Source: an optimization exercise on an open RTL-to-GDS flow (aim: small area). Production flows keep margins and buffers that such runs may drop. Only simulation tests tie the RTL to the original design; equivalence was not proved. The series may have gaps, and a smaller design here may also do less where the tests do not look. Power is estimated from default activity; no workload was simulated.

--- flow/design.v: outline only ---
// module fir_lowpass: 1911 lines
// module fir_fa: 4 lines
// module fir_ha: 4 lines
// module fir_and: 3 lines
// module fir_inv: 3 lines
module fir_lowpass #(
    parameter DATA_WIDTH = 16
) (
    input signed [DATA_WIDTH-1:0] i2s_data_in,
    output reg signed [(DATA_WIDTH+16)-1:0] i2s_data_out,
    input clk,
    input resetn
);
  // ...
==> flow/flow/run.sh <==
#!/bin/bash
set -euo pipefail
export CTS_ARGS="-sink_clustering_enable -repair_clock_nets -sink_clustering_size 16 -sink_clustering_max_diameter 50 -dont_use_dummy_load -buf_list sky130_fd_sc_hd__clkbuf_8"
export BUFFER_PORTS_ARGS="-buffer_cell sky130_fd_sc_hd__buf_1"
bash standard.sh finish > standard.log 2>&1
==> flow/standard.sh <==
#!/bin/bash
# synth_recipe.tcl (not shown) runs the flow's synth.tcl, then flattens the netlist and writes it again
# the make line also repeats each setting of config.mk as NAME=value (left out here)
make -C /OpenROAD-flow-scripts/flow DESIGN_CONFIG=/design/flow/config.mk WORK_HOME=/design/flow/orfs CLKGATE_MAP_FILE= SYNTH_SCRIPT=/design/flow/synth_recipe.tcl "${@:-finish}"
==> flow/config.mk <==
export PLATFORM = sky130hd
export DESIGN_NAME = fir_lowpass
export DESIGN_NICKNAME = fir_lowpass
export VERILOG_FILES = /design/flow/design.v
export SDC_FILE = /design/flow/constraint.sdc
export NUM_CORES = 4
export LEC_CHECK = 0
export CAP_MARGIN = 20
export CORE_MARGIN = 2
export CORE_UTILIZATION = 60
export CTS_CLUSTER_DIAMETER = 80
export CTS_CLUSTER_SIZE = 30
export GPL_TIMING_DRIVEN = 0
export PLACE_DENSITY = 0.7
export SLEW_MARGIN = 20
export SYNTH_HIERARCHICAL = 1
export SYNTH_MINIMUM_KEEP_SIZE = 0
==> flow/constraint.sdc <==
create_clock -name core_clock -period 8.0 [get_ports {clk}]
set_input_delay 1.6000 -clock core_clock [delete_from_list [all_inputs] [get_ports {clk}]]
set_output_delay 1.6000 -clock core_clock [all_outputs]
set_load 0.01 [all_outputs]
==> run_1/logic_types.png <==
Drawn at 3 px/um.
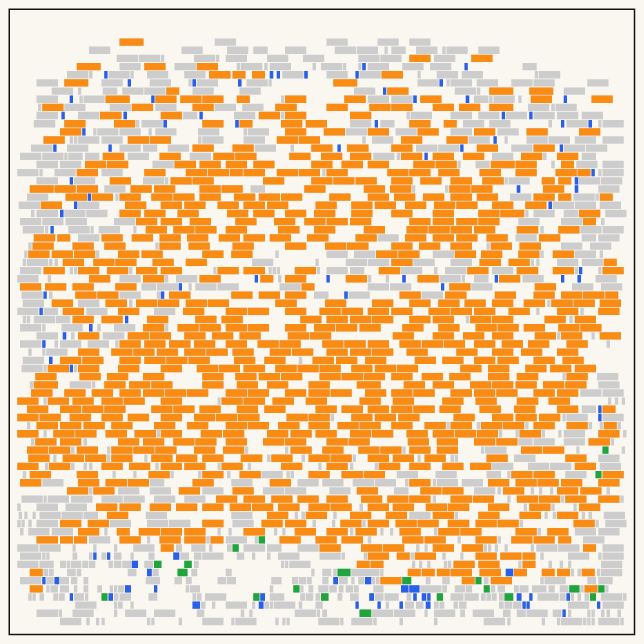
orange -> adder and majority cells  # cells 808
green -> AND and OR gates  # cells 21
blue -> NOR gates  # cells 100, where all over the die

==> run_1/wires.png <==
Drawn at 3 px/um.
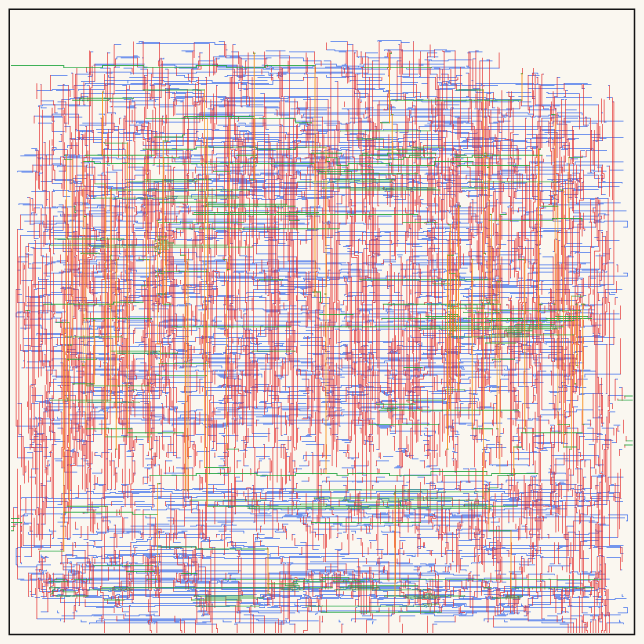
orange -> metal 4  # wire length 3050 um
red -> metal 2  # wire length 30.0 mm
green -> metal 3  # wire length 4100 um
blue -> metal 1  # wire length 23.3 mm
total length of routed wires: 60500 um
number of vias after detailed routing: 13.0k
WL/cell: 26.6 um
global-route total usage across every layer: 0.306

==> run_1/ir_drop.png <==
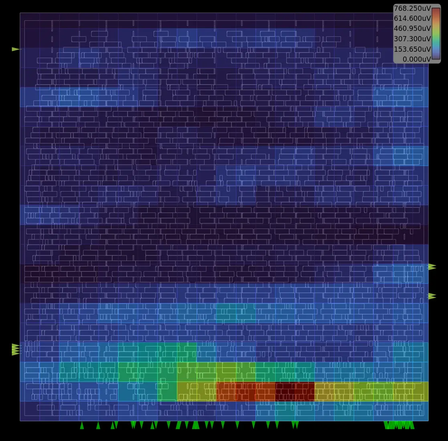
switching power: 4.80 mW
Power Dens Cells: 376 nW/um^2
Power Total: 9.90 mW

==> impl_metrics.ini, run 1 <==
[clock_tree]
cts.sinks = 334
worstSkewPairLatency_ps = 630
cts-root-buf = sky130_fd_sc_hd__clkbuf_8
cts_made_buffers = 36
cts_tree = done
cts_max_level = 2
cts_setup_buffers = 0
clk_path_buf_depth = 3
path_clk_slew_ps = 100

[synthesis]
ys_dominant_reg_cell = sky130_fd_sc_hd__dfxtp_1
ys_types = 56
synth_top_area_share = 0.613
synth_area_leader_cell = sky130_fd_sc_hd__fa_1
postSynthCellCount = 1658
netlist_area_sq_um = 24900
synth_sequential_area_ratio = 0.268
yosys_warnings = 7
post_synthesis_average_cell_area_sq_um = 15.0
ys_top_cells_by_area = sky130_fd_sc_hd__fa_1, sky130_fd_sc_hd__dfxtp_1, sky130_fd_sc_hd__inv_1
postSynth.asyncResetShare = 0
synth_edf_count = 0
postSynthRegisterBits = 334

[placed_design]
numPortBuffers = 49
hpwlAfterDp_um = 54000
placed_cells_incl_taps = 2239
placement.setup.worst_slack_ps = 85.5
gpl.final_weighted_congestion = 0.955

[routing]
firstDrtPassIters = 5
drt_iter0_drc = 920
drc = 0
route.detailed.vias_per_inst = 5.70
antenna_left = 0

[finish]
nNetsFinal = 2571
synthToLayoutAreaGrowth_pct = 5.52
final.fill_count = 3035
drive_above_1_share = 0.0344
n_antenna_cell = 0
post_layout_nonfiller_instances = 2275
postLayoutCoreUtil = 0.643
largest_register_ffs = 32

[floorplan]
io_pins = 50
initial_core_util = 0.610
floorplan.die_area_sq_um = 43200
placementRows = 74
die_y_um = 208
core_area_sq_um = 40900

[flow_run]
drv.max_cap_violation_count = 0

[critical_path]
reg2reg_depth = 18
element_type_at_the_critical_path_start = flip-flop
cp-end-kind = flip-flop
worst_ep_required_time_ps = 8430
critical_path_peak_fanout = 5
worst-endpoint-arrival_ps = 8180
regToRegSetupSlack_ps = 250

[sta]
timing.slew.headroom = 0.380
rsz0062_at_grt = no
post-route-worst-setup-slack_ps = 251
skew_ps = 78.9
timing.final.hold_violations = 0
final-max-slew-violation-count = 0
whs_ps = 294
setup_tns_ps = 0
setup_viol_count_final = 0
final.min_clock_period_ps = 7750
timing_worst_slew_pin_value_ps = 930
fmax_mhz = 129
finalCritPeriodShare = 0.969

[hold_path]
hold-path-cell-count = 0
min_path_type = reg2reg

[global_route]
grt_overflow = 0
antenna_violations_before_repair = 0
grt_pass1_vias = 15100
grt_first_pass_wirelength_um = 93200
grt_max_degree = 17

[power_and_ir_drop]
max-vdd-ir-drop_mv = 0.773
power_leakage_nw = 10.8
swShare = 0.485
pwr-share-clk = 0.097

[status]
run_status = timing/DRC/antenna clean
## run 1: cells in the mapped netlist, drive strengths merged (2+ instances only)
| master | n |
|---|---|
| fa | 764 |
| dfxtp | 334 |
| inv | 170 |
| nand2 | 91 |
| nor2 | 82 |
| ha | 44 |
| a21oi | 21 |
| clkbuf | 19 |
| nand3 | 12 |
| nor3 | 10 |
| o21ai | 9 |
| buf | 8 |
| a21o | 7 |
| a31oi | 7 |
| nand2b | 7 |
| xor2 | 6 |
| and2 | 5 |
| mux2i | 4 |
| nand4 | 4 |
| or3 | 4 |
| a211oi | 3 |
| and3 | 3 |
| nand4b | 3 |
| nor3b | 3 |
| o211ai | 3 |
| o311ai | 3 |
| or4 | 3 |
| xnor2 | 3 |
| a211o | 2 |
| and4b | 2 |
| nor2b | 2 |
| nor4 | 2 |
| or3b | 2 |
## run 1: cell usage in the layout, fill, tap and decap left out, types with 3 or more instances in the layout
cell type                  count
sky130_fd_sc_hd__xor2_1        6
sky130_fd_sc_hd__nand3_1      12
sky130_fd_sc_hd__clkbuf_8     36
sky130_fd_sc_hd__mux2i_1       4
sky130_fd_sc_hd__o211ai_1      3
sky130_fd_sc_hd__o21ai_0       8
sky130_fd_sc_hd__inv_1       170
sky130_fd_sc_hd__or3_1         3
sky130_fd_sc_hd__clkbuf_1     19
sky130_fd_sc_hd__nand4b_1      3
sky130_fd_sc_hd__nand2b_1      7
sky130_fd_sc_hd__xnor2_1       3
sky130_fd_sc_hd__dfxtp_1     334
sky130_fd_sc_hd__and2_1        5
sky130_fd_sc_hd__and3_1        3
sky130_fd_sc_hd__nor2_1       82
sky130_fd_sc_hd__nor3_1       10
sky130_fd_sc_hd__fa_2         13
sky130_fd_sc_hd__nand4_1       4
sky130_fd_sc_hd__a21o_1        7
sky130_fd_sc_hd__a21oi_1      21
sky130_fd_sc_hd__buf_1        54
sky130_fd_sc_hd__fa_1        751
sky130_fd_sc_hd__o311ai_0      3
sky130_fd_sc_hd__ha_1         44
sky130_fd_sc_hd__nor3b_1       3
sky130_fd_sc_hd__a31oi_1       7
sky130_fd_sc_hd__nand2_1      91
## run 1: power groups by stage
stage	Sequential (mW)	Clock [mW]	Combinational (mW)
finish	1.95	0.962	6.99
global placement	1.99	0	6.78
floorplan	1.98	0	5.22
global route	1.97	1.05	7.90
detailed placement	1.99	0	6.92
CTS	1.96	0.993	6.96
## run 1: final cells by class
class                           count  area [sq um]  area share
Inverter                          170           638      0.0242
Buffer                             27           110     0.00418
Timing Repair Buffer               49           184     0.00699
Tap cell                          532           666      0.0253
Clock buffer                       36           495      0.0188
Multi-Input combinational cell   1127         17500       0.666
Sequential cell                   334          6690       0.254
## run 1: critical path, cell delays in order (launching register included)
cell                      delay, ps
sky130_fd_sc_hd__dfxtp_1        340
sky130_fd_sc_hd__ha_1           200
sky130_fd_sc_hd__fa_1           390
sky130_fd_sc_hd__fa_1           390
sky130_fd_sc_hd__fa_1           390
sky130_fd_sc_hd__fa_1           420
sky130_fd_sc_hd__fa_1           400
sky130_fd_sc_hd__fa_1           430
sky130_fd_sc_hd__fa_1           870
sky130_fd_sc_hd__fa_1           540
sky130_fd_sc_hd__fa_1           480
sky130_fd_sc_hd__fa_1           490
sky130_fd_sc_hd__inv_1           50
sky130_fd_sc_hd__fa_1           410
sky130_fd_sc_hd__fa_1           390
sky130_fd_sc_hd__fa_1           490
sky130_fd_sc_hd__inv_1           50
sky130_fd_sc_hd__fa_1           400
sky130_fd_sc_hd__fa_1           440
## run 1: per-layer routing
layer | part of all wire | global-route usage | vias up
li1 | - | - | 5200
met1 | 0.39 | 0.419 | 7195
met2 | 0.50 | 0.488 | 449
met3 | 0.068 | 0.0637 | 133
met4 | 0.051 | 0.125 | 0
met5 | 0 | 0 | -
## run 1: logic make-up after synthesis
family / synth area share
DFF: 0.268
AOI/OAI and AO/OA: 0.0188
adders and majority gates: 0.635
muxes: 0.00161
xor gates and xnor gates: 0.00316
buffers and inverters: 0.0300
and+or+nand+nor: 0.0432
## run 1: timing repair
| item | CTS | global route |
|---|---|---|
| resized for setup | 1 | 12 |
| setup endpoints to repair | 1 | 2 |
| hold buffers | 0 | 0 |
==> run_1/cell_density.png <==
Drawn at 2 px/um. 21 x 21 tiles, from dark purple (low) to yellow (high), 0 to 100% covered.
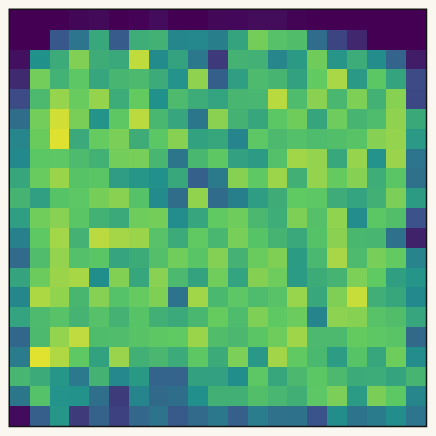

==> inputs of run 2 (changes only) <==
==> flow/run.sh (new file) <==
#!/bin/bash
# synth_recipe.tcl (not shown) runs the flow's synth.tcl, then flattens the netlist and writes it again
# the make line also repeats each setting of config.mk as NAME=value (left out here)
make -C /OpenROAD-flow-scripts/flow DESIGN_CONFIG=/design/flow/config.mk WORK_HOME=/design/flow/orfs CLKGATE_MAP_FILE= SYNTH_SCRIPT=/design/flow/synth_recipe.tcl finish
removed: flow/flow/run.sh
removed: flow/standard.sh
==> run_2/cell_density.png <==
Drawn at 2 px/um. 21 x 21 tiles, from dark purple (low) to yellow (high), 0 to 100% covered.
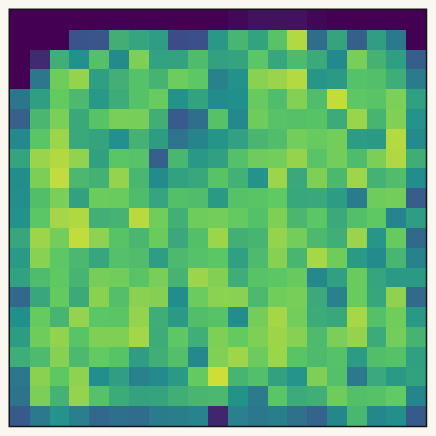
fullest tile = 92%
nearly empty tiles = 5.2%
emptiest ninth of the die = top left

==> run_2/ir_drop.png <==
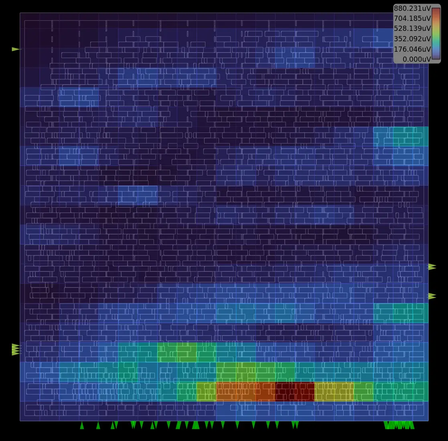
Cell Int Power: 5.34 mW
Power Total: 10.2 mW

==> impl_metrics.ini, run 2 <==
[synthesis]
ys_dominant_reg_cell = sky130_fd_sc_hd__dfxtp_1
ys_top_cells_by_area = sky130_fd_sc_hd__fa_1, sky130_fd_sc_hd__dfxtp_1, sky130_fd_sc_hd__inv_1
synth_common_cells = sky130_fd_sc_hd__fa_1, sky130_fd_sc_hd__dfxtp_1, sky130_fd_sc_hd__inv_1
postSynth.asyncResetShare = 0
post_synthesis_average_cell_area_sq_um = 15.0
ys_types = 56
yosys_warnings = 7
postSynthCellCount = 1658
synth_sequential_area_ratio = 0.268
synthMostInstantiatedCell = sky130_fd_sc_hd__fa_1
synth_edf_count = 0
synth_top_area_share = 0.613
netlist_area_sq_um = 24900
synth_area_leader_cell = sky130_fd_sc_hd__fa_1
postSynthRegisterBits = 334

[critical_path]
slowest_cell_on_the_critical_path = sky130_fd_sc_hd__fa_2
reg2reg_depth = 18
worst-endpoint-arrival_ps = 8220
timing.critical_path.slowest_cell_delay_ps = 750
regToRegSetupSlack_ps = 240
cp-end-kind = flip-flop
critical_path_peak_fanout = 5
worst_ep_required_time_ps = 8450
worst-setup-path-type = reg2reg
cp_cell_instances = ha_1, fa_1, fa_1, fa_2, fa_1, fa_1, fa_1, fa_1, fa_1, fa_1, fa_1, inv_1, fa_1, fa_1, inv_1, fa_1, fa_1, fa_1
most_frequent_cell_on_the_critical_path = sky130_fd_sc_hd__fa_1
element_type_at_the_critical_path_start = flip-flop

[power_and_ir_drop]
p_per_area_nw_per_um2 = 378
sequentialPowerShare = 0.192
combPwrFrac = 0.681
pwr-share-clk = 0.127
max-vdd-ir-drop_mv = 0.676
swShare = 0.476
power_leakage_nw = 11.1
netSwitchingPower_mw = 4.85

[finish]
n_antenna_cell = 0
largest_register_ffs = 32
synthToLayoutAreaGrowth_pct = 7.97
nNetsFinal = 2556
post_layout_nonfiller_instances = 2275
layout_common_cells = sky130_fd_sc_hd__fa_1, sky130_fd_sc_hd__dfxtp_1, sky130_fd_sc_hd__inv_1
drive_above_1_share = 0.0293
final_common_cell = sky130_fd_sc_hd__fa_1

[routing]
antenna_left = 0
dr_total_vias = 12900
routed-wl-met3_um = 4800
drt_iter0_drc = 981
met2WireLength_um = 29700
drc = 0
m1WireLength_um = 22300
firstDrtPassIters = 5
top_routing_layer_in_use = met4
wl_cell_um = 26.6
drt_wl_total_um = 60500
route.detailed.vias_per_inst = 5.69

[floorplan]
initial_core_util = 0.610
floorplan.die.width_um = 208
io_pins = 50
die_y_um = 208
floorplan.die_area_sq_um = 43200
placementRows = 74
core_area_sq_um = 40900

[global_route]
grt_use_total = 0.303
grt_pass1_vias = 15200
grt_max_degree = 31
grt_first_pass_wirelength_um = 92900
grt_overflow = 0
antenna_violations_before_repair = 0

[sta]
setup_tns_ps = 0
skew_ps = 38.4
finalCritPeriodShare = 0.970
final.min_clock_period_ps = 7760
timing.final.hold_violations = 0
timing_worst_slew_pin_value_ps = 896
setup_viol_count_final = 0
timing.slew.headroom = 0.402
fmax_mhz = 129
rsz0062_at_grt = no
final-max-slew-violation-count = 0

[clock_tree]
cts.sinks = 334
postCtsHoldBufs = 0
cts_setup_buffers = 0
cts_made_buffers = 21
clk_path_buf_depth = 3
path_clk_slew_ps = 110
worstSkewPairLatency_ps = 560
cts-root-buf = sky130_fd_sc_hd__clkbuf_16
cts_max_level = 1
cts_tree = done

[hold_path]
hold-path-cell-count = 0
min_path_type = reg2reg

[placed_design]
placed_cells_incl_taps = 2239
hpwlAfterDp_um = 53400
gpl.final_weighted_congestion = 0.973
numPortBuffers = 49

[status]
run_status = timing/DRC/antenna clean

[flow_run]
drv.max_cap_violation_count = 0
-- run 2: cell counts after synthesis --
Identical to the previous run, type by type.
-- run 2: final cells by class --
type                    instances  area, sq um
flip-flops and latches        334         6690
clock buffers                  23          533
fillers                      3012        14000
multi-input cells            1127        17500
inverters                     170          638
clock inverters                13          284
repair buffers                 49          490
plain buffers                  27          110
well taps                     532          666
-- run 2: critical path: cells and delay by family, from the launching register on --
kind	cells	cell delay, ps
flops	1	480
buf+inv	2	100
fa+ha+maj	16	7060
-- run 2: layer usage --
metal,up-vias,track usage
met1,7104,0.396
met3,141,0.0803
met4,0,0.131
li1,5188,-
met2,514,0.487
met5,-,0.00445
-- run 2: repair_timing --
item                                    in CTS  in global routing
endpoints found under the setup margin       0                  2
gates resized for setup                      0                  6
hold endpoints to repair                     0                  0
-- run 2: logic make-up after synthesis --
| family | share of synthesized area |
|---|---|
| DFF | 0.268 |
| muxes | 0.00161 |
| AOI/OAI and AO/OA | 0.0188 |
| and+or+nand+nor | 0.0432 |
| xor gates and xnor gates | 0.00316 |
| buffers and inverters | 0.0300 |
| adders and majority gates | 0.635 |
-- run 2: per-stage QoR --
stage          power (mW)  worst slack (ps)  hold slack (ps)   util  instance area [sq um]
4_1_cts              10.2              34.1              336  0.658                  26900
2_1_floorplan        7.20               773              310      -                  24900
3_5_place_dp         8.86              66.6              312  0.638                  26100
3_3_place_gp         8.70              93.9              310  0.638                  26100
5_1_grt              11.2              1.53              339  0.658                  26900
6_report             10.2               236              335  0.658                  26900
-- run 2: power groups by stage --
stage	Clock [mW]	Sequential [mW]	Combinational [mW]
finish	1.30	1.95	6.94
detailed placement	0	2.00	6.87
global route	1.38	1.97	7.85
floorplan	0	1.98	5.22
CTS	1.33	1.96	6.92
global placement	0	1.99	6.71
==> run_2/logic_types.png <==
Drawn at 3 px/um.
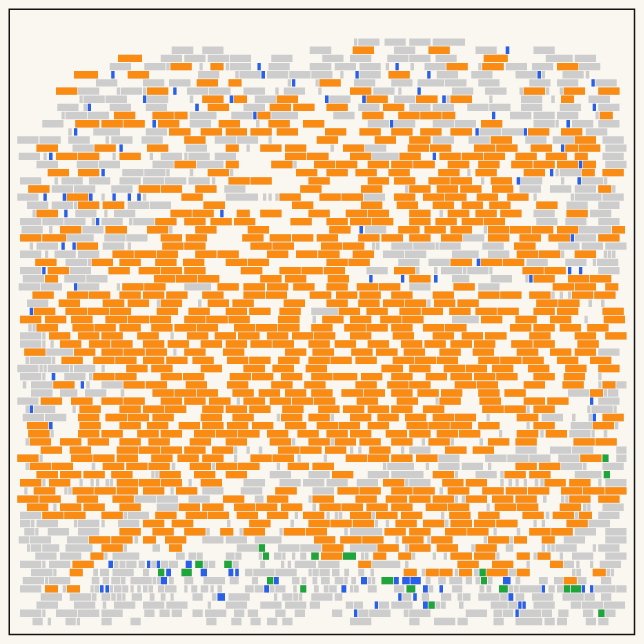

==> inputs of run 3 (changes only) <==
==> flow/flow/run.sh (new file) <==
#!/bin/bash
set -euo pipefail
export CTS_ARGS="-sink_clustering_enable -repair_clock_nets -sink_clustering_size 20 -sink_clustering_max_diameter 60 -dont_use_dummy_load -buf_list sky130_fd_sc_hd__clkbuf_8"
export BUFFER_PORTS_ARGS="-buffer_cell sky130_fd_sc_hd__buf_1"
bash standard.sh finish > standard.log 2>&1
==> flow/standard.sh (new file) <==
#!/bin/bash
# synth_recipe.tcl (not shown) runs the flow's synth.tcl, then flattens the netlist and writes it again
# the make line also repeats each setting of config.mk as NAME=value (left out here)
make -C /OpenROAD-flow-scripts/flow DESIGN_CONFIG=/design/flow/config.mk WORK_HOME=/design/flow/orfs CLKGATE_MAP_FILE= SYNTH_SCRIPT=/design/flow/synth_recipe.tcl "${@:-finish}"
removed: flow/run.sh
==> run_3/logic_types.png <==
Drawn at 3 px/um.
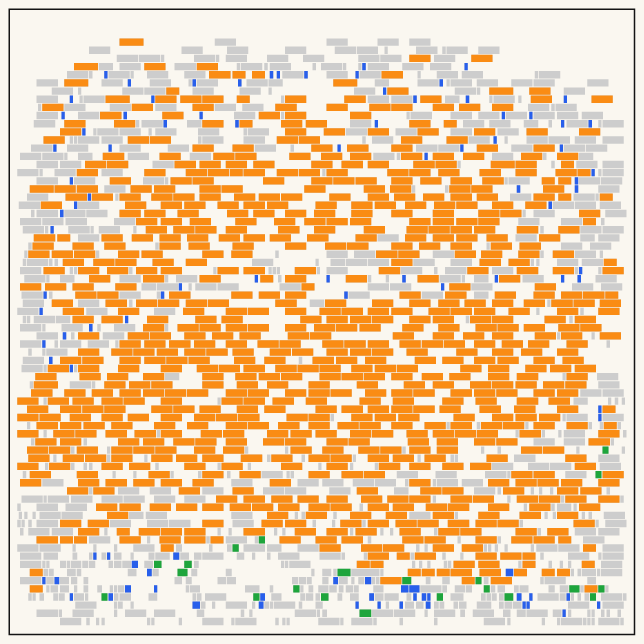
orange -> adder and majority cells  # cells 808
blue -> NOR gates  # cells 100, where all over the die
green -> AND and OR gates  # cells 21

==> impl_metrics.ini, run 3 <==
[status]
run_status = timing/DRC/antenna clean

[clock_tree]
clk_path_buf_depth = 3
cts_made_buffers = 28
worstSkewPairLatency_ps = 670
cts_tree = done
cts-root-buf = sky130_fd_sc_hd__clkbuf_8
cts_max_level = 1
cts.sinks = 334
path_clk_slew_ps = 100

[sta]
skew_ps = 84.9
timing_worst_slew_pin_value_ps = 922
final.min_clock_period_ps = 7770
timing.final.hold_violations = 0
setup_viol_count_final = 0
timing.slew.headroom = 0.385
fmax_mhz = 129
rsz0062_at_grt = no
finalCritPeriodShare = 0.971
setup_tns_ps = 0
final-max-slew-violation-count = 0
post-route-worst-setup-slack_ps = 231

[placed_design]
placement.setup.worst_slack_ps = 85.5
gpl.final_weighted_congestion = 0.955
hpwlAfterDp_um = 54000
numPortBuffers = 49

[synthesis]
synth_common_cells = sky130_fd_sc_hd__fa_1, sky130_fd_sc_hd__dfxtp_1, sky130_fd_sc_hd__inv_1
ys_types = 56
synthMostInstantiatedCell = sky130_fd_sc_hd__fa_1
postSynthRegisterBits = 334
ys_dominant_reg_cell = sky130_fd_sc_hd__dfxtp_1
synth_edf_count = 0
postSynthCellCount = 1658
synth_sequential_area_ratio = 0.268
ys_top_cells_by_area = sky130_fd_sc_hd__fa_1, sky130_fd_sc_hd__dfxtp_1, sky130_fd_sc_hd__inv_1
postSynth.asyncResetShare = 0
synth_top_area_share = 0.613
netlist_area_sq_um = 24900
yosys_warnings = 7
post_synthesis_average_cell_area_sq_um = 15.0
synth_area_leader_cell = sky130_fd_sc_hd__fa_1

[global_route]
antenna_violations_before_repair = 0
grt_max_degree = 21
grt_overflow = 0
grt_first_pass_wirelength_um = 92700
grt_pass1_vias = 15000
grt_use_total = 0.303

[critical_path]
critical_path_peak_fanout = 5
reg2reg_depth = 17
regToRegSetupSlack_ps = 230
cp_num_cells = 17
worst_ep_required_time_ps = 8470
cp_cell_instances = ha_1, fa_1, fa_1, fa_1, fa_1, fa_1, fa_1, fa_1, fa_1, fa_1, fa_1, fa_1, fa_1, fa_1, inv_1, fa_1, fa_1
slowest_cell_on_the_critical_path = sky130_fd_sc_hd__fa_1
cp-end-kind = flip-flop
timing.critical_path.slowest_cell_delay_ps = 750
path_buf_inv = 1
element_type_at_the_critical_path_start = flip-flop
worst-endpoint-arrival_ps = 8240
worst-setup-path-type = reg2reg
worst_path_dominant_cell_family = adder cells
most_frequent_cell_on_the_critical_path = sky130_fd_sc_hd__fa_1

[routing]
drt_wl_total_um = 60200
antenna_left = 0
drt_iter0_drc = 917
firstDrtPassIters = 5
wl_cell_um = 26.6
route.detailed.vias_per_inst = 5.69
drc = 0
dr_total_vias = 12900

[finish]
layout_common_cells = sky130_fd_sc_hd__fa_1, sky130_fd_sc_hd__dfxtp_1, sky130_fd_sc_hd__inv_1
n_antenna_cell = 0
nNetsFinal = 2563
final_common_cell = sky130_fd_sc_hd__fa_1
final.fill_count = 3045
largest_register_ffs = 32
synthToLayoutAreaGrowth_pct = 5.04
drive_above_1_share = 0.0277

[floorplan]
floorplan.die_area_sq_um = 43200
core_area_sq_um = 40900
placementRows = 74
floorplan.die.width_um = 208
initial_core_util = 0.610
io_pins = 50
die_y_um = 208

[power_and_ir_drop]
power_leakage_nw = 10.7
design_power_total_mw = 9.76
max-vdd-ir-drop_mv = 0.762
p_per_area_nw_per_um2 = 372

[hold_path]
hold-path-cell-count = 0
min_path_type = reg2reg

[flow_run]
drv.max_cap_violation_count = 0
==> run_3/wires.png <==
Drawn at 3 px/um.
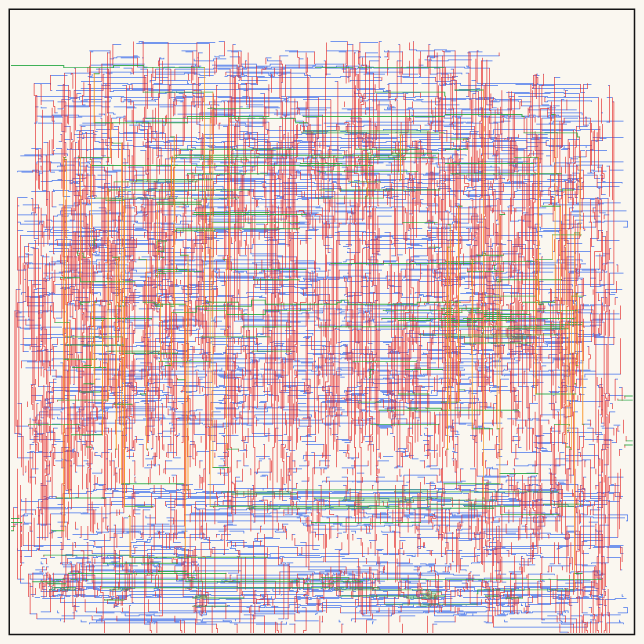
orange -> metal 4  # wire length 2800 um
blue -> metal 1  # wire length 23.2 mm
red -> metal 2  # wire length 30.1 mm
green -> metal 3  # wire length 4130 um

[run 3: where the power goes]
part           leakage [nW]  internal [mW]  switching (mW)
Combinational          7.82           2.83            4.13
Clock                 0.201          0.310           0.535
Sequential             2.72           1.87          0.0823
Total                  10.7           5.01            4.75
[run 3: what timing repair did]
action / CTS / global route
hold buffers: 0 / 0
gates resized for setup: 0 / 9
setup buffers: 0 / 0
endpoints found under the setup margin: 0 / 2
[run 3: stage by stage]
stage,cells,instance area (sq um),util,hold slack (ps)
2_1_floorplan,1658,24900,-,310
3_3_place_gp,2239,25800,0.630,312
3_5_place_dp,2239,25800,0.630,312
4_1_cts,2267,26200,0.640,294
5_1_grt,2267,26200,0.640,299
6_report,2267,26200,0.640,294
[run 3: layer usage]
metal / wire length, um / vias up / track usage / share of wire
li1: - / 5182 / - / -
met1: 23200 / 7157 / 0.419 / 0.39
met2: 30100 / 446 / 0.487 / 0.50
met3: 4130 / 115 / 0.0587 / 0.069
met4: 2800 / 0 / 0.111 / 0.046
met5: 0 / - / 0 / 0
[run 3: kinds of logic after synthesis]
| family | count (synthesis) | synth area share |
|---|---|---|
| AO/OA/AOI/OAI | 67 | 0.0188 |
| XOR/XNOR | 9 | 0.00316 |
| adder cells (fa/ha/maj) | 808 | 0.635 |
| buffers and inverters | 197 | 0.0300 |
| flip-flops | 334 | 0.268 |
| multiplexers | 4 | 0.00161 |
| AND/OR/NAND/NOR | 239 | 0.0432 |
[run 3: area by class of cell]
cell class / count / area, sq um / share of cell area
buffer: 27 / 110 / 0.00420
clock buffer: 28 / 385 / 0.0147
inverter: 170 / 638 / 0.0244
multi-input combinational: 1127 / 17500 / 0.669
sequential: 334 / 6690 / 0.255
tap: 532 / 666 / 0.0254
timing repair buffer: 49 / 184 / 0.00702
==> run_3/cell_density.png <==
Drawn at 2 px/um. 21 x 21 tiles, from dark purple (low) to yellow (high), 0 to 100% covered.
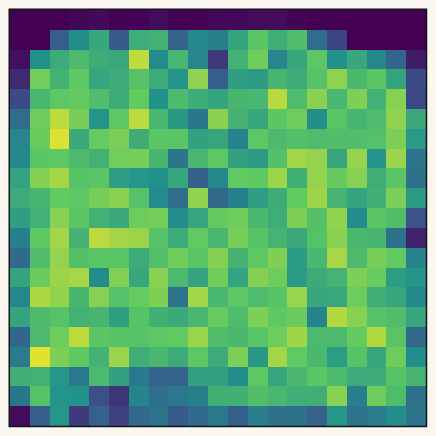

==> inputs of run 4 (changes only) <==
==> flow/flow/run.sh (replaced) <==
#!/bin/bash
set -euo pipefail
export CTS_ARGS="-sink_clustering_enable -repair_clock_nets -sink_clustering_size 20 -sink_clustering_max_diameter 60 -dont_use_dummy_load -buf_list sky130_fd_sc_hd__clkbuf_8"
bash standard.sh finish > standard.log 2>&1
==> run_4/cell_density.png <==
Drawn at 2 px/um. 21 x 21 tiles, from dark purple (low) to yellow (high), 0 to 100% covered.
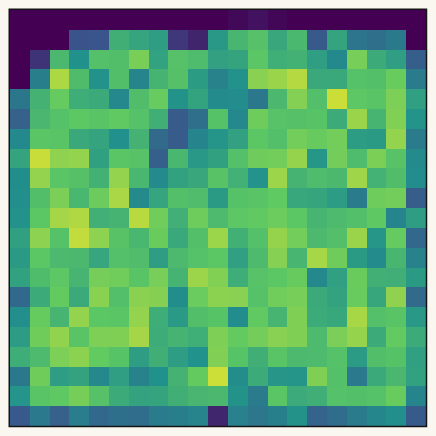
nearly empty tiles = 5.7%
tiles over 75% full = 24%
mean over tiles = 60%
fullest tile = 92%
area of the core: 40900 sq um
Initial Util: 0.610
utilization after layout: 0.649

==> impl_metrics.ini, run 4 <==
[placed_design]
numPortBuffers = 49
hpwlAfterDp_um = 53400
gpl.final_weighted_congestion = 0.973

[synthesis]
ys_types = 56
synth_top_area_share = 0.613
netlist_area_sq_um = 24900
ys_dominant_reg_cell = sky130_fd_sc_hd__dfxtp_1
synth_simple_gate_area_frac = 0.0432
postSynthRegisterBits = 334
synth_sequential_area_ratio = 0.268
yosys_warnings = 7
synth_area_leader_cell = sky130_fd_sc_hd__fa_1
synthMostInstantiatedCell = sky130_fd_sc_hd__fa_1
synthMuxAreaShare = 0.00161
post_synth_fa_ha_maj_area_fraction = 0.635
synth-compound-area-share = 0.0188
postSynth.asyncResetShare = 0
postSynthCellCount = 1658
synth_edf_count = 0
synth_area_in_xor_xnor = 0.00316
ys_top_cells_by_area = sky130_fd_sc_hd__fa_1, sky130_fd_sc_hd__dfxtp_1, sky130_fd_sc_hd__inv_1

[routing]
firstDrtPassIters = 5
antenna_left = 0
drc = 0
route.detailed.vias_per_inst = 5.65
wl_cell_um = 26.5
drt_iter0_drc = 873
drt_wl_total_um = 60200
dr_total_vias = 12800

[sta]
final.min_clock_period_ps = 7780
timing_worst_slew_pin_value_ps = 884
rsz0062_at_grt = no
timing.final.hold_violations = 0
finalCritPeriodShare = 0.973
skew_ps = 78.2
setup_tns_ps = 0
timing.slew.headroom = 0.411
fmax_mhz = 128
final-max-slew-violation-count = 0

[hold_path]
min_path_type = reg2reg
hold-path-cell-count = 0

[finish]
final_common_cell = sky130_fd_sc_hd__fa_1
multiInputGateArea_sq_um = 17500
drive_above_1_share = 0.0316
nNetsFinal = 2568
n_antenna_cell = 0
largest_register_ffs = 32
final.fill_count = 3065
synthToLayoutAreaGrowth_pct = 6.46

[floorplan]
placementRows = 74
floorplan.die.width_um = 208
io_pins = 50
die_y_um = 208
floorplan.die_area_sq_um = 43200

[clock_tree]
clk_path_buf_depth = 3
cts_tree = done
cts_made_buffers = 29
cts_max_level = 1
worstSkewPairLatency_ps = 660
path_clk_slew_ps = 110

[global_route]
grt_busiest_layer = met2
grt_util_met1 = 0.400
grt_use_total = 0.303
grt_pass1_vias = 15100
grt_overflow = 0
global_route.usage.met3 = 0.0747
grt_max_degree = 21
met2_usage = 0.480
antenna_violations_before_repair = 0
grt_first_pass_wirelength_um = 92600

[critical_path]
worst-setup-path-type = reg2reg
most_frequent_cell_on_the_critical_path = sky130_fd_sc_hd__fa_1
timing.critical_path.slowest_cell_delay_ps = 730
slowest_cell_on_the_critical_path = sky130_fd_sc_hd__fa_2
worst_ep_required_time_ps = 8510
worst-endpoint-arrival_ps = 8290
regToRegSetupSlack_ps = 220
element_type_at_the_critical_path_start = flip-flop
cp-end-kind = flip-flop
cp_cell_instances = ha_1, fa_1, fa_1, fa_2, fa_1, fa_1, fa_1, fa_1, fa_1, fa_1, fa_1, inv_1, fa_1, fa_1, inv_1, fa_1, fa_1, fa_1
critical_path_peak_fanout = 5

[power_and_ir_drop]
max-vdd-ir-drop_mv = 0.677
p_per_area_nw_per_um2 = 367
design_power_total_mw = 9.74
power_leakage_nw = 10.9

[status]
run_status = timing/DRC/antenna clean

[flow_run]
drv.max_cap_violation_count = 0
==> run_4/logic_types.png <==
Drawn at 3 px/um.
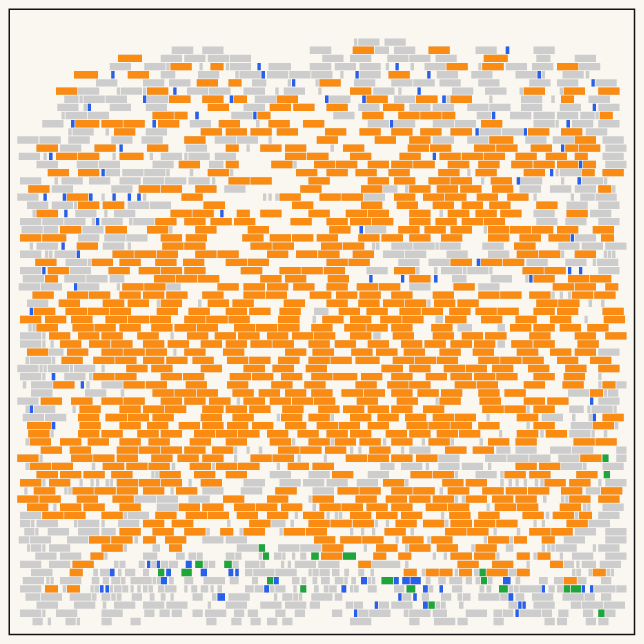
orange -> adder and majority cells  # cells 808
green -> AND and OR gates  # cells 21
blue -> NOR gates  # cells 100, where all over the die

## run 4: critical path, delay by kind of cell, from the launching register on
kind	cells	cell delay [ps]
adders and majority gates	16	7050
DFF	1	480
buffers and inverters	2	100
## run 4: cells by family after synthesis
family / Yosys count
fa+ha+maj: 808
simple gates: 239
mux: 4
compound gates: 67
flops: 334
buf+inv: 197
xor+xnor: 9
## run 4: repair_timing
item,CTS,global route
endpoints found under the setup margin,0,2
setup buffers,0,4
hold buffers,0,0
resized for setup,0,11
## run 4: final cells by class
cell class                      instances  area share
Buffer                                 27     0.00415
Clock buffer                           29      0.0150
Inverter                              170      0.0240
Multi-Input combinational cell       1127       0.660
Sequential cell                       334       0.252
Tap cell                              532      0.0251
Timing Repair Buffer                   53      0.0196
## run 4: layer usage
| layer | wire [um] | part of all wire |
|---|---|---|
| met3 | 4580 | 0.076 |
| met4 | 3750 | 0.062 |
| met2 | 29500 | 0.49 |
| met5 | 36 | 0.00060 |
| met1 | 22400 | 0.37 |
## run 4: through the flow
stage	cells	worst slack [ps]	instance area, sq um	hold slack, ps	utilization
2_1_floorplan	1658	773	24900	310	-
3_3_place_gp	2239	93.9	26100	310	0.638
3_5_place_dp	2239	66.6	26100	312	0.638
4_1_cts	2268	12.8	26500	284	0.648
5_1_grt	2272	3.80	26600	293	0.649
6_report	2272	217	26600	284	0.649
## run 4: power by group
part | internal [mW] | leakage [nW] | switching, mW | total [mW]
Sequential | 1.87 | 2.73 | 0.0821 | 1.95
Clock | 0.320 | 0.209 | 0.530 | 0.850
Combinational | 2.85 | 7.96 | 4.08 | 6.94
==> run_4/ir_drop.png <==
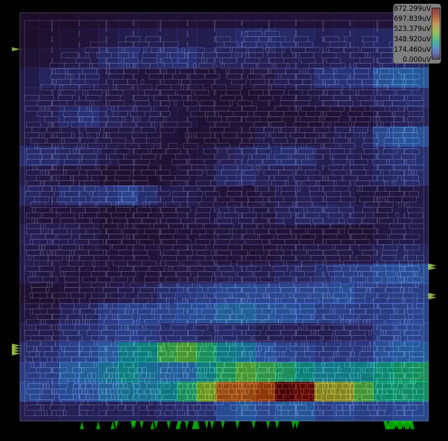

==> inputs of run 5 (changes only) <==
==> flow/flow/run.sh (replaced) <==
#!/bin/bash
set -euo pipefail
export CTS_ARGS="-sink_clustering_enable -repair_clock_nets -sink_clustering_size 18 -sink_clustering_max_diameter 55 -dont_use_dummy_load -buf_list sky130_fd_sc_hd__clkbuf_8"
export BUFFER_PORTS_ARGS="-buffer_cell sky130_fd_sc_hd__buf_1"
bash standard.sh finish > standard.log 2>&1
==> run_5/ir_drop.png <==
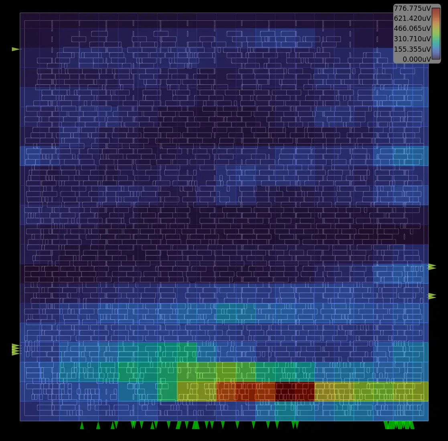
Power Total: 9.90 mW
Power Dens Cells: 376 nW/um^2
Cell Int Power: 5.09 mW
switching power: 4.81 mW

==> impl_metrics.ini, run 5 <==
[finish]
final_common_cell = sky130_fd_sc_hd__fa_1
synthToLayoutAreaGrowth_pct = 5.43
largest_register_ffs = 32
drive_above_1_share = 0.0316
final_cell_area_sq_um = 26300
nNetsFinal = 2570
n_antenna_cell = 0
layout_common_cells = sky130_fd_sc_hd__fa_1, sky130_fd_sc_hd__dfxtp_1, sky130_fd_sc_hd__inv_1

[sta]
rsz0062_at_grt = no
final-max-slew-violation-count = 0
timing.slew.headroom = 0.371
skew_ps = 115
setup_tns_ps = 0
final.min_clock_period_ps = 7800
fmax_mhz = 128
timing_worst_slew_pin_value_ps = 944
timing.final.hold_violations = 0
setup_viol_count_final = 0
finalCritPeriodShare = 0.975

[critical_path]
cp-end-kind = flip-flop
reg2reg_depth = 17
critical_path_peak_fanout = 5
element_type_at_the_critical_path_start = flip-flop
regToRegSetupSlack_ps = 200
worst_ep_required_time_ps = 8430
worst-setup-path-type = reg2reg
worst-endpoint-arrival_ps = 8230

[status]
run_status = timing/DRC/antenna clean

[synthesis]
yosys_warnings = 7
postSynthCellCount = 1658
postSynth.asyncResetShare = 0
synth_top_area_share = 0.613
post_synthesis_average_cell_area_sq_um = 15.0
netlist_area_sq_um = 24900
postSynthRegisterBits = 334
synth_sequential_area_ratio = 0.268
synthMostInstantiatedCell = sky130_fd_sc_hd__fa_1
ys_top_cells_by_area = sky130_fd_sc_hd__fa_1, sky130_fd_sc_hd__dfxtp_1, sky130_fd_sc_hd__inv_1
synth_area_leader_cell = sky130_fd_sc_hd__fa_1
ys_dominant_reg_cell = sky130_fd_sc_hd__dfxtp_1
ys_types = 56
synth_edf_count = 0
synth_common_cells = sky130_fd_sc_hd__fa_1, sky130_fd_sc_hd__dfxtp_1, sky130_fd_sc_hd__inv_1

[global_route]
grt_first_pass_wirelength_um = 93000
grt_pass1_vias = 15100
grt_overflow = 0
grt_max_degree = 19
grt_use_total = 0.306
antenna_violations_before_repair = 0

[clock_tree]
worstSkewPairLatency_ps = 640
cts_max_level = 2
cts_made_buffers = 35
postCtsHoldBufs = 0
path_clk_slew_ps = 90
clk_path_buf_depth = 3
cts_tree = done
cts-root-buf = sky130_fd_sc_hd__clkbuf_8
cts.sinks = 334

[routing]
drt_wl_total_um = 60400
route.detailed.vias_per_inst = 5.69
dr_total_vias = 12900
firstDrtPassIters = 5
wl_cell_um = 26.6
antenna_left = 0
drt_iter0_drc = 864
drc = 0

[floorplan]
floorplan.die_area_sq_um = 43200
core_area_sq_um = 40900
die_y_um = 208
placementRows = 74
floorplan.die.width_um = 208
initial_core_util = 0.610
io_pins = 50

[placed_design]
total_cell_area_at_the_placement_stage_sq_um = 25800
hpwlAfterDp_um = 54000
gpl.final_weighted_congestion = 0.955
numPortBuffers = 49

[hold_path]
hold-path-cell-count = 0
min_path_type = reg2reg

[power_and_ir_drop]
power_leakage_nw = 10.8
max-vdd-ir-drop_mv = 0.777

[flow_run]
drv.max_cap_violation_count = 0
==> run_5/cell_density.png <==
Drawn at 2 px/um. 21 x 21 tiles, from dark purple (low) to yellow (high), 0 to 100% covered.
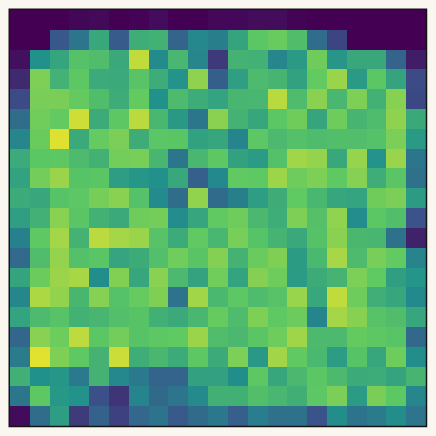
mean over tiles = 59%
fullest tile = 96%
tiles over 75% full = 26%
nearly empty tiles = 4.8%
utilization after layout: 0.643

run 5: cell count changes in the layout (fill, tap and decap cells not counted), moves of 4 or more:
cell,previous run,this run
sky130_fd_sc_hd__clkbuf_8,29,35
sky130_fd_sc_hd__clkdlybuf4s50_1,49,0
sky130_fd_sc_hd__buf_4,6,2
sky130_fd_sc_hd__buf_1,5,54
run 5: worst max-delay path, cell delays in order, from the launching register on:
cell and delay [ps]:
sky130_fd_sc_hd__dfxtp_1 320, sky130_fd_sc_hd__ha_1 210, sky130_fd_sc_hd__fa_1 400, sky130_fd_sc_hd__fa_1 750, sky130_fd_sc_hd__fa_1 530, sky130_fd_sc_hd__fa_1 490
sky130_fd_sc_hd__fa_1 450, sky130_fd_sc_hd__fa_1 430, sky130_fd_sc_hd__fa_1 460, sky130_fd_sc_hd__fa_1 390, sky130_fd_sc_hd__fa_1 400, sky130_fd_sc_hd__fa_1 420
sky130_fd_sc_hd__fa_1 560, sky130_fd_sc_hd__fa_1 440, sky130_fd_sc_hd__fa_1 490, sky130_fd_sc_hd__inv_1 50, sky130_fd_sc_hd__fa_1 400, sky130_fd_sc_hd__fa_1 430
run 5: report_power, final:
| group | total [mW] | switching, mW | internal, mW |
|---|---|---|---|
| clock | 0.947 | 0.557 | 0.390 |
| sequential | 1.95 | 0.0819 | 1.87 |
| combinational | 7.00 | 4.17 | 2.83 |
run 5: layer usage:
layer / share of wire / wire (um) / GRT usage
met1: 0.39 / 23400 / 0.419
met2: 0.50 / 30100 / 0.487
met3: 0.065 / 3930 / 0.0655
met4: 0.049 / 2960 / 0.123
met5: 0 / 0 / 0
run 5: what timing repair did:
action	4_1_cts	5_1_grt
buffers inserted	0	0
endpoints found under the setup margin	0	2
resized for setup	0	9
run 5: final cells by class:
cell class	count	area, sq um
Tap cell	532	666
Inverter	170	638
Buffer	27	110
Sequential cell	334	6690
Timing Repair Buffer	49	184
Multi-Input combinational cell	1127	17500
Clock buffer	35	482
Fill cell	3028	14600
run 5: cell families (layout without fill, tap and decap cells):
| logic type | count (synthesis) | count (layout) | share of synthesized area |
|---|---|---|---|
| AO/OA/AOI/OAI | 67 | 67 | 0.0188 |
| XOR/XNOR | 9 | 9 | 0.00316 |
| adder cells (fa/ha/maj) | 808 | 808 | 0.635 |
| buffers and inverters | 197 | 281 | 0.0300 |
| flip-flops | 334 | 334 | 0.268 |
| multiplexers | 4 | 4 | 0.00161 |
| AND/OR/NAND/NOR | 239 | 239 | 0.0432 |
run 5: metrics by stage:
stage / power (mW) / cells / util / hold WS (ps) / setup WS [ps]
floorplan: 7.20 / 1658 / - / 310 / 773
global placement: 8.77 / 2239 / 0.630 / 312 / 146
detailed placement: 8.92 / 2239 / 0.630 / 312 / 85.5
CTS: 9.89 / 2274 / 0.642 / 294 / 9.69
global route: 10.9 / 2274 / 0.643 / 300 / 4.30
finish: 9.90 / 2274 / 0.643 / 294 / 200
==> run_5/wires.png <==
Drawn at 3 px/um.
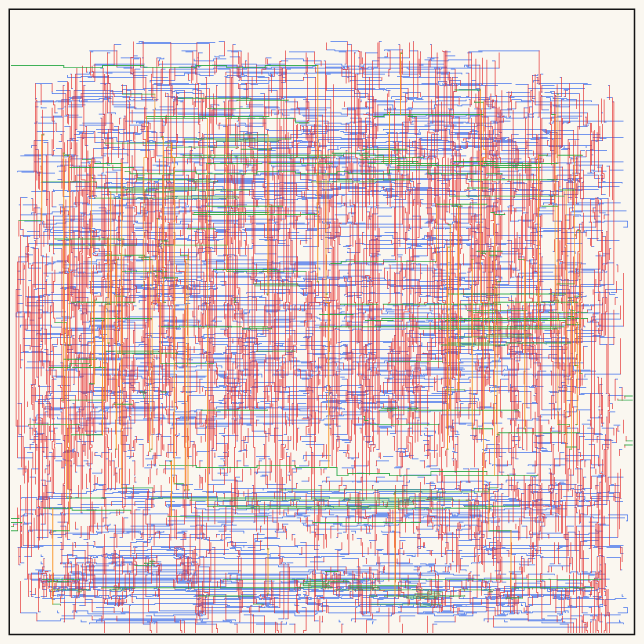

==> inputs of run 6 (changes only) <==
==> flow/flow/run.sh (replaced) <==
#!/bin/bash
set -euo pipefail
export CTS_ARGS="-sink_clustering_enable -repair_clock_nets -sink_clustering_size 18 -sink_clustering_max_diameter 55 -dont_use_dummy_load -buf_list sky130_fd_sc_hd__clkbuf_8"
export BUFFER_PORTS_ARGS="-buffer_cell sky130_fd_sc_hd__buf_1"
bash standard.sh REMOVE_ABC_BUFFERS=1 finish > standard.log 2>&1
==> run_6/wires.png <==
Drawn at 3 px/um.
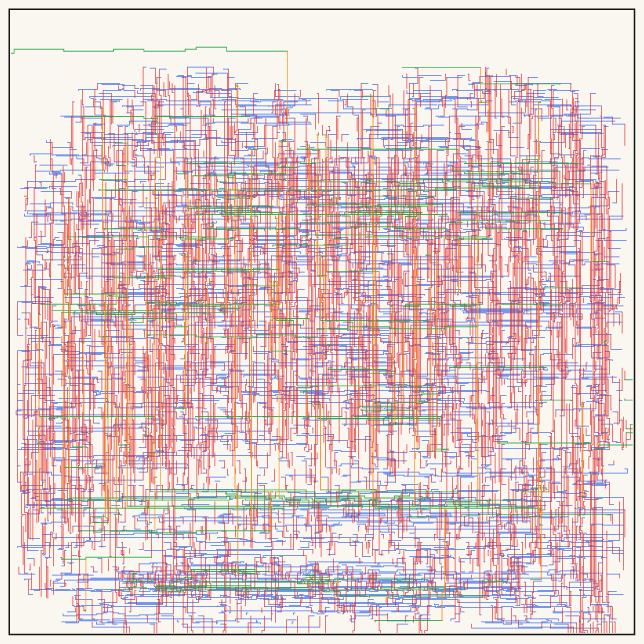
global-route total usage across every layer: 0.288
WL/cell: 25.4 um
number of vias after detailed routing: 12.8k

==> impl_metrics.ini, run 6 <==
[critical_path]
worst-endpoint-arrival_ps = 8220
critical_path_peak_fanout = 5
worst_path_dominant_cell_family = adder cells
cp_cell_instances = ha_1, fa_1, fa_1, fa_2, fa_1, fa_1, fa_1, fa_1, fa_1, fa_1, fa_1, inv_1, fa_1, fa_1, fa_1, inv_1, fa_1, fa_1
most_frequent_cell_on_the_critical_path = sky130_fd_sc_hd__fa_1
reg2reg_depth = 18
slowest_cell_on_the_critical_path = sky130_fd_sc_hd__fa_2
worst-setup-path-type = reg2reg
cp-end-kind = flip-flop
element_type_at_the_critical_path_start = flip-flop
regToRegSetupSlack_ps = 230
worst_ep_required_time_ps = 8450
timing.critical_path.slowest_cell_delay_ps = 710
path_buf_inv = 2
cp_num_cells = 18

[floorplan]
floorplan.die.width_um = 208
die_y_um = 208
core_area_sq_um = 40900
initial_core_util = 0.610
floorplan.die_area_sq_um = 43200
io_pins = 50
placementRows = 74

[synthesis]
synth_edf_count = 0
post_synthesis_average_cell_area_sq_um = 15.0
ys_top_cells_by_area = sky130_fd_sc_hd__fa_1, sky130_fd_sc_hd__dfxtp_1, sky130_fd_sc_hd__inv_1
ys_dominant_reg_cell = sky130_fd_sc_hd__dfxtp_1
postSynthRegisterBits = 334
main_combinational_cell_family_by_area_after_synthesis = adder cells
yosys_warnings = 7
synth_area_in_xor_xnor = 0.00316
postSynth.asyncResetShare = 0
synth_sequential_area_ratio = 0.268
netlist_area_sq_um = 24900
synth_top_area_share = 0.613
synth_simple_gate_area_frac = 0.0432
synthMostInstantiatedCell = sky130_fd_sc_hd__fa_1
synth-compound-area-share = 0.0188
post_synth_fa_ha_maj_area_fraction = 0.635
ys_types = 56
synthMuxAreaShare = 0.00161
postSynthCellCount = 1658
synth_area_leader_cell = sky130_fd_sc_hd__fa_1
synth_common_cells = sky130_fd_sc_hd__fa_1, sky130_fd_sc_hd__dfxtp_1, sky130_fd_sc_hd__inv_1

[sta]
setup_tns_ps = 0
timing_worst_slew_pin_value_ps = 1080
setup_viol_count_final = 0
rsz0062_at_grt = no
final.min_clock_period_ps = 7770
timing.final.hold_violations = 0
fmax_mhz = 129
skew_ps = 96.1
final-max-slew-violation-count = 0
timing.slew.headroom = 0.279
finalCritPeriodShare = 0.971

[global_route]
grt_busiest_layer = met2
grt_first_pass_wirelength_um = 89100
grt_max_degree = 39
met2_usage = 0.473
grt_overflow = 0
grt_pass1_vias = 15100
global_route.usage.met3 = 0.0631
antenna_violations_before_repair = 0
grt_util_met1 = 0.373

[clock_tree]
cts.sinks = 334
worstSkewPairLatency_ps = 620
path_clk_slew_ps = 100
cts_tree = done
cts_max_level = 2
cts_made_buffers = 35
clk_path_buf_depth = 3
cts-root-buf = sky130_fd_sc_hd__clkbuf_8

[finish]
regArea_sq_um = 6690
drive_above_1_share = 0.0360
multiInputGateArea_sq_um = 17500
n_antenna_cell = 0
largest_register_ffs = 32
nNetsFinal = 2551
layout_common_cells = sky130_fd_sc_hd__fa_1, sky130_fd_sc_hd__dfxtp_1, sky130_fd_sc_hd__inv_1
synthToLayoutAreaGrowth_pct = 5.35
final.fill_count = 3058
final_common_cell = sky130_fd_sc_hd__fa_1

[routing]
drt_wl_total_um = 57200
route.detailed.vias_per_inst = 5.69
firstDrtPassIters = 5
drc = 0
antenna_left = 0
drt_iter0_drc = 926

[hold_path]
hold-path-cell-count = 0
min_path_type = reg2reg

[power_and_ir_drop]
power_leakage_nw = 10.8
p_per_area_nw_per_um2 = 368
max-vdd-ir-drop_mv = 0.784
design_power_total_mw = 9.67

[status]
run_status = timing/DRC/antenna clean

[placed_design]
gpl.final_weighted_congestion = 0.947
numPortBuffers = 49
hpwlAfterDp_um = 50600

[flow_run]
drv.max_cap_violation_count = 0
==> run_6/power_grid.png <==
Drawn at 2 px/um. Pins as bars on the die edge.
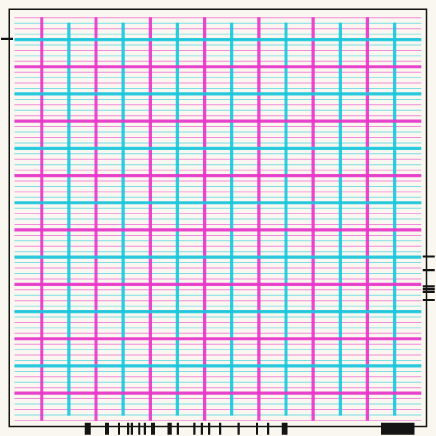
cyan -> VDD
magenta -> VSS
met4 straps = 14
rows = 74
met1 rails = 75
met5 straps = 14
signal pins = 50

==> run 6: logic make-up (layout without fill, tap and decap cells) <==
logic type / count (synthesis) / in the layout
xor+xnor: 9 / 9
mux: 4 / 4
compound gates: 67 / 67
fa+ha+maj: 808 / 808
flops: 334 / 334
buf+inv: 197 / 262
simple gates: 239 / 239
==> run 6: metrics by stage <==
| step | util | hold WS, ps | area, sq um | cells | setup WS, ps |
|---|---|---|---|---|---|
| 2_1_floorplan | - | 310 | 24800 | 1631 | 773 |
| 3_3_place_gp | 0.628 | 311 | 25700 | 2212 | 99.6 |
| 3_5_place_dp | 0.629 | 313 | 25700 | 2214 | 32.7 |
| 4_1_cts | 0.641 | 307 | 26200 | 2249 | 25.6 |
| 5_1_grt | 0.642 | 316 | 26300 | 2255 | 0.506 |
| 6_report | 0.642 | 314 | 26300 | 2255 | 230 |
==> run 6: layer usage <==
layer,up-vias,part of all wire
li1,5165,-
met1,7086,0.36
met2,445,0.51
met3,133,0.071
met4,0,0.053
met5,-,0
==> run 6: area by class of cell <==
class	count	share of cell area
sequential	334	0.254
clock buffer	35	0.0183
inverter	170	0.0244
timing repair buffer	57	0.0102
multi-input combinational	1127	0.667
tap	532	0.0253
==> run 6: where the power goes <==
part	switching, mW	total, mW	leakage (nW)	internal, mW
Sequential	0.0839	1.96	2.72	1.87
Combinational	3.96	6.77	7.83	2.81
Clock	0.555	0.945	0.252	0.390
Total	4.60	9.67	10.8	5.07
==> run 6: what timing repair did <==
| item | CTS | global route |
|---|---|---|
| buffers inserted | 0 | 6 |
| hold buffers | 0 | 0 |
| resized for setup | 1 | 7 |
| hold endpoints to repair | 0 | 0 |
| pin swaps | 0 | 2 |
| setup endpoints to repair | 1 | 2 |
==> run_6/ir_drop.png <==
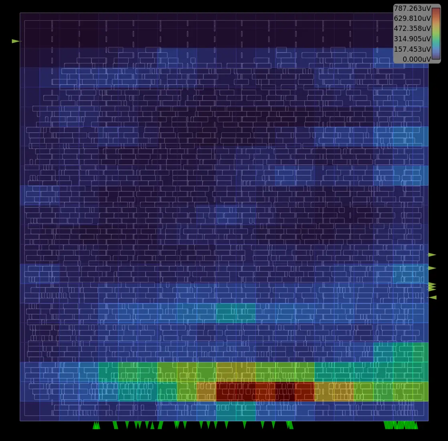

==> inputs of run 7 (changes only) <==
--- a/flow/config.mk
+++ b/flow/config.mk
@@ -7,11 +7,11 @@
 export LEC_CHECK = 0
 export CAP_MARGIN = 20
 export CORE_MARGIN = 2
-export CORE_UTILIZATION = 60
+export CORE_UTILIZATION = 70
 export CTS_CLUSTER_DIAMETER = 80
 export CTS_CLUSTER_SIZE = 30
 export GPL_TIMING_DRIVEN = 0
-export PLACE_DENSITY = 0.7
+export PLACE_DENSITY = 0.8
 export SLEW_MARGIN = 20
 export SYNTH_HIERARCHICAL = 1
 export SYNTH_MINIMUM_KEEP_SIZE = 0
==> run_7/ir_drop.png <==
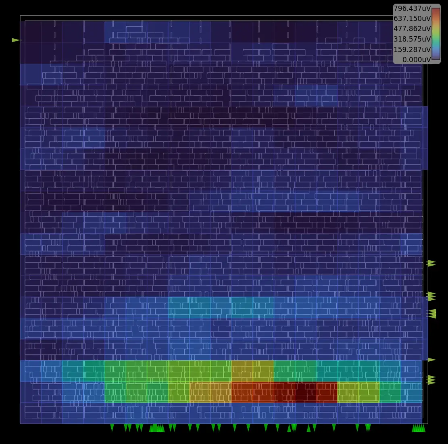
Power Dens Cells: 376 nW/um^2
switching power: 4.76 mW
Cell Int Power: 5.07 mW
Power Total: 9.82 mW

==> impl_metrics.ini, run 7 <==
[global_route]
antenna_violations_before_repair = 1
grt_overflow = 0
grt_pass1_vias = 15800
grt_first_pass_wirelength_um = 91700
grt_max_degree = 44

[critical_path]
worst-endpoint-arrival_ps = 8310
element_type_at_the_critical_path_start = flip-flop
timing.critical_path.slowest_cell_delay_ps = 720
cp-end-kind = flip-flop
worst_ep_required_time_ps = 8510
reg2reg_depth = 18
critical_path_peak_fanout = 5
regToRegSetupSlack_ps = 190
worst-setup-path-type = reg2reg
cp_cell_instances = ha_1, fa_1, fa_2, fa_2, fa_1, fa_1, fa_1, fa_2, fa_1, fa_1, fa_1, inv_1, fa_1, fa_1, inv_1, fa_1, fa_1, fa_1
most_frequent_cell_on_the_critical_path = sky130_fd_sc_hd__fa_1
slowest_cell_on_the_critical_path = sky130_fd_sc_hd__fa_2

[floorplan]
placementRows = 69
floorplan.die.width_um = 193
floorplan.die_area_sq_um = 37200
die_y_um = 193
core_area_sq_um = 35300
initial_core_util = 0.706
io_pins = 50

[sta]
timing.final.hold_violations = 0
final-max-slew-violation-count = 0
post-route-worst-setup-slack_ps = 191
timing_worst_slew_pin_value_ps = 1030
setup_tns_ps = 0
rsz0062_at_grt = no
skew_ps = 118
setup_viol_count_final = 0
fmax_mhz = 128
whs_ps = 277
final.min_clock_period_ps = 7810
finalCritPeriodShare = 0.976
timing.slew.headroom = 0.311

[clock_tree]
cts.sinks = 334
worstSkewPairLatency_ps = 690
path_clk_slew_ps = 90
cts_made_buffers = 31
cts-root-buf = sky130_fd_sc_hd__clkbuf_8
postCtsHoldBufs = 0
cts_tree = done
clk_path_buf_depth = 3
cts_max_level = 1

[hold_path]
min_path_type = reg2reg
hold-path-cell-count = 0

[synthesis]
postSynthRegisterBits = 334
ys_top_cells_by_area = sky130_fd_sc_hd__fa_1, sky130_fd_sc_hd__dfxtp_1, sky130_fd_sc_hd__inv_1
netlist_area_sq_um = 24900
ys_dominant_reg_cell = sky130_fd_sc_hd__dfxtp_1
synth_edf_count = 0
synth_sequential_area_ratio = 0.268
postSynth.asyncResetShare = 0
yosys_warnings = 7
postSynthCellCount = 1658
synth_area_leader_cell = sky130_fd_sc_hd__fa_1
synth_top_area_share = 0.613
synthMostInstantiatedCell = sky130_fd_sc_hd__fa_1
post_synthesis_average_cell_area_sq_um = 15.0
synth_common_cells = sky130_fd_sc_hd__fa_1, sky130_fd_sc_hd__dfxtp_1, sky130_fd_sc_hd__inv_1
ys_types = 56

[power_and_ir_drop]
power_leakage_nw = 10.8
max-vdd-ir-drop_mv = 0.847

[finish]
final.fill_count = 2147
final_common_cell = sky130_fd_sc_hd__fa_1
final_cell_area_sq_um = 26100
multiInputGateArea_sq_um = 17500
drive_above_1_share = 0.0338
postLayoutCoreUtil = 0.740
regArea_sq_um = 6690
post_layout_nonfiller_instances = 2178
layout_common_cells = sky130_fd_sc_hd__fa_1, sky130_fd_sc_hd__dfxtp_1, sky130_fd_sc_hd__inv_1
nNetsFinal = 2544
synthToLayoutAreaGrowth_pct = 4.72
largest_register_ffs = 32

[routing]
firstDrtPassIters = 5
drc = 0
route.detailed.vias_per_inst = 6.06
antenna_left = 0
drt_iter0_drc = 971

[placed_design]
numPortBuffers = 49
gpl.final_weighted_congestion = 0.964
total_cell_area_at_the_placement_stage_sq_um = 25600
hpwlAfterDp_um = 52200
placed_cells_incl_taps = 2143
placement.setup.worst_slack_ps = 3.01

[flow_run]
drv.max_cap_violation_count = 0

[status]
run_status = timing/DRC/antenna clean
==> run_7/wires.png <==
Drawn at 3 px/um.
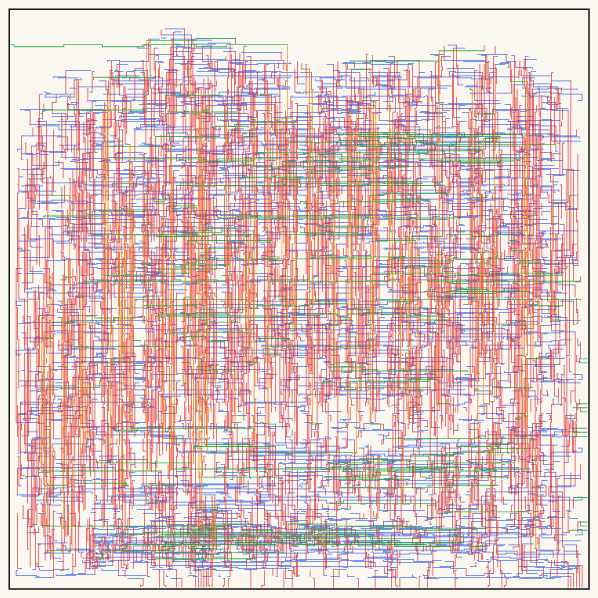
number of vias after detailed routing: 13.2k
total length of routed wires: 59500 um
WL/cell: 27.3 um
global-route total usage across every layer: 0.357

-- run 7: cell counts after synthesis --
Identical to the previous run, type by type.
-- run 7: cells by family after synthesis --
| kind of cell | share of synthesized area |
|---|---|
| DFF | 0.268 |
| AOI/OAI and AO/OA | 0.0188 |
| xor gates and xnor gates | 0.00316 |
| adders and majority gates | 0.635 |
| buffers and inverters | 0.0300 |
| and+or+nand+nor | 0.0432 |
| muxes | 0.00161 |
-- run 7: report_power, final --
group / leakage, nW / internal (mW) / total [mW] / switching, mW
sequential: 2.73 / 1.87 / 1.96 / 0.0834
clock: 0.223 / 0.342 / 0.887 / 0.546
combinational: 7.82 / 2.86 / 6.98 / 4.13
total: 10.8 / 5.07 / 9.82 / 4.76
-- run 7: final cells by class --
| cell class | instances | share of cell area |
|---|---|---|
| tap | 461 | 0.0221 |
| clock buffer | 31 | 0.0163 |
| inverter | 170 | 0.0245 |
| sequential | 334 | 0.256 |
| antenna | 1 | 0.0000958 |
| multi-input combinational | 1127 | 0.671 |
| timing repair buffer | 54 | 0.00944 |
-- run 7: what timing repair did --
action | 4_1_cts | 5_1_grt
setup endpoints to repair | 1 | 2
buffers inserted | 0 | 3
pin swaps | 0 | 1
gates resized for setup | 2 | 9
-- run 7: critical path, delay by kind of cell, from the launching register on --
kind	cells	cell delay [ps]
DFF	1	530
adders and majority gates	16	7010
buffers and inverters	2	120
-- run 7: metal layers --
metal	vias up	part of all wire	GRT usage	routed length, um
li1	5140	-	-	-
met1	7226	0.33	0.432	19600
met2	640	0.51	0.591	30500
met3	193	0.083	0.0811	4930
met4	0	0.075	0.215	4490
met5	-	0	0	0
==> run_7/logic_types.png <==
Drawn at 3 px/um.
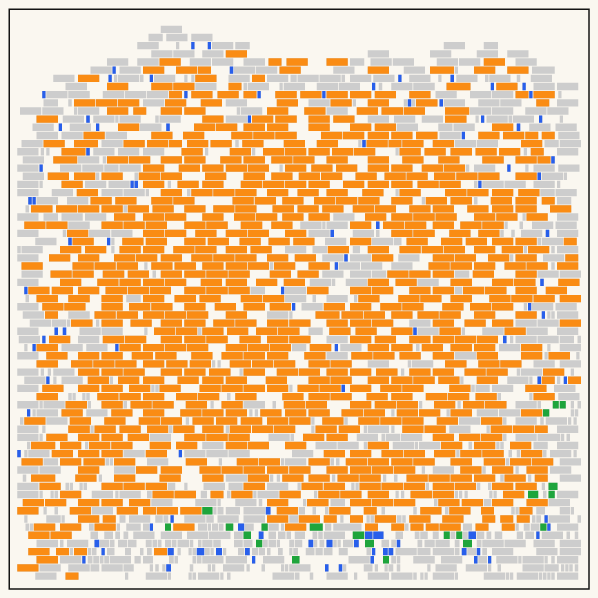

==> inputs of run 8 (changes only) <==
==> flow/flow/run.sh (replaced) <==
#!/bin/bash
set -euo pipefail
export CTS_ARGS="-sink_clustering_enable -repair_clock_nets -sink_clustering_size 18 -sink_clustering_max_diameter 55 -dont_use_dummy_load -buf_list sky130_fd_sc_hd__clkbuf_8"
export BUFFER_PORTS_ARGS="-buffer_cell sky130_fd_sc_hd__buf_1"
bash standard.sh finish > standard.log 2>&1
==> run_8/logic_types.png <==
Drawn at 3 px/um.
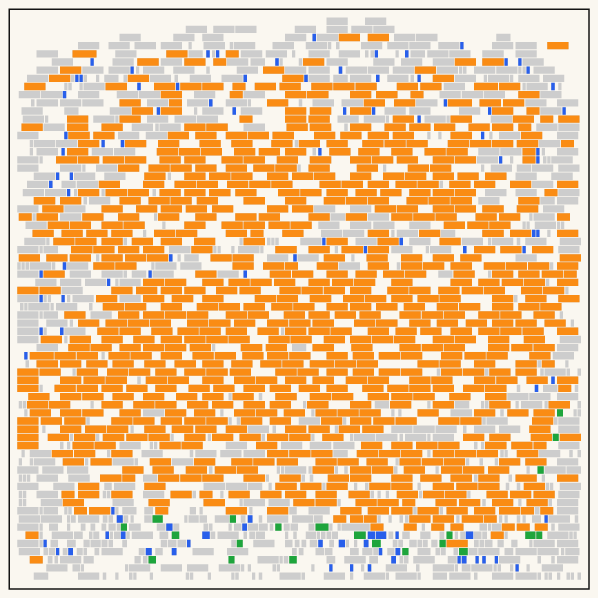
blue -> NOR gates  # cells 100, where all over the die
green -> AND and OR gates  # cells 21
orange -> adder and majority cells  # cells 808
multi-input logic portion of the cell area: 0.670
most common library cell in the layout ignoring fill and taps: sky130_fd_sc_hd__fa_1
number of standard cells in the final layout excluding fillers: 2199

==> impl_metrics.ini, run 8 <==
[clock_tree]
clk_path_buf_depth = 3
cts-root-buf = sky130_fd_sc_hd__clkbuf_8
cts_tree = done
cts_setup_buffers = 0
cts_made_buffers = 31
cts_max_level = 1
worstSkewPairLatency_ps = 670
path_clk_slew_ps = 110
cts.sinks = 334

[synthesis]
synth_common_cells = sky130_fd_sc_hd__fa_1, sky130_fd_sc_hd__dfxtp_1, sky130_fd_sc_hd__inv_1
post_synthesis_average_cell_area_sq_um = 15.0
synth_sequential_area_ratio = 0.268
yosys_warnings = 7
synth_top_area_share = 0.613
netlist_area_sq_um = 24900
postSynthRegisterBits = 334
postSynth.asyncResetShare = 0
ys_types = 56
synth_edf_count = 0
ys_top_cells_by_area = sky130_fd_sc_hd__fa_1, sky130_fd_sc_hd__dfxtp_1, sky130_fd_sc_hd__inv_1
synthMostInstantiatedCell = sky130_fd_sc_hd__fa_1
ys_dominant_reg_cell = sky130_fd_sc_hd__dfxtp_1
postSynthCellCount = 1658
synth_area_leader_cell = sky130_fd_sc_hd__fa_1

[finish]
largest_register_ffs = 32
final_cell_area_sq_um = 26100
regArea_sq_um = 6690
nNetsFinal = 2566
drive_above_1_share = 0.0270
multiInputGateArea_sq_um = 17500
n_antenna_cell = 0
synthToLayoutAreaGrowth_pct = 4.81
layout_common_cells = sky130_fd_sc_hd__fa_1, sky130_fd_sc_hd__dfxtp_1, sky130_fd_sc_hd__inv_1
final.fill_count = 2259

[routing]
firstDrtPassIters = 5
drt_wl_total_um = 59000
drc = 0
route.detailed.vias_per_inst = 5.97
drt_iter0_drc = 906
antenna_left = 0
dr_total_vias = 13100
wl_cell_um = 26.8

[hold_path]
hold-path-cell-count = 0
min_path_type = reg2reg

[floorplan]
core_area_sq_um = 35300
io_pins = 50
floorplan.die_area_sq_um = 37200
placementRows = 69
die_y_um = 193
initial_core_util = 0.706
floorplan.die.width_um = 193

[power_and_ir_drop]
p_per_area_nw_per_um2 = 374
power_leakage_nw = 10.8
max-vdd-ir-drop_mv = 0.739

[critical_path]
worst_ep_required_time_ps = 8500
cp-end-kind = flip-flop
element_type_at_the_critical_path_start = flip-flop
worst-setup-path-type = reg2reg
reg2reg_depth = 18
regToRegSetupSlack_ps = 210
worst-endpoint-arrival_ps = 8290
critical_path_peak_fanout = 5

[global_route]
grt_overflow = 0
grt_use_total = 0.354
grt_pass1_vias = 15300
grt_max_degree = 19
antenna_violations_before_repair = 0
grt_first_pass_wirelength_um = 90300

[sta]
setup_viol_count_final = 0
skew_ps = 87.7
timing_worst_slew_pin_value_ps = 923
setup_tns_ps = 0
rsz0062_at_grt = no
timing.final.hold_violations = 0
final-max-slew-violation-count = 0
finalCritPeriodShare = 0.974
timing.slew.headroom = 0.384
fmax_mhz = 128
final.min_clock_period_ps = 7790

[placed_design]
numPortBuffers = 49
placed_cells_incl_taps = 2168
hpwlAfterDp_um = 52500
gpl.final_weighted_congestion = 0.990
total_cell_area_at_the_placement_stage_sq_um = 25700

[status]
run_status = timing/DRC/antenna clean

[flow_run]
drv.max_cap_violation_count = 0
==> run_8/ir_drop.png <==
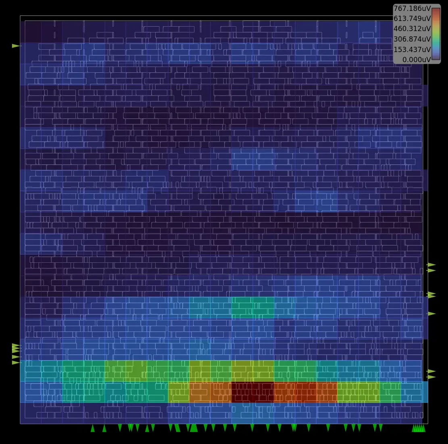
Power Total: 9.78 mW
switching power: 4.72 mW

## run 8: kinds of logic after synthesis
group / after synthesis / synth area share
buf+inv: 197 / 0.0300
fa+ha+maj: 808 / 0.635
compound gates: 67 / 0.0188
flops: 334 / 0.268
mux: 4 / 0.00161
simple gates: 239 / 0.0432
xor+xnor: 9 / 0.00316
## run 8: per-layer routing
metal,vias up,part of all wire,wire (um),GRT usage
met5,-,0,0,0
met4,0,0.070,4130,0.194
met3,175,0.081,4810,0.0747
met2,616,0.49,28900,0.558
met1,7155,0.36,21100,0.469
li1,5187,-,-,-
## run 8: cell type report
| cell class | count | area share |
|---|---|---|
| plain buffers | 27 | 0.00421 |
| clock buffers | 31 | 0.0163 |
| inverters | 170 | 0.0244 |
| multi-input cells | 1127 | 0.670 |
| flip-flops and latches | 334 | 0.256 |
| well taps | 461 | 0.0221 |
| repair buffers | 49 | 0.00703 |
## run 8: what timing repair did
action / 4_1_cts / 5_1_grt
endpoints found under the setup margin: 0 / 2
gates resized for setup: 0 / 5
hold buffers: 0 / 0
## run 8: power by group
part / switching (mW) / internal [mW]
Combinational: 4.11 / 2.84
Sequential: 0.0817 / 1.87
Clock: 0.537 / 0.342
Total: 4.72 / 5.05
## run 8: per-stage QoR
step | utilization | hold WS, ps | setup slack, ps
3_5_place_dp | 0.728 | 312 | 106
3_3_place_gp | 0.728 | 312 | 194
5_1_grt | 0.740 | 304 | 10.1
4_1_cts | 0.740 | 306 | 26.7
6_report | 0.740 | 301 | 209
2_1_floorplan | - | 310 | 773
## run 8: critical path: stages, from the launching register on
cell	delay, ps
sky130_fd_sc_hd__dfxtp_1	330
sky130_fd_sc_hd__ha_1	220
sky130_fd_sc_hd__fa_1	400
sky130_fd_sc_hd__fa_1	390
sky130_fd_sc_hd__fa_1	390
sky130_fd_sc_hd__fa_1	410
sky130_fd_sc_hd__fa_1	390
sky130_fd_sc_hd__fa_1	400
sky130_fd_sc_hd__fa_1	970
sky130_fd_sc_hd__fa_1	530
sky130_fd_sc_hd__fa_1	460
sky130_fd_sc_hd__fa_1	490
sky130_fd_sc_hd__inv_1	50
sky130_fd_sc_hd__fa_1	400
sky130_fd_sc_hd__fa_1	490
sky130_fd_sc_hd__inv_1	60
sky130_fd_sc_hd__fa_1	410
sky130_fd_sc_hd__fa_1	390
sky130_fd_sc_hd__fa_1	430

==> layout pictures side by side <==
Cell density map.
panel A
Drawn at 2 px/um. 19 x 19 tiles, from dark purple (low) to yellow (high), 0 to 100% covered.
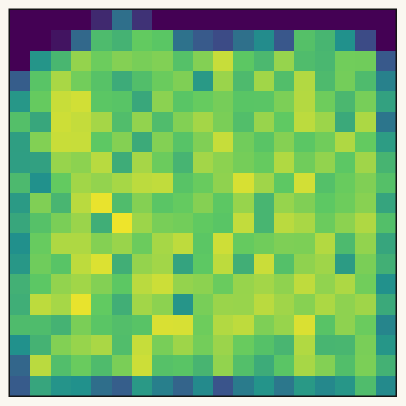
panel B
Drawn at 2 px/um. 19 x 19 tiles, from dark purple (low) to yellow (high), 0 to 100% covered.
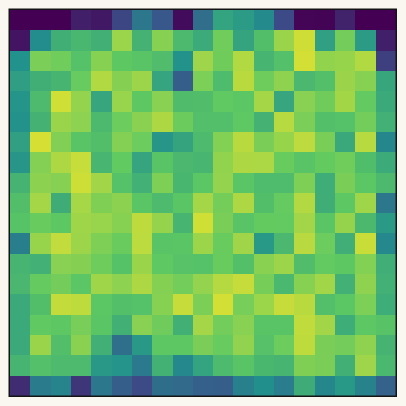
panel C
Drawn at 2 px/um. 21 x 21 tiles, from dark purple (low) to yellow (high), 0 to 100% covered.
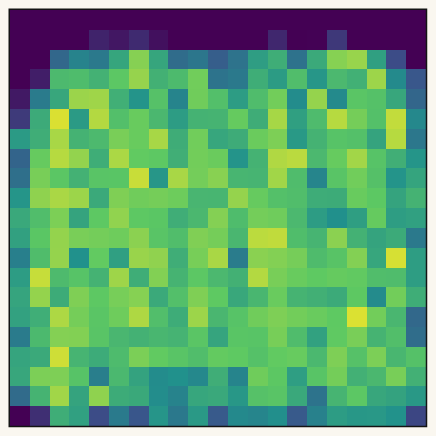
Run 8 is panel B.
Run 6 is panel C.
Run 7 is panel A.
Of these, largest die: panel C
Of these, lowest utilization: panel C


==> notes/layouts.md <==
Pictures saved along the way, in no particular order.

Routed metal, one color a layer.
Drawn at 3 px/um.
shot_01.png
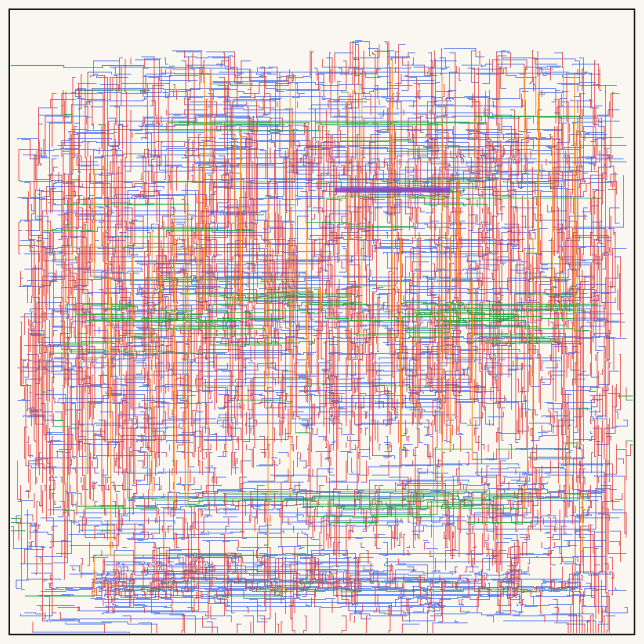
shot_02.png
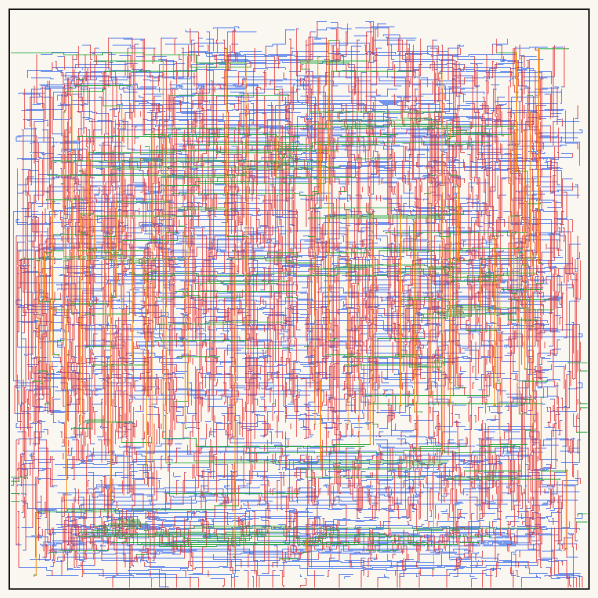
- largest die: shot_01.png
shot_01.png is run 4.
shot_02.png is run 8.

## static timing again, ports no longer ideal
No port has a modelled driver above. Below, the same layouts with a new extraction and two added sets of constraints. Step 1 assumes that a clkbuf_16 drives the clock port and a buf_2 every other input. Step 2 times the ports against the registers' clock, not the clock port: input delays grow and output delays shrink by t, the midpoint of the rising clock arrivals with the driver on. Slacks: ideal ports / drivers / drivers and shift; pairs: ideal ports / drivers.
run | t, ns | setup WS [ns] | worst hold slack (ns) | clock arrival spread, ns | pins driven straight from the clock port
run 1 | 0.639 | 0.251 / 0.251 / 0.251 | 0.294 / 0.294 / 0.294 | 0.079 / 0.079 | 1
run 2 | 0.599 | 0.236 / 0.236 / 0.236 | 0.335 / 0.335 / 0.335 | 0.041 / 0.042 | 1
run 3 | 0.675 | 0.231 / 0.231 / 0.231 | 0.294 / 0.294 / 0.294 | 0.085 / 0.085 | 1
run 4 | 0.668 | 0.217 / 0.217 / 0.217 | 0.284 / 0.284 / 0.284 | 0.079 / 0.078 | 1
run 5 | 0.630 | 0.200 / 0.200 / 0.200 | 0.294 / 0.294 / 0.294 | 0.115 / 0.115 | 1
run 6 | 0.623 | 0.230 / 0.230 / 0.230 | 0.314 / 0.314 / 0.314 | 0.097 / 0.097 | 1
run 7 | 0.683 | 0.191 / 0.191 / 0.191 | 0.277 / 0.277 / 0.277 | 0.122 / 0.122 | 1
run 8 | 0.680 | 0.209 / 0.209 / 0.209 | 0.301 / 0.301 / 0.301 | 0.087 / 0.088 | 1
After both steps every run listed still meets setup and hold.
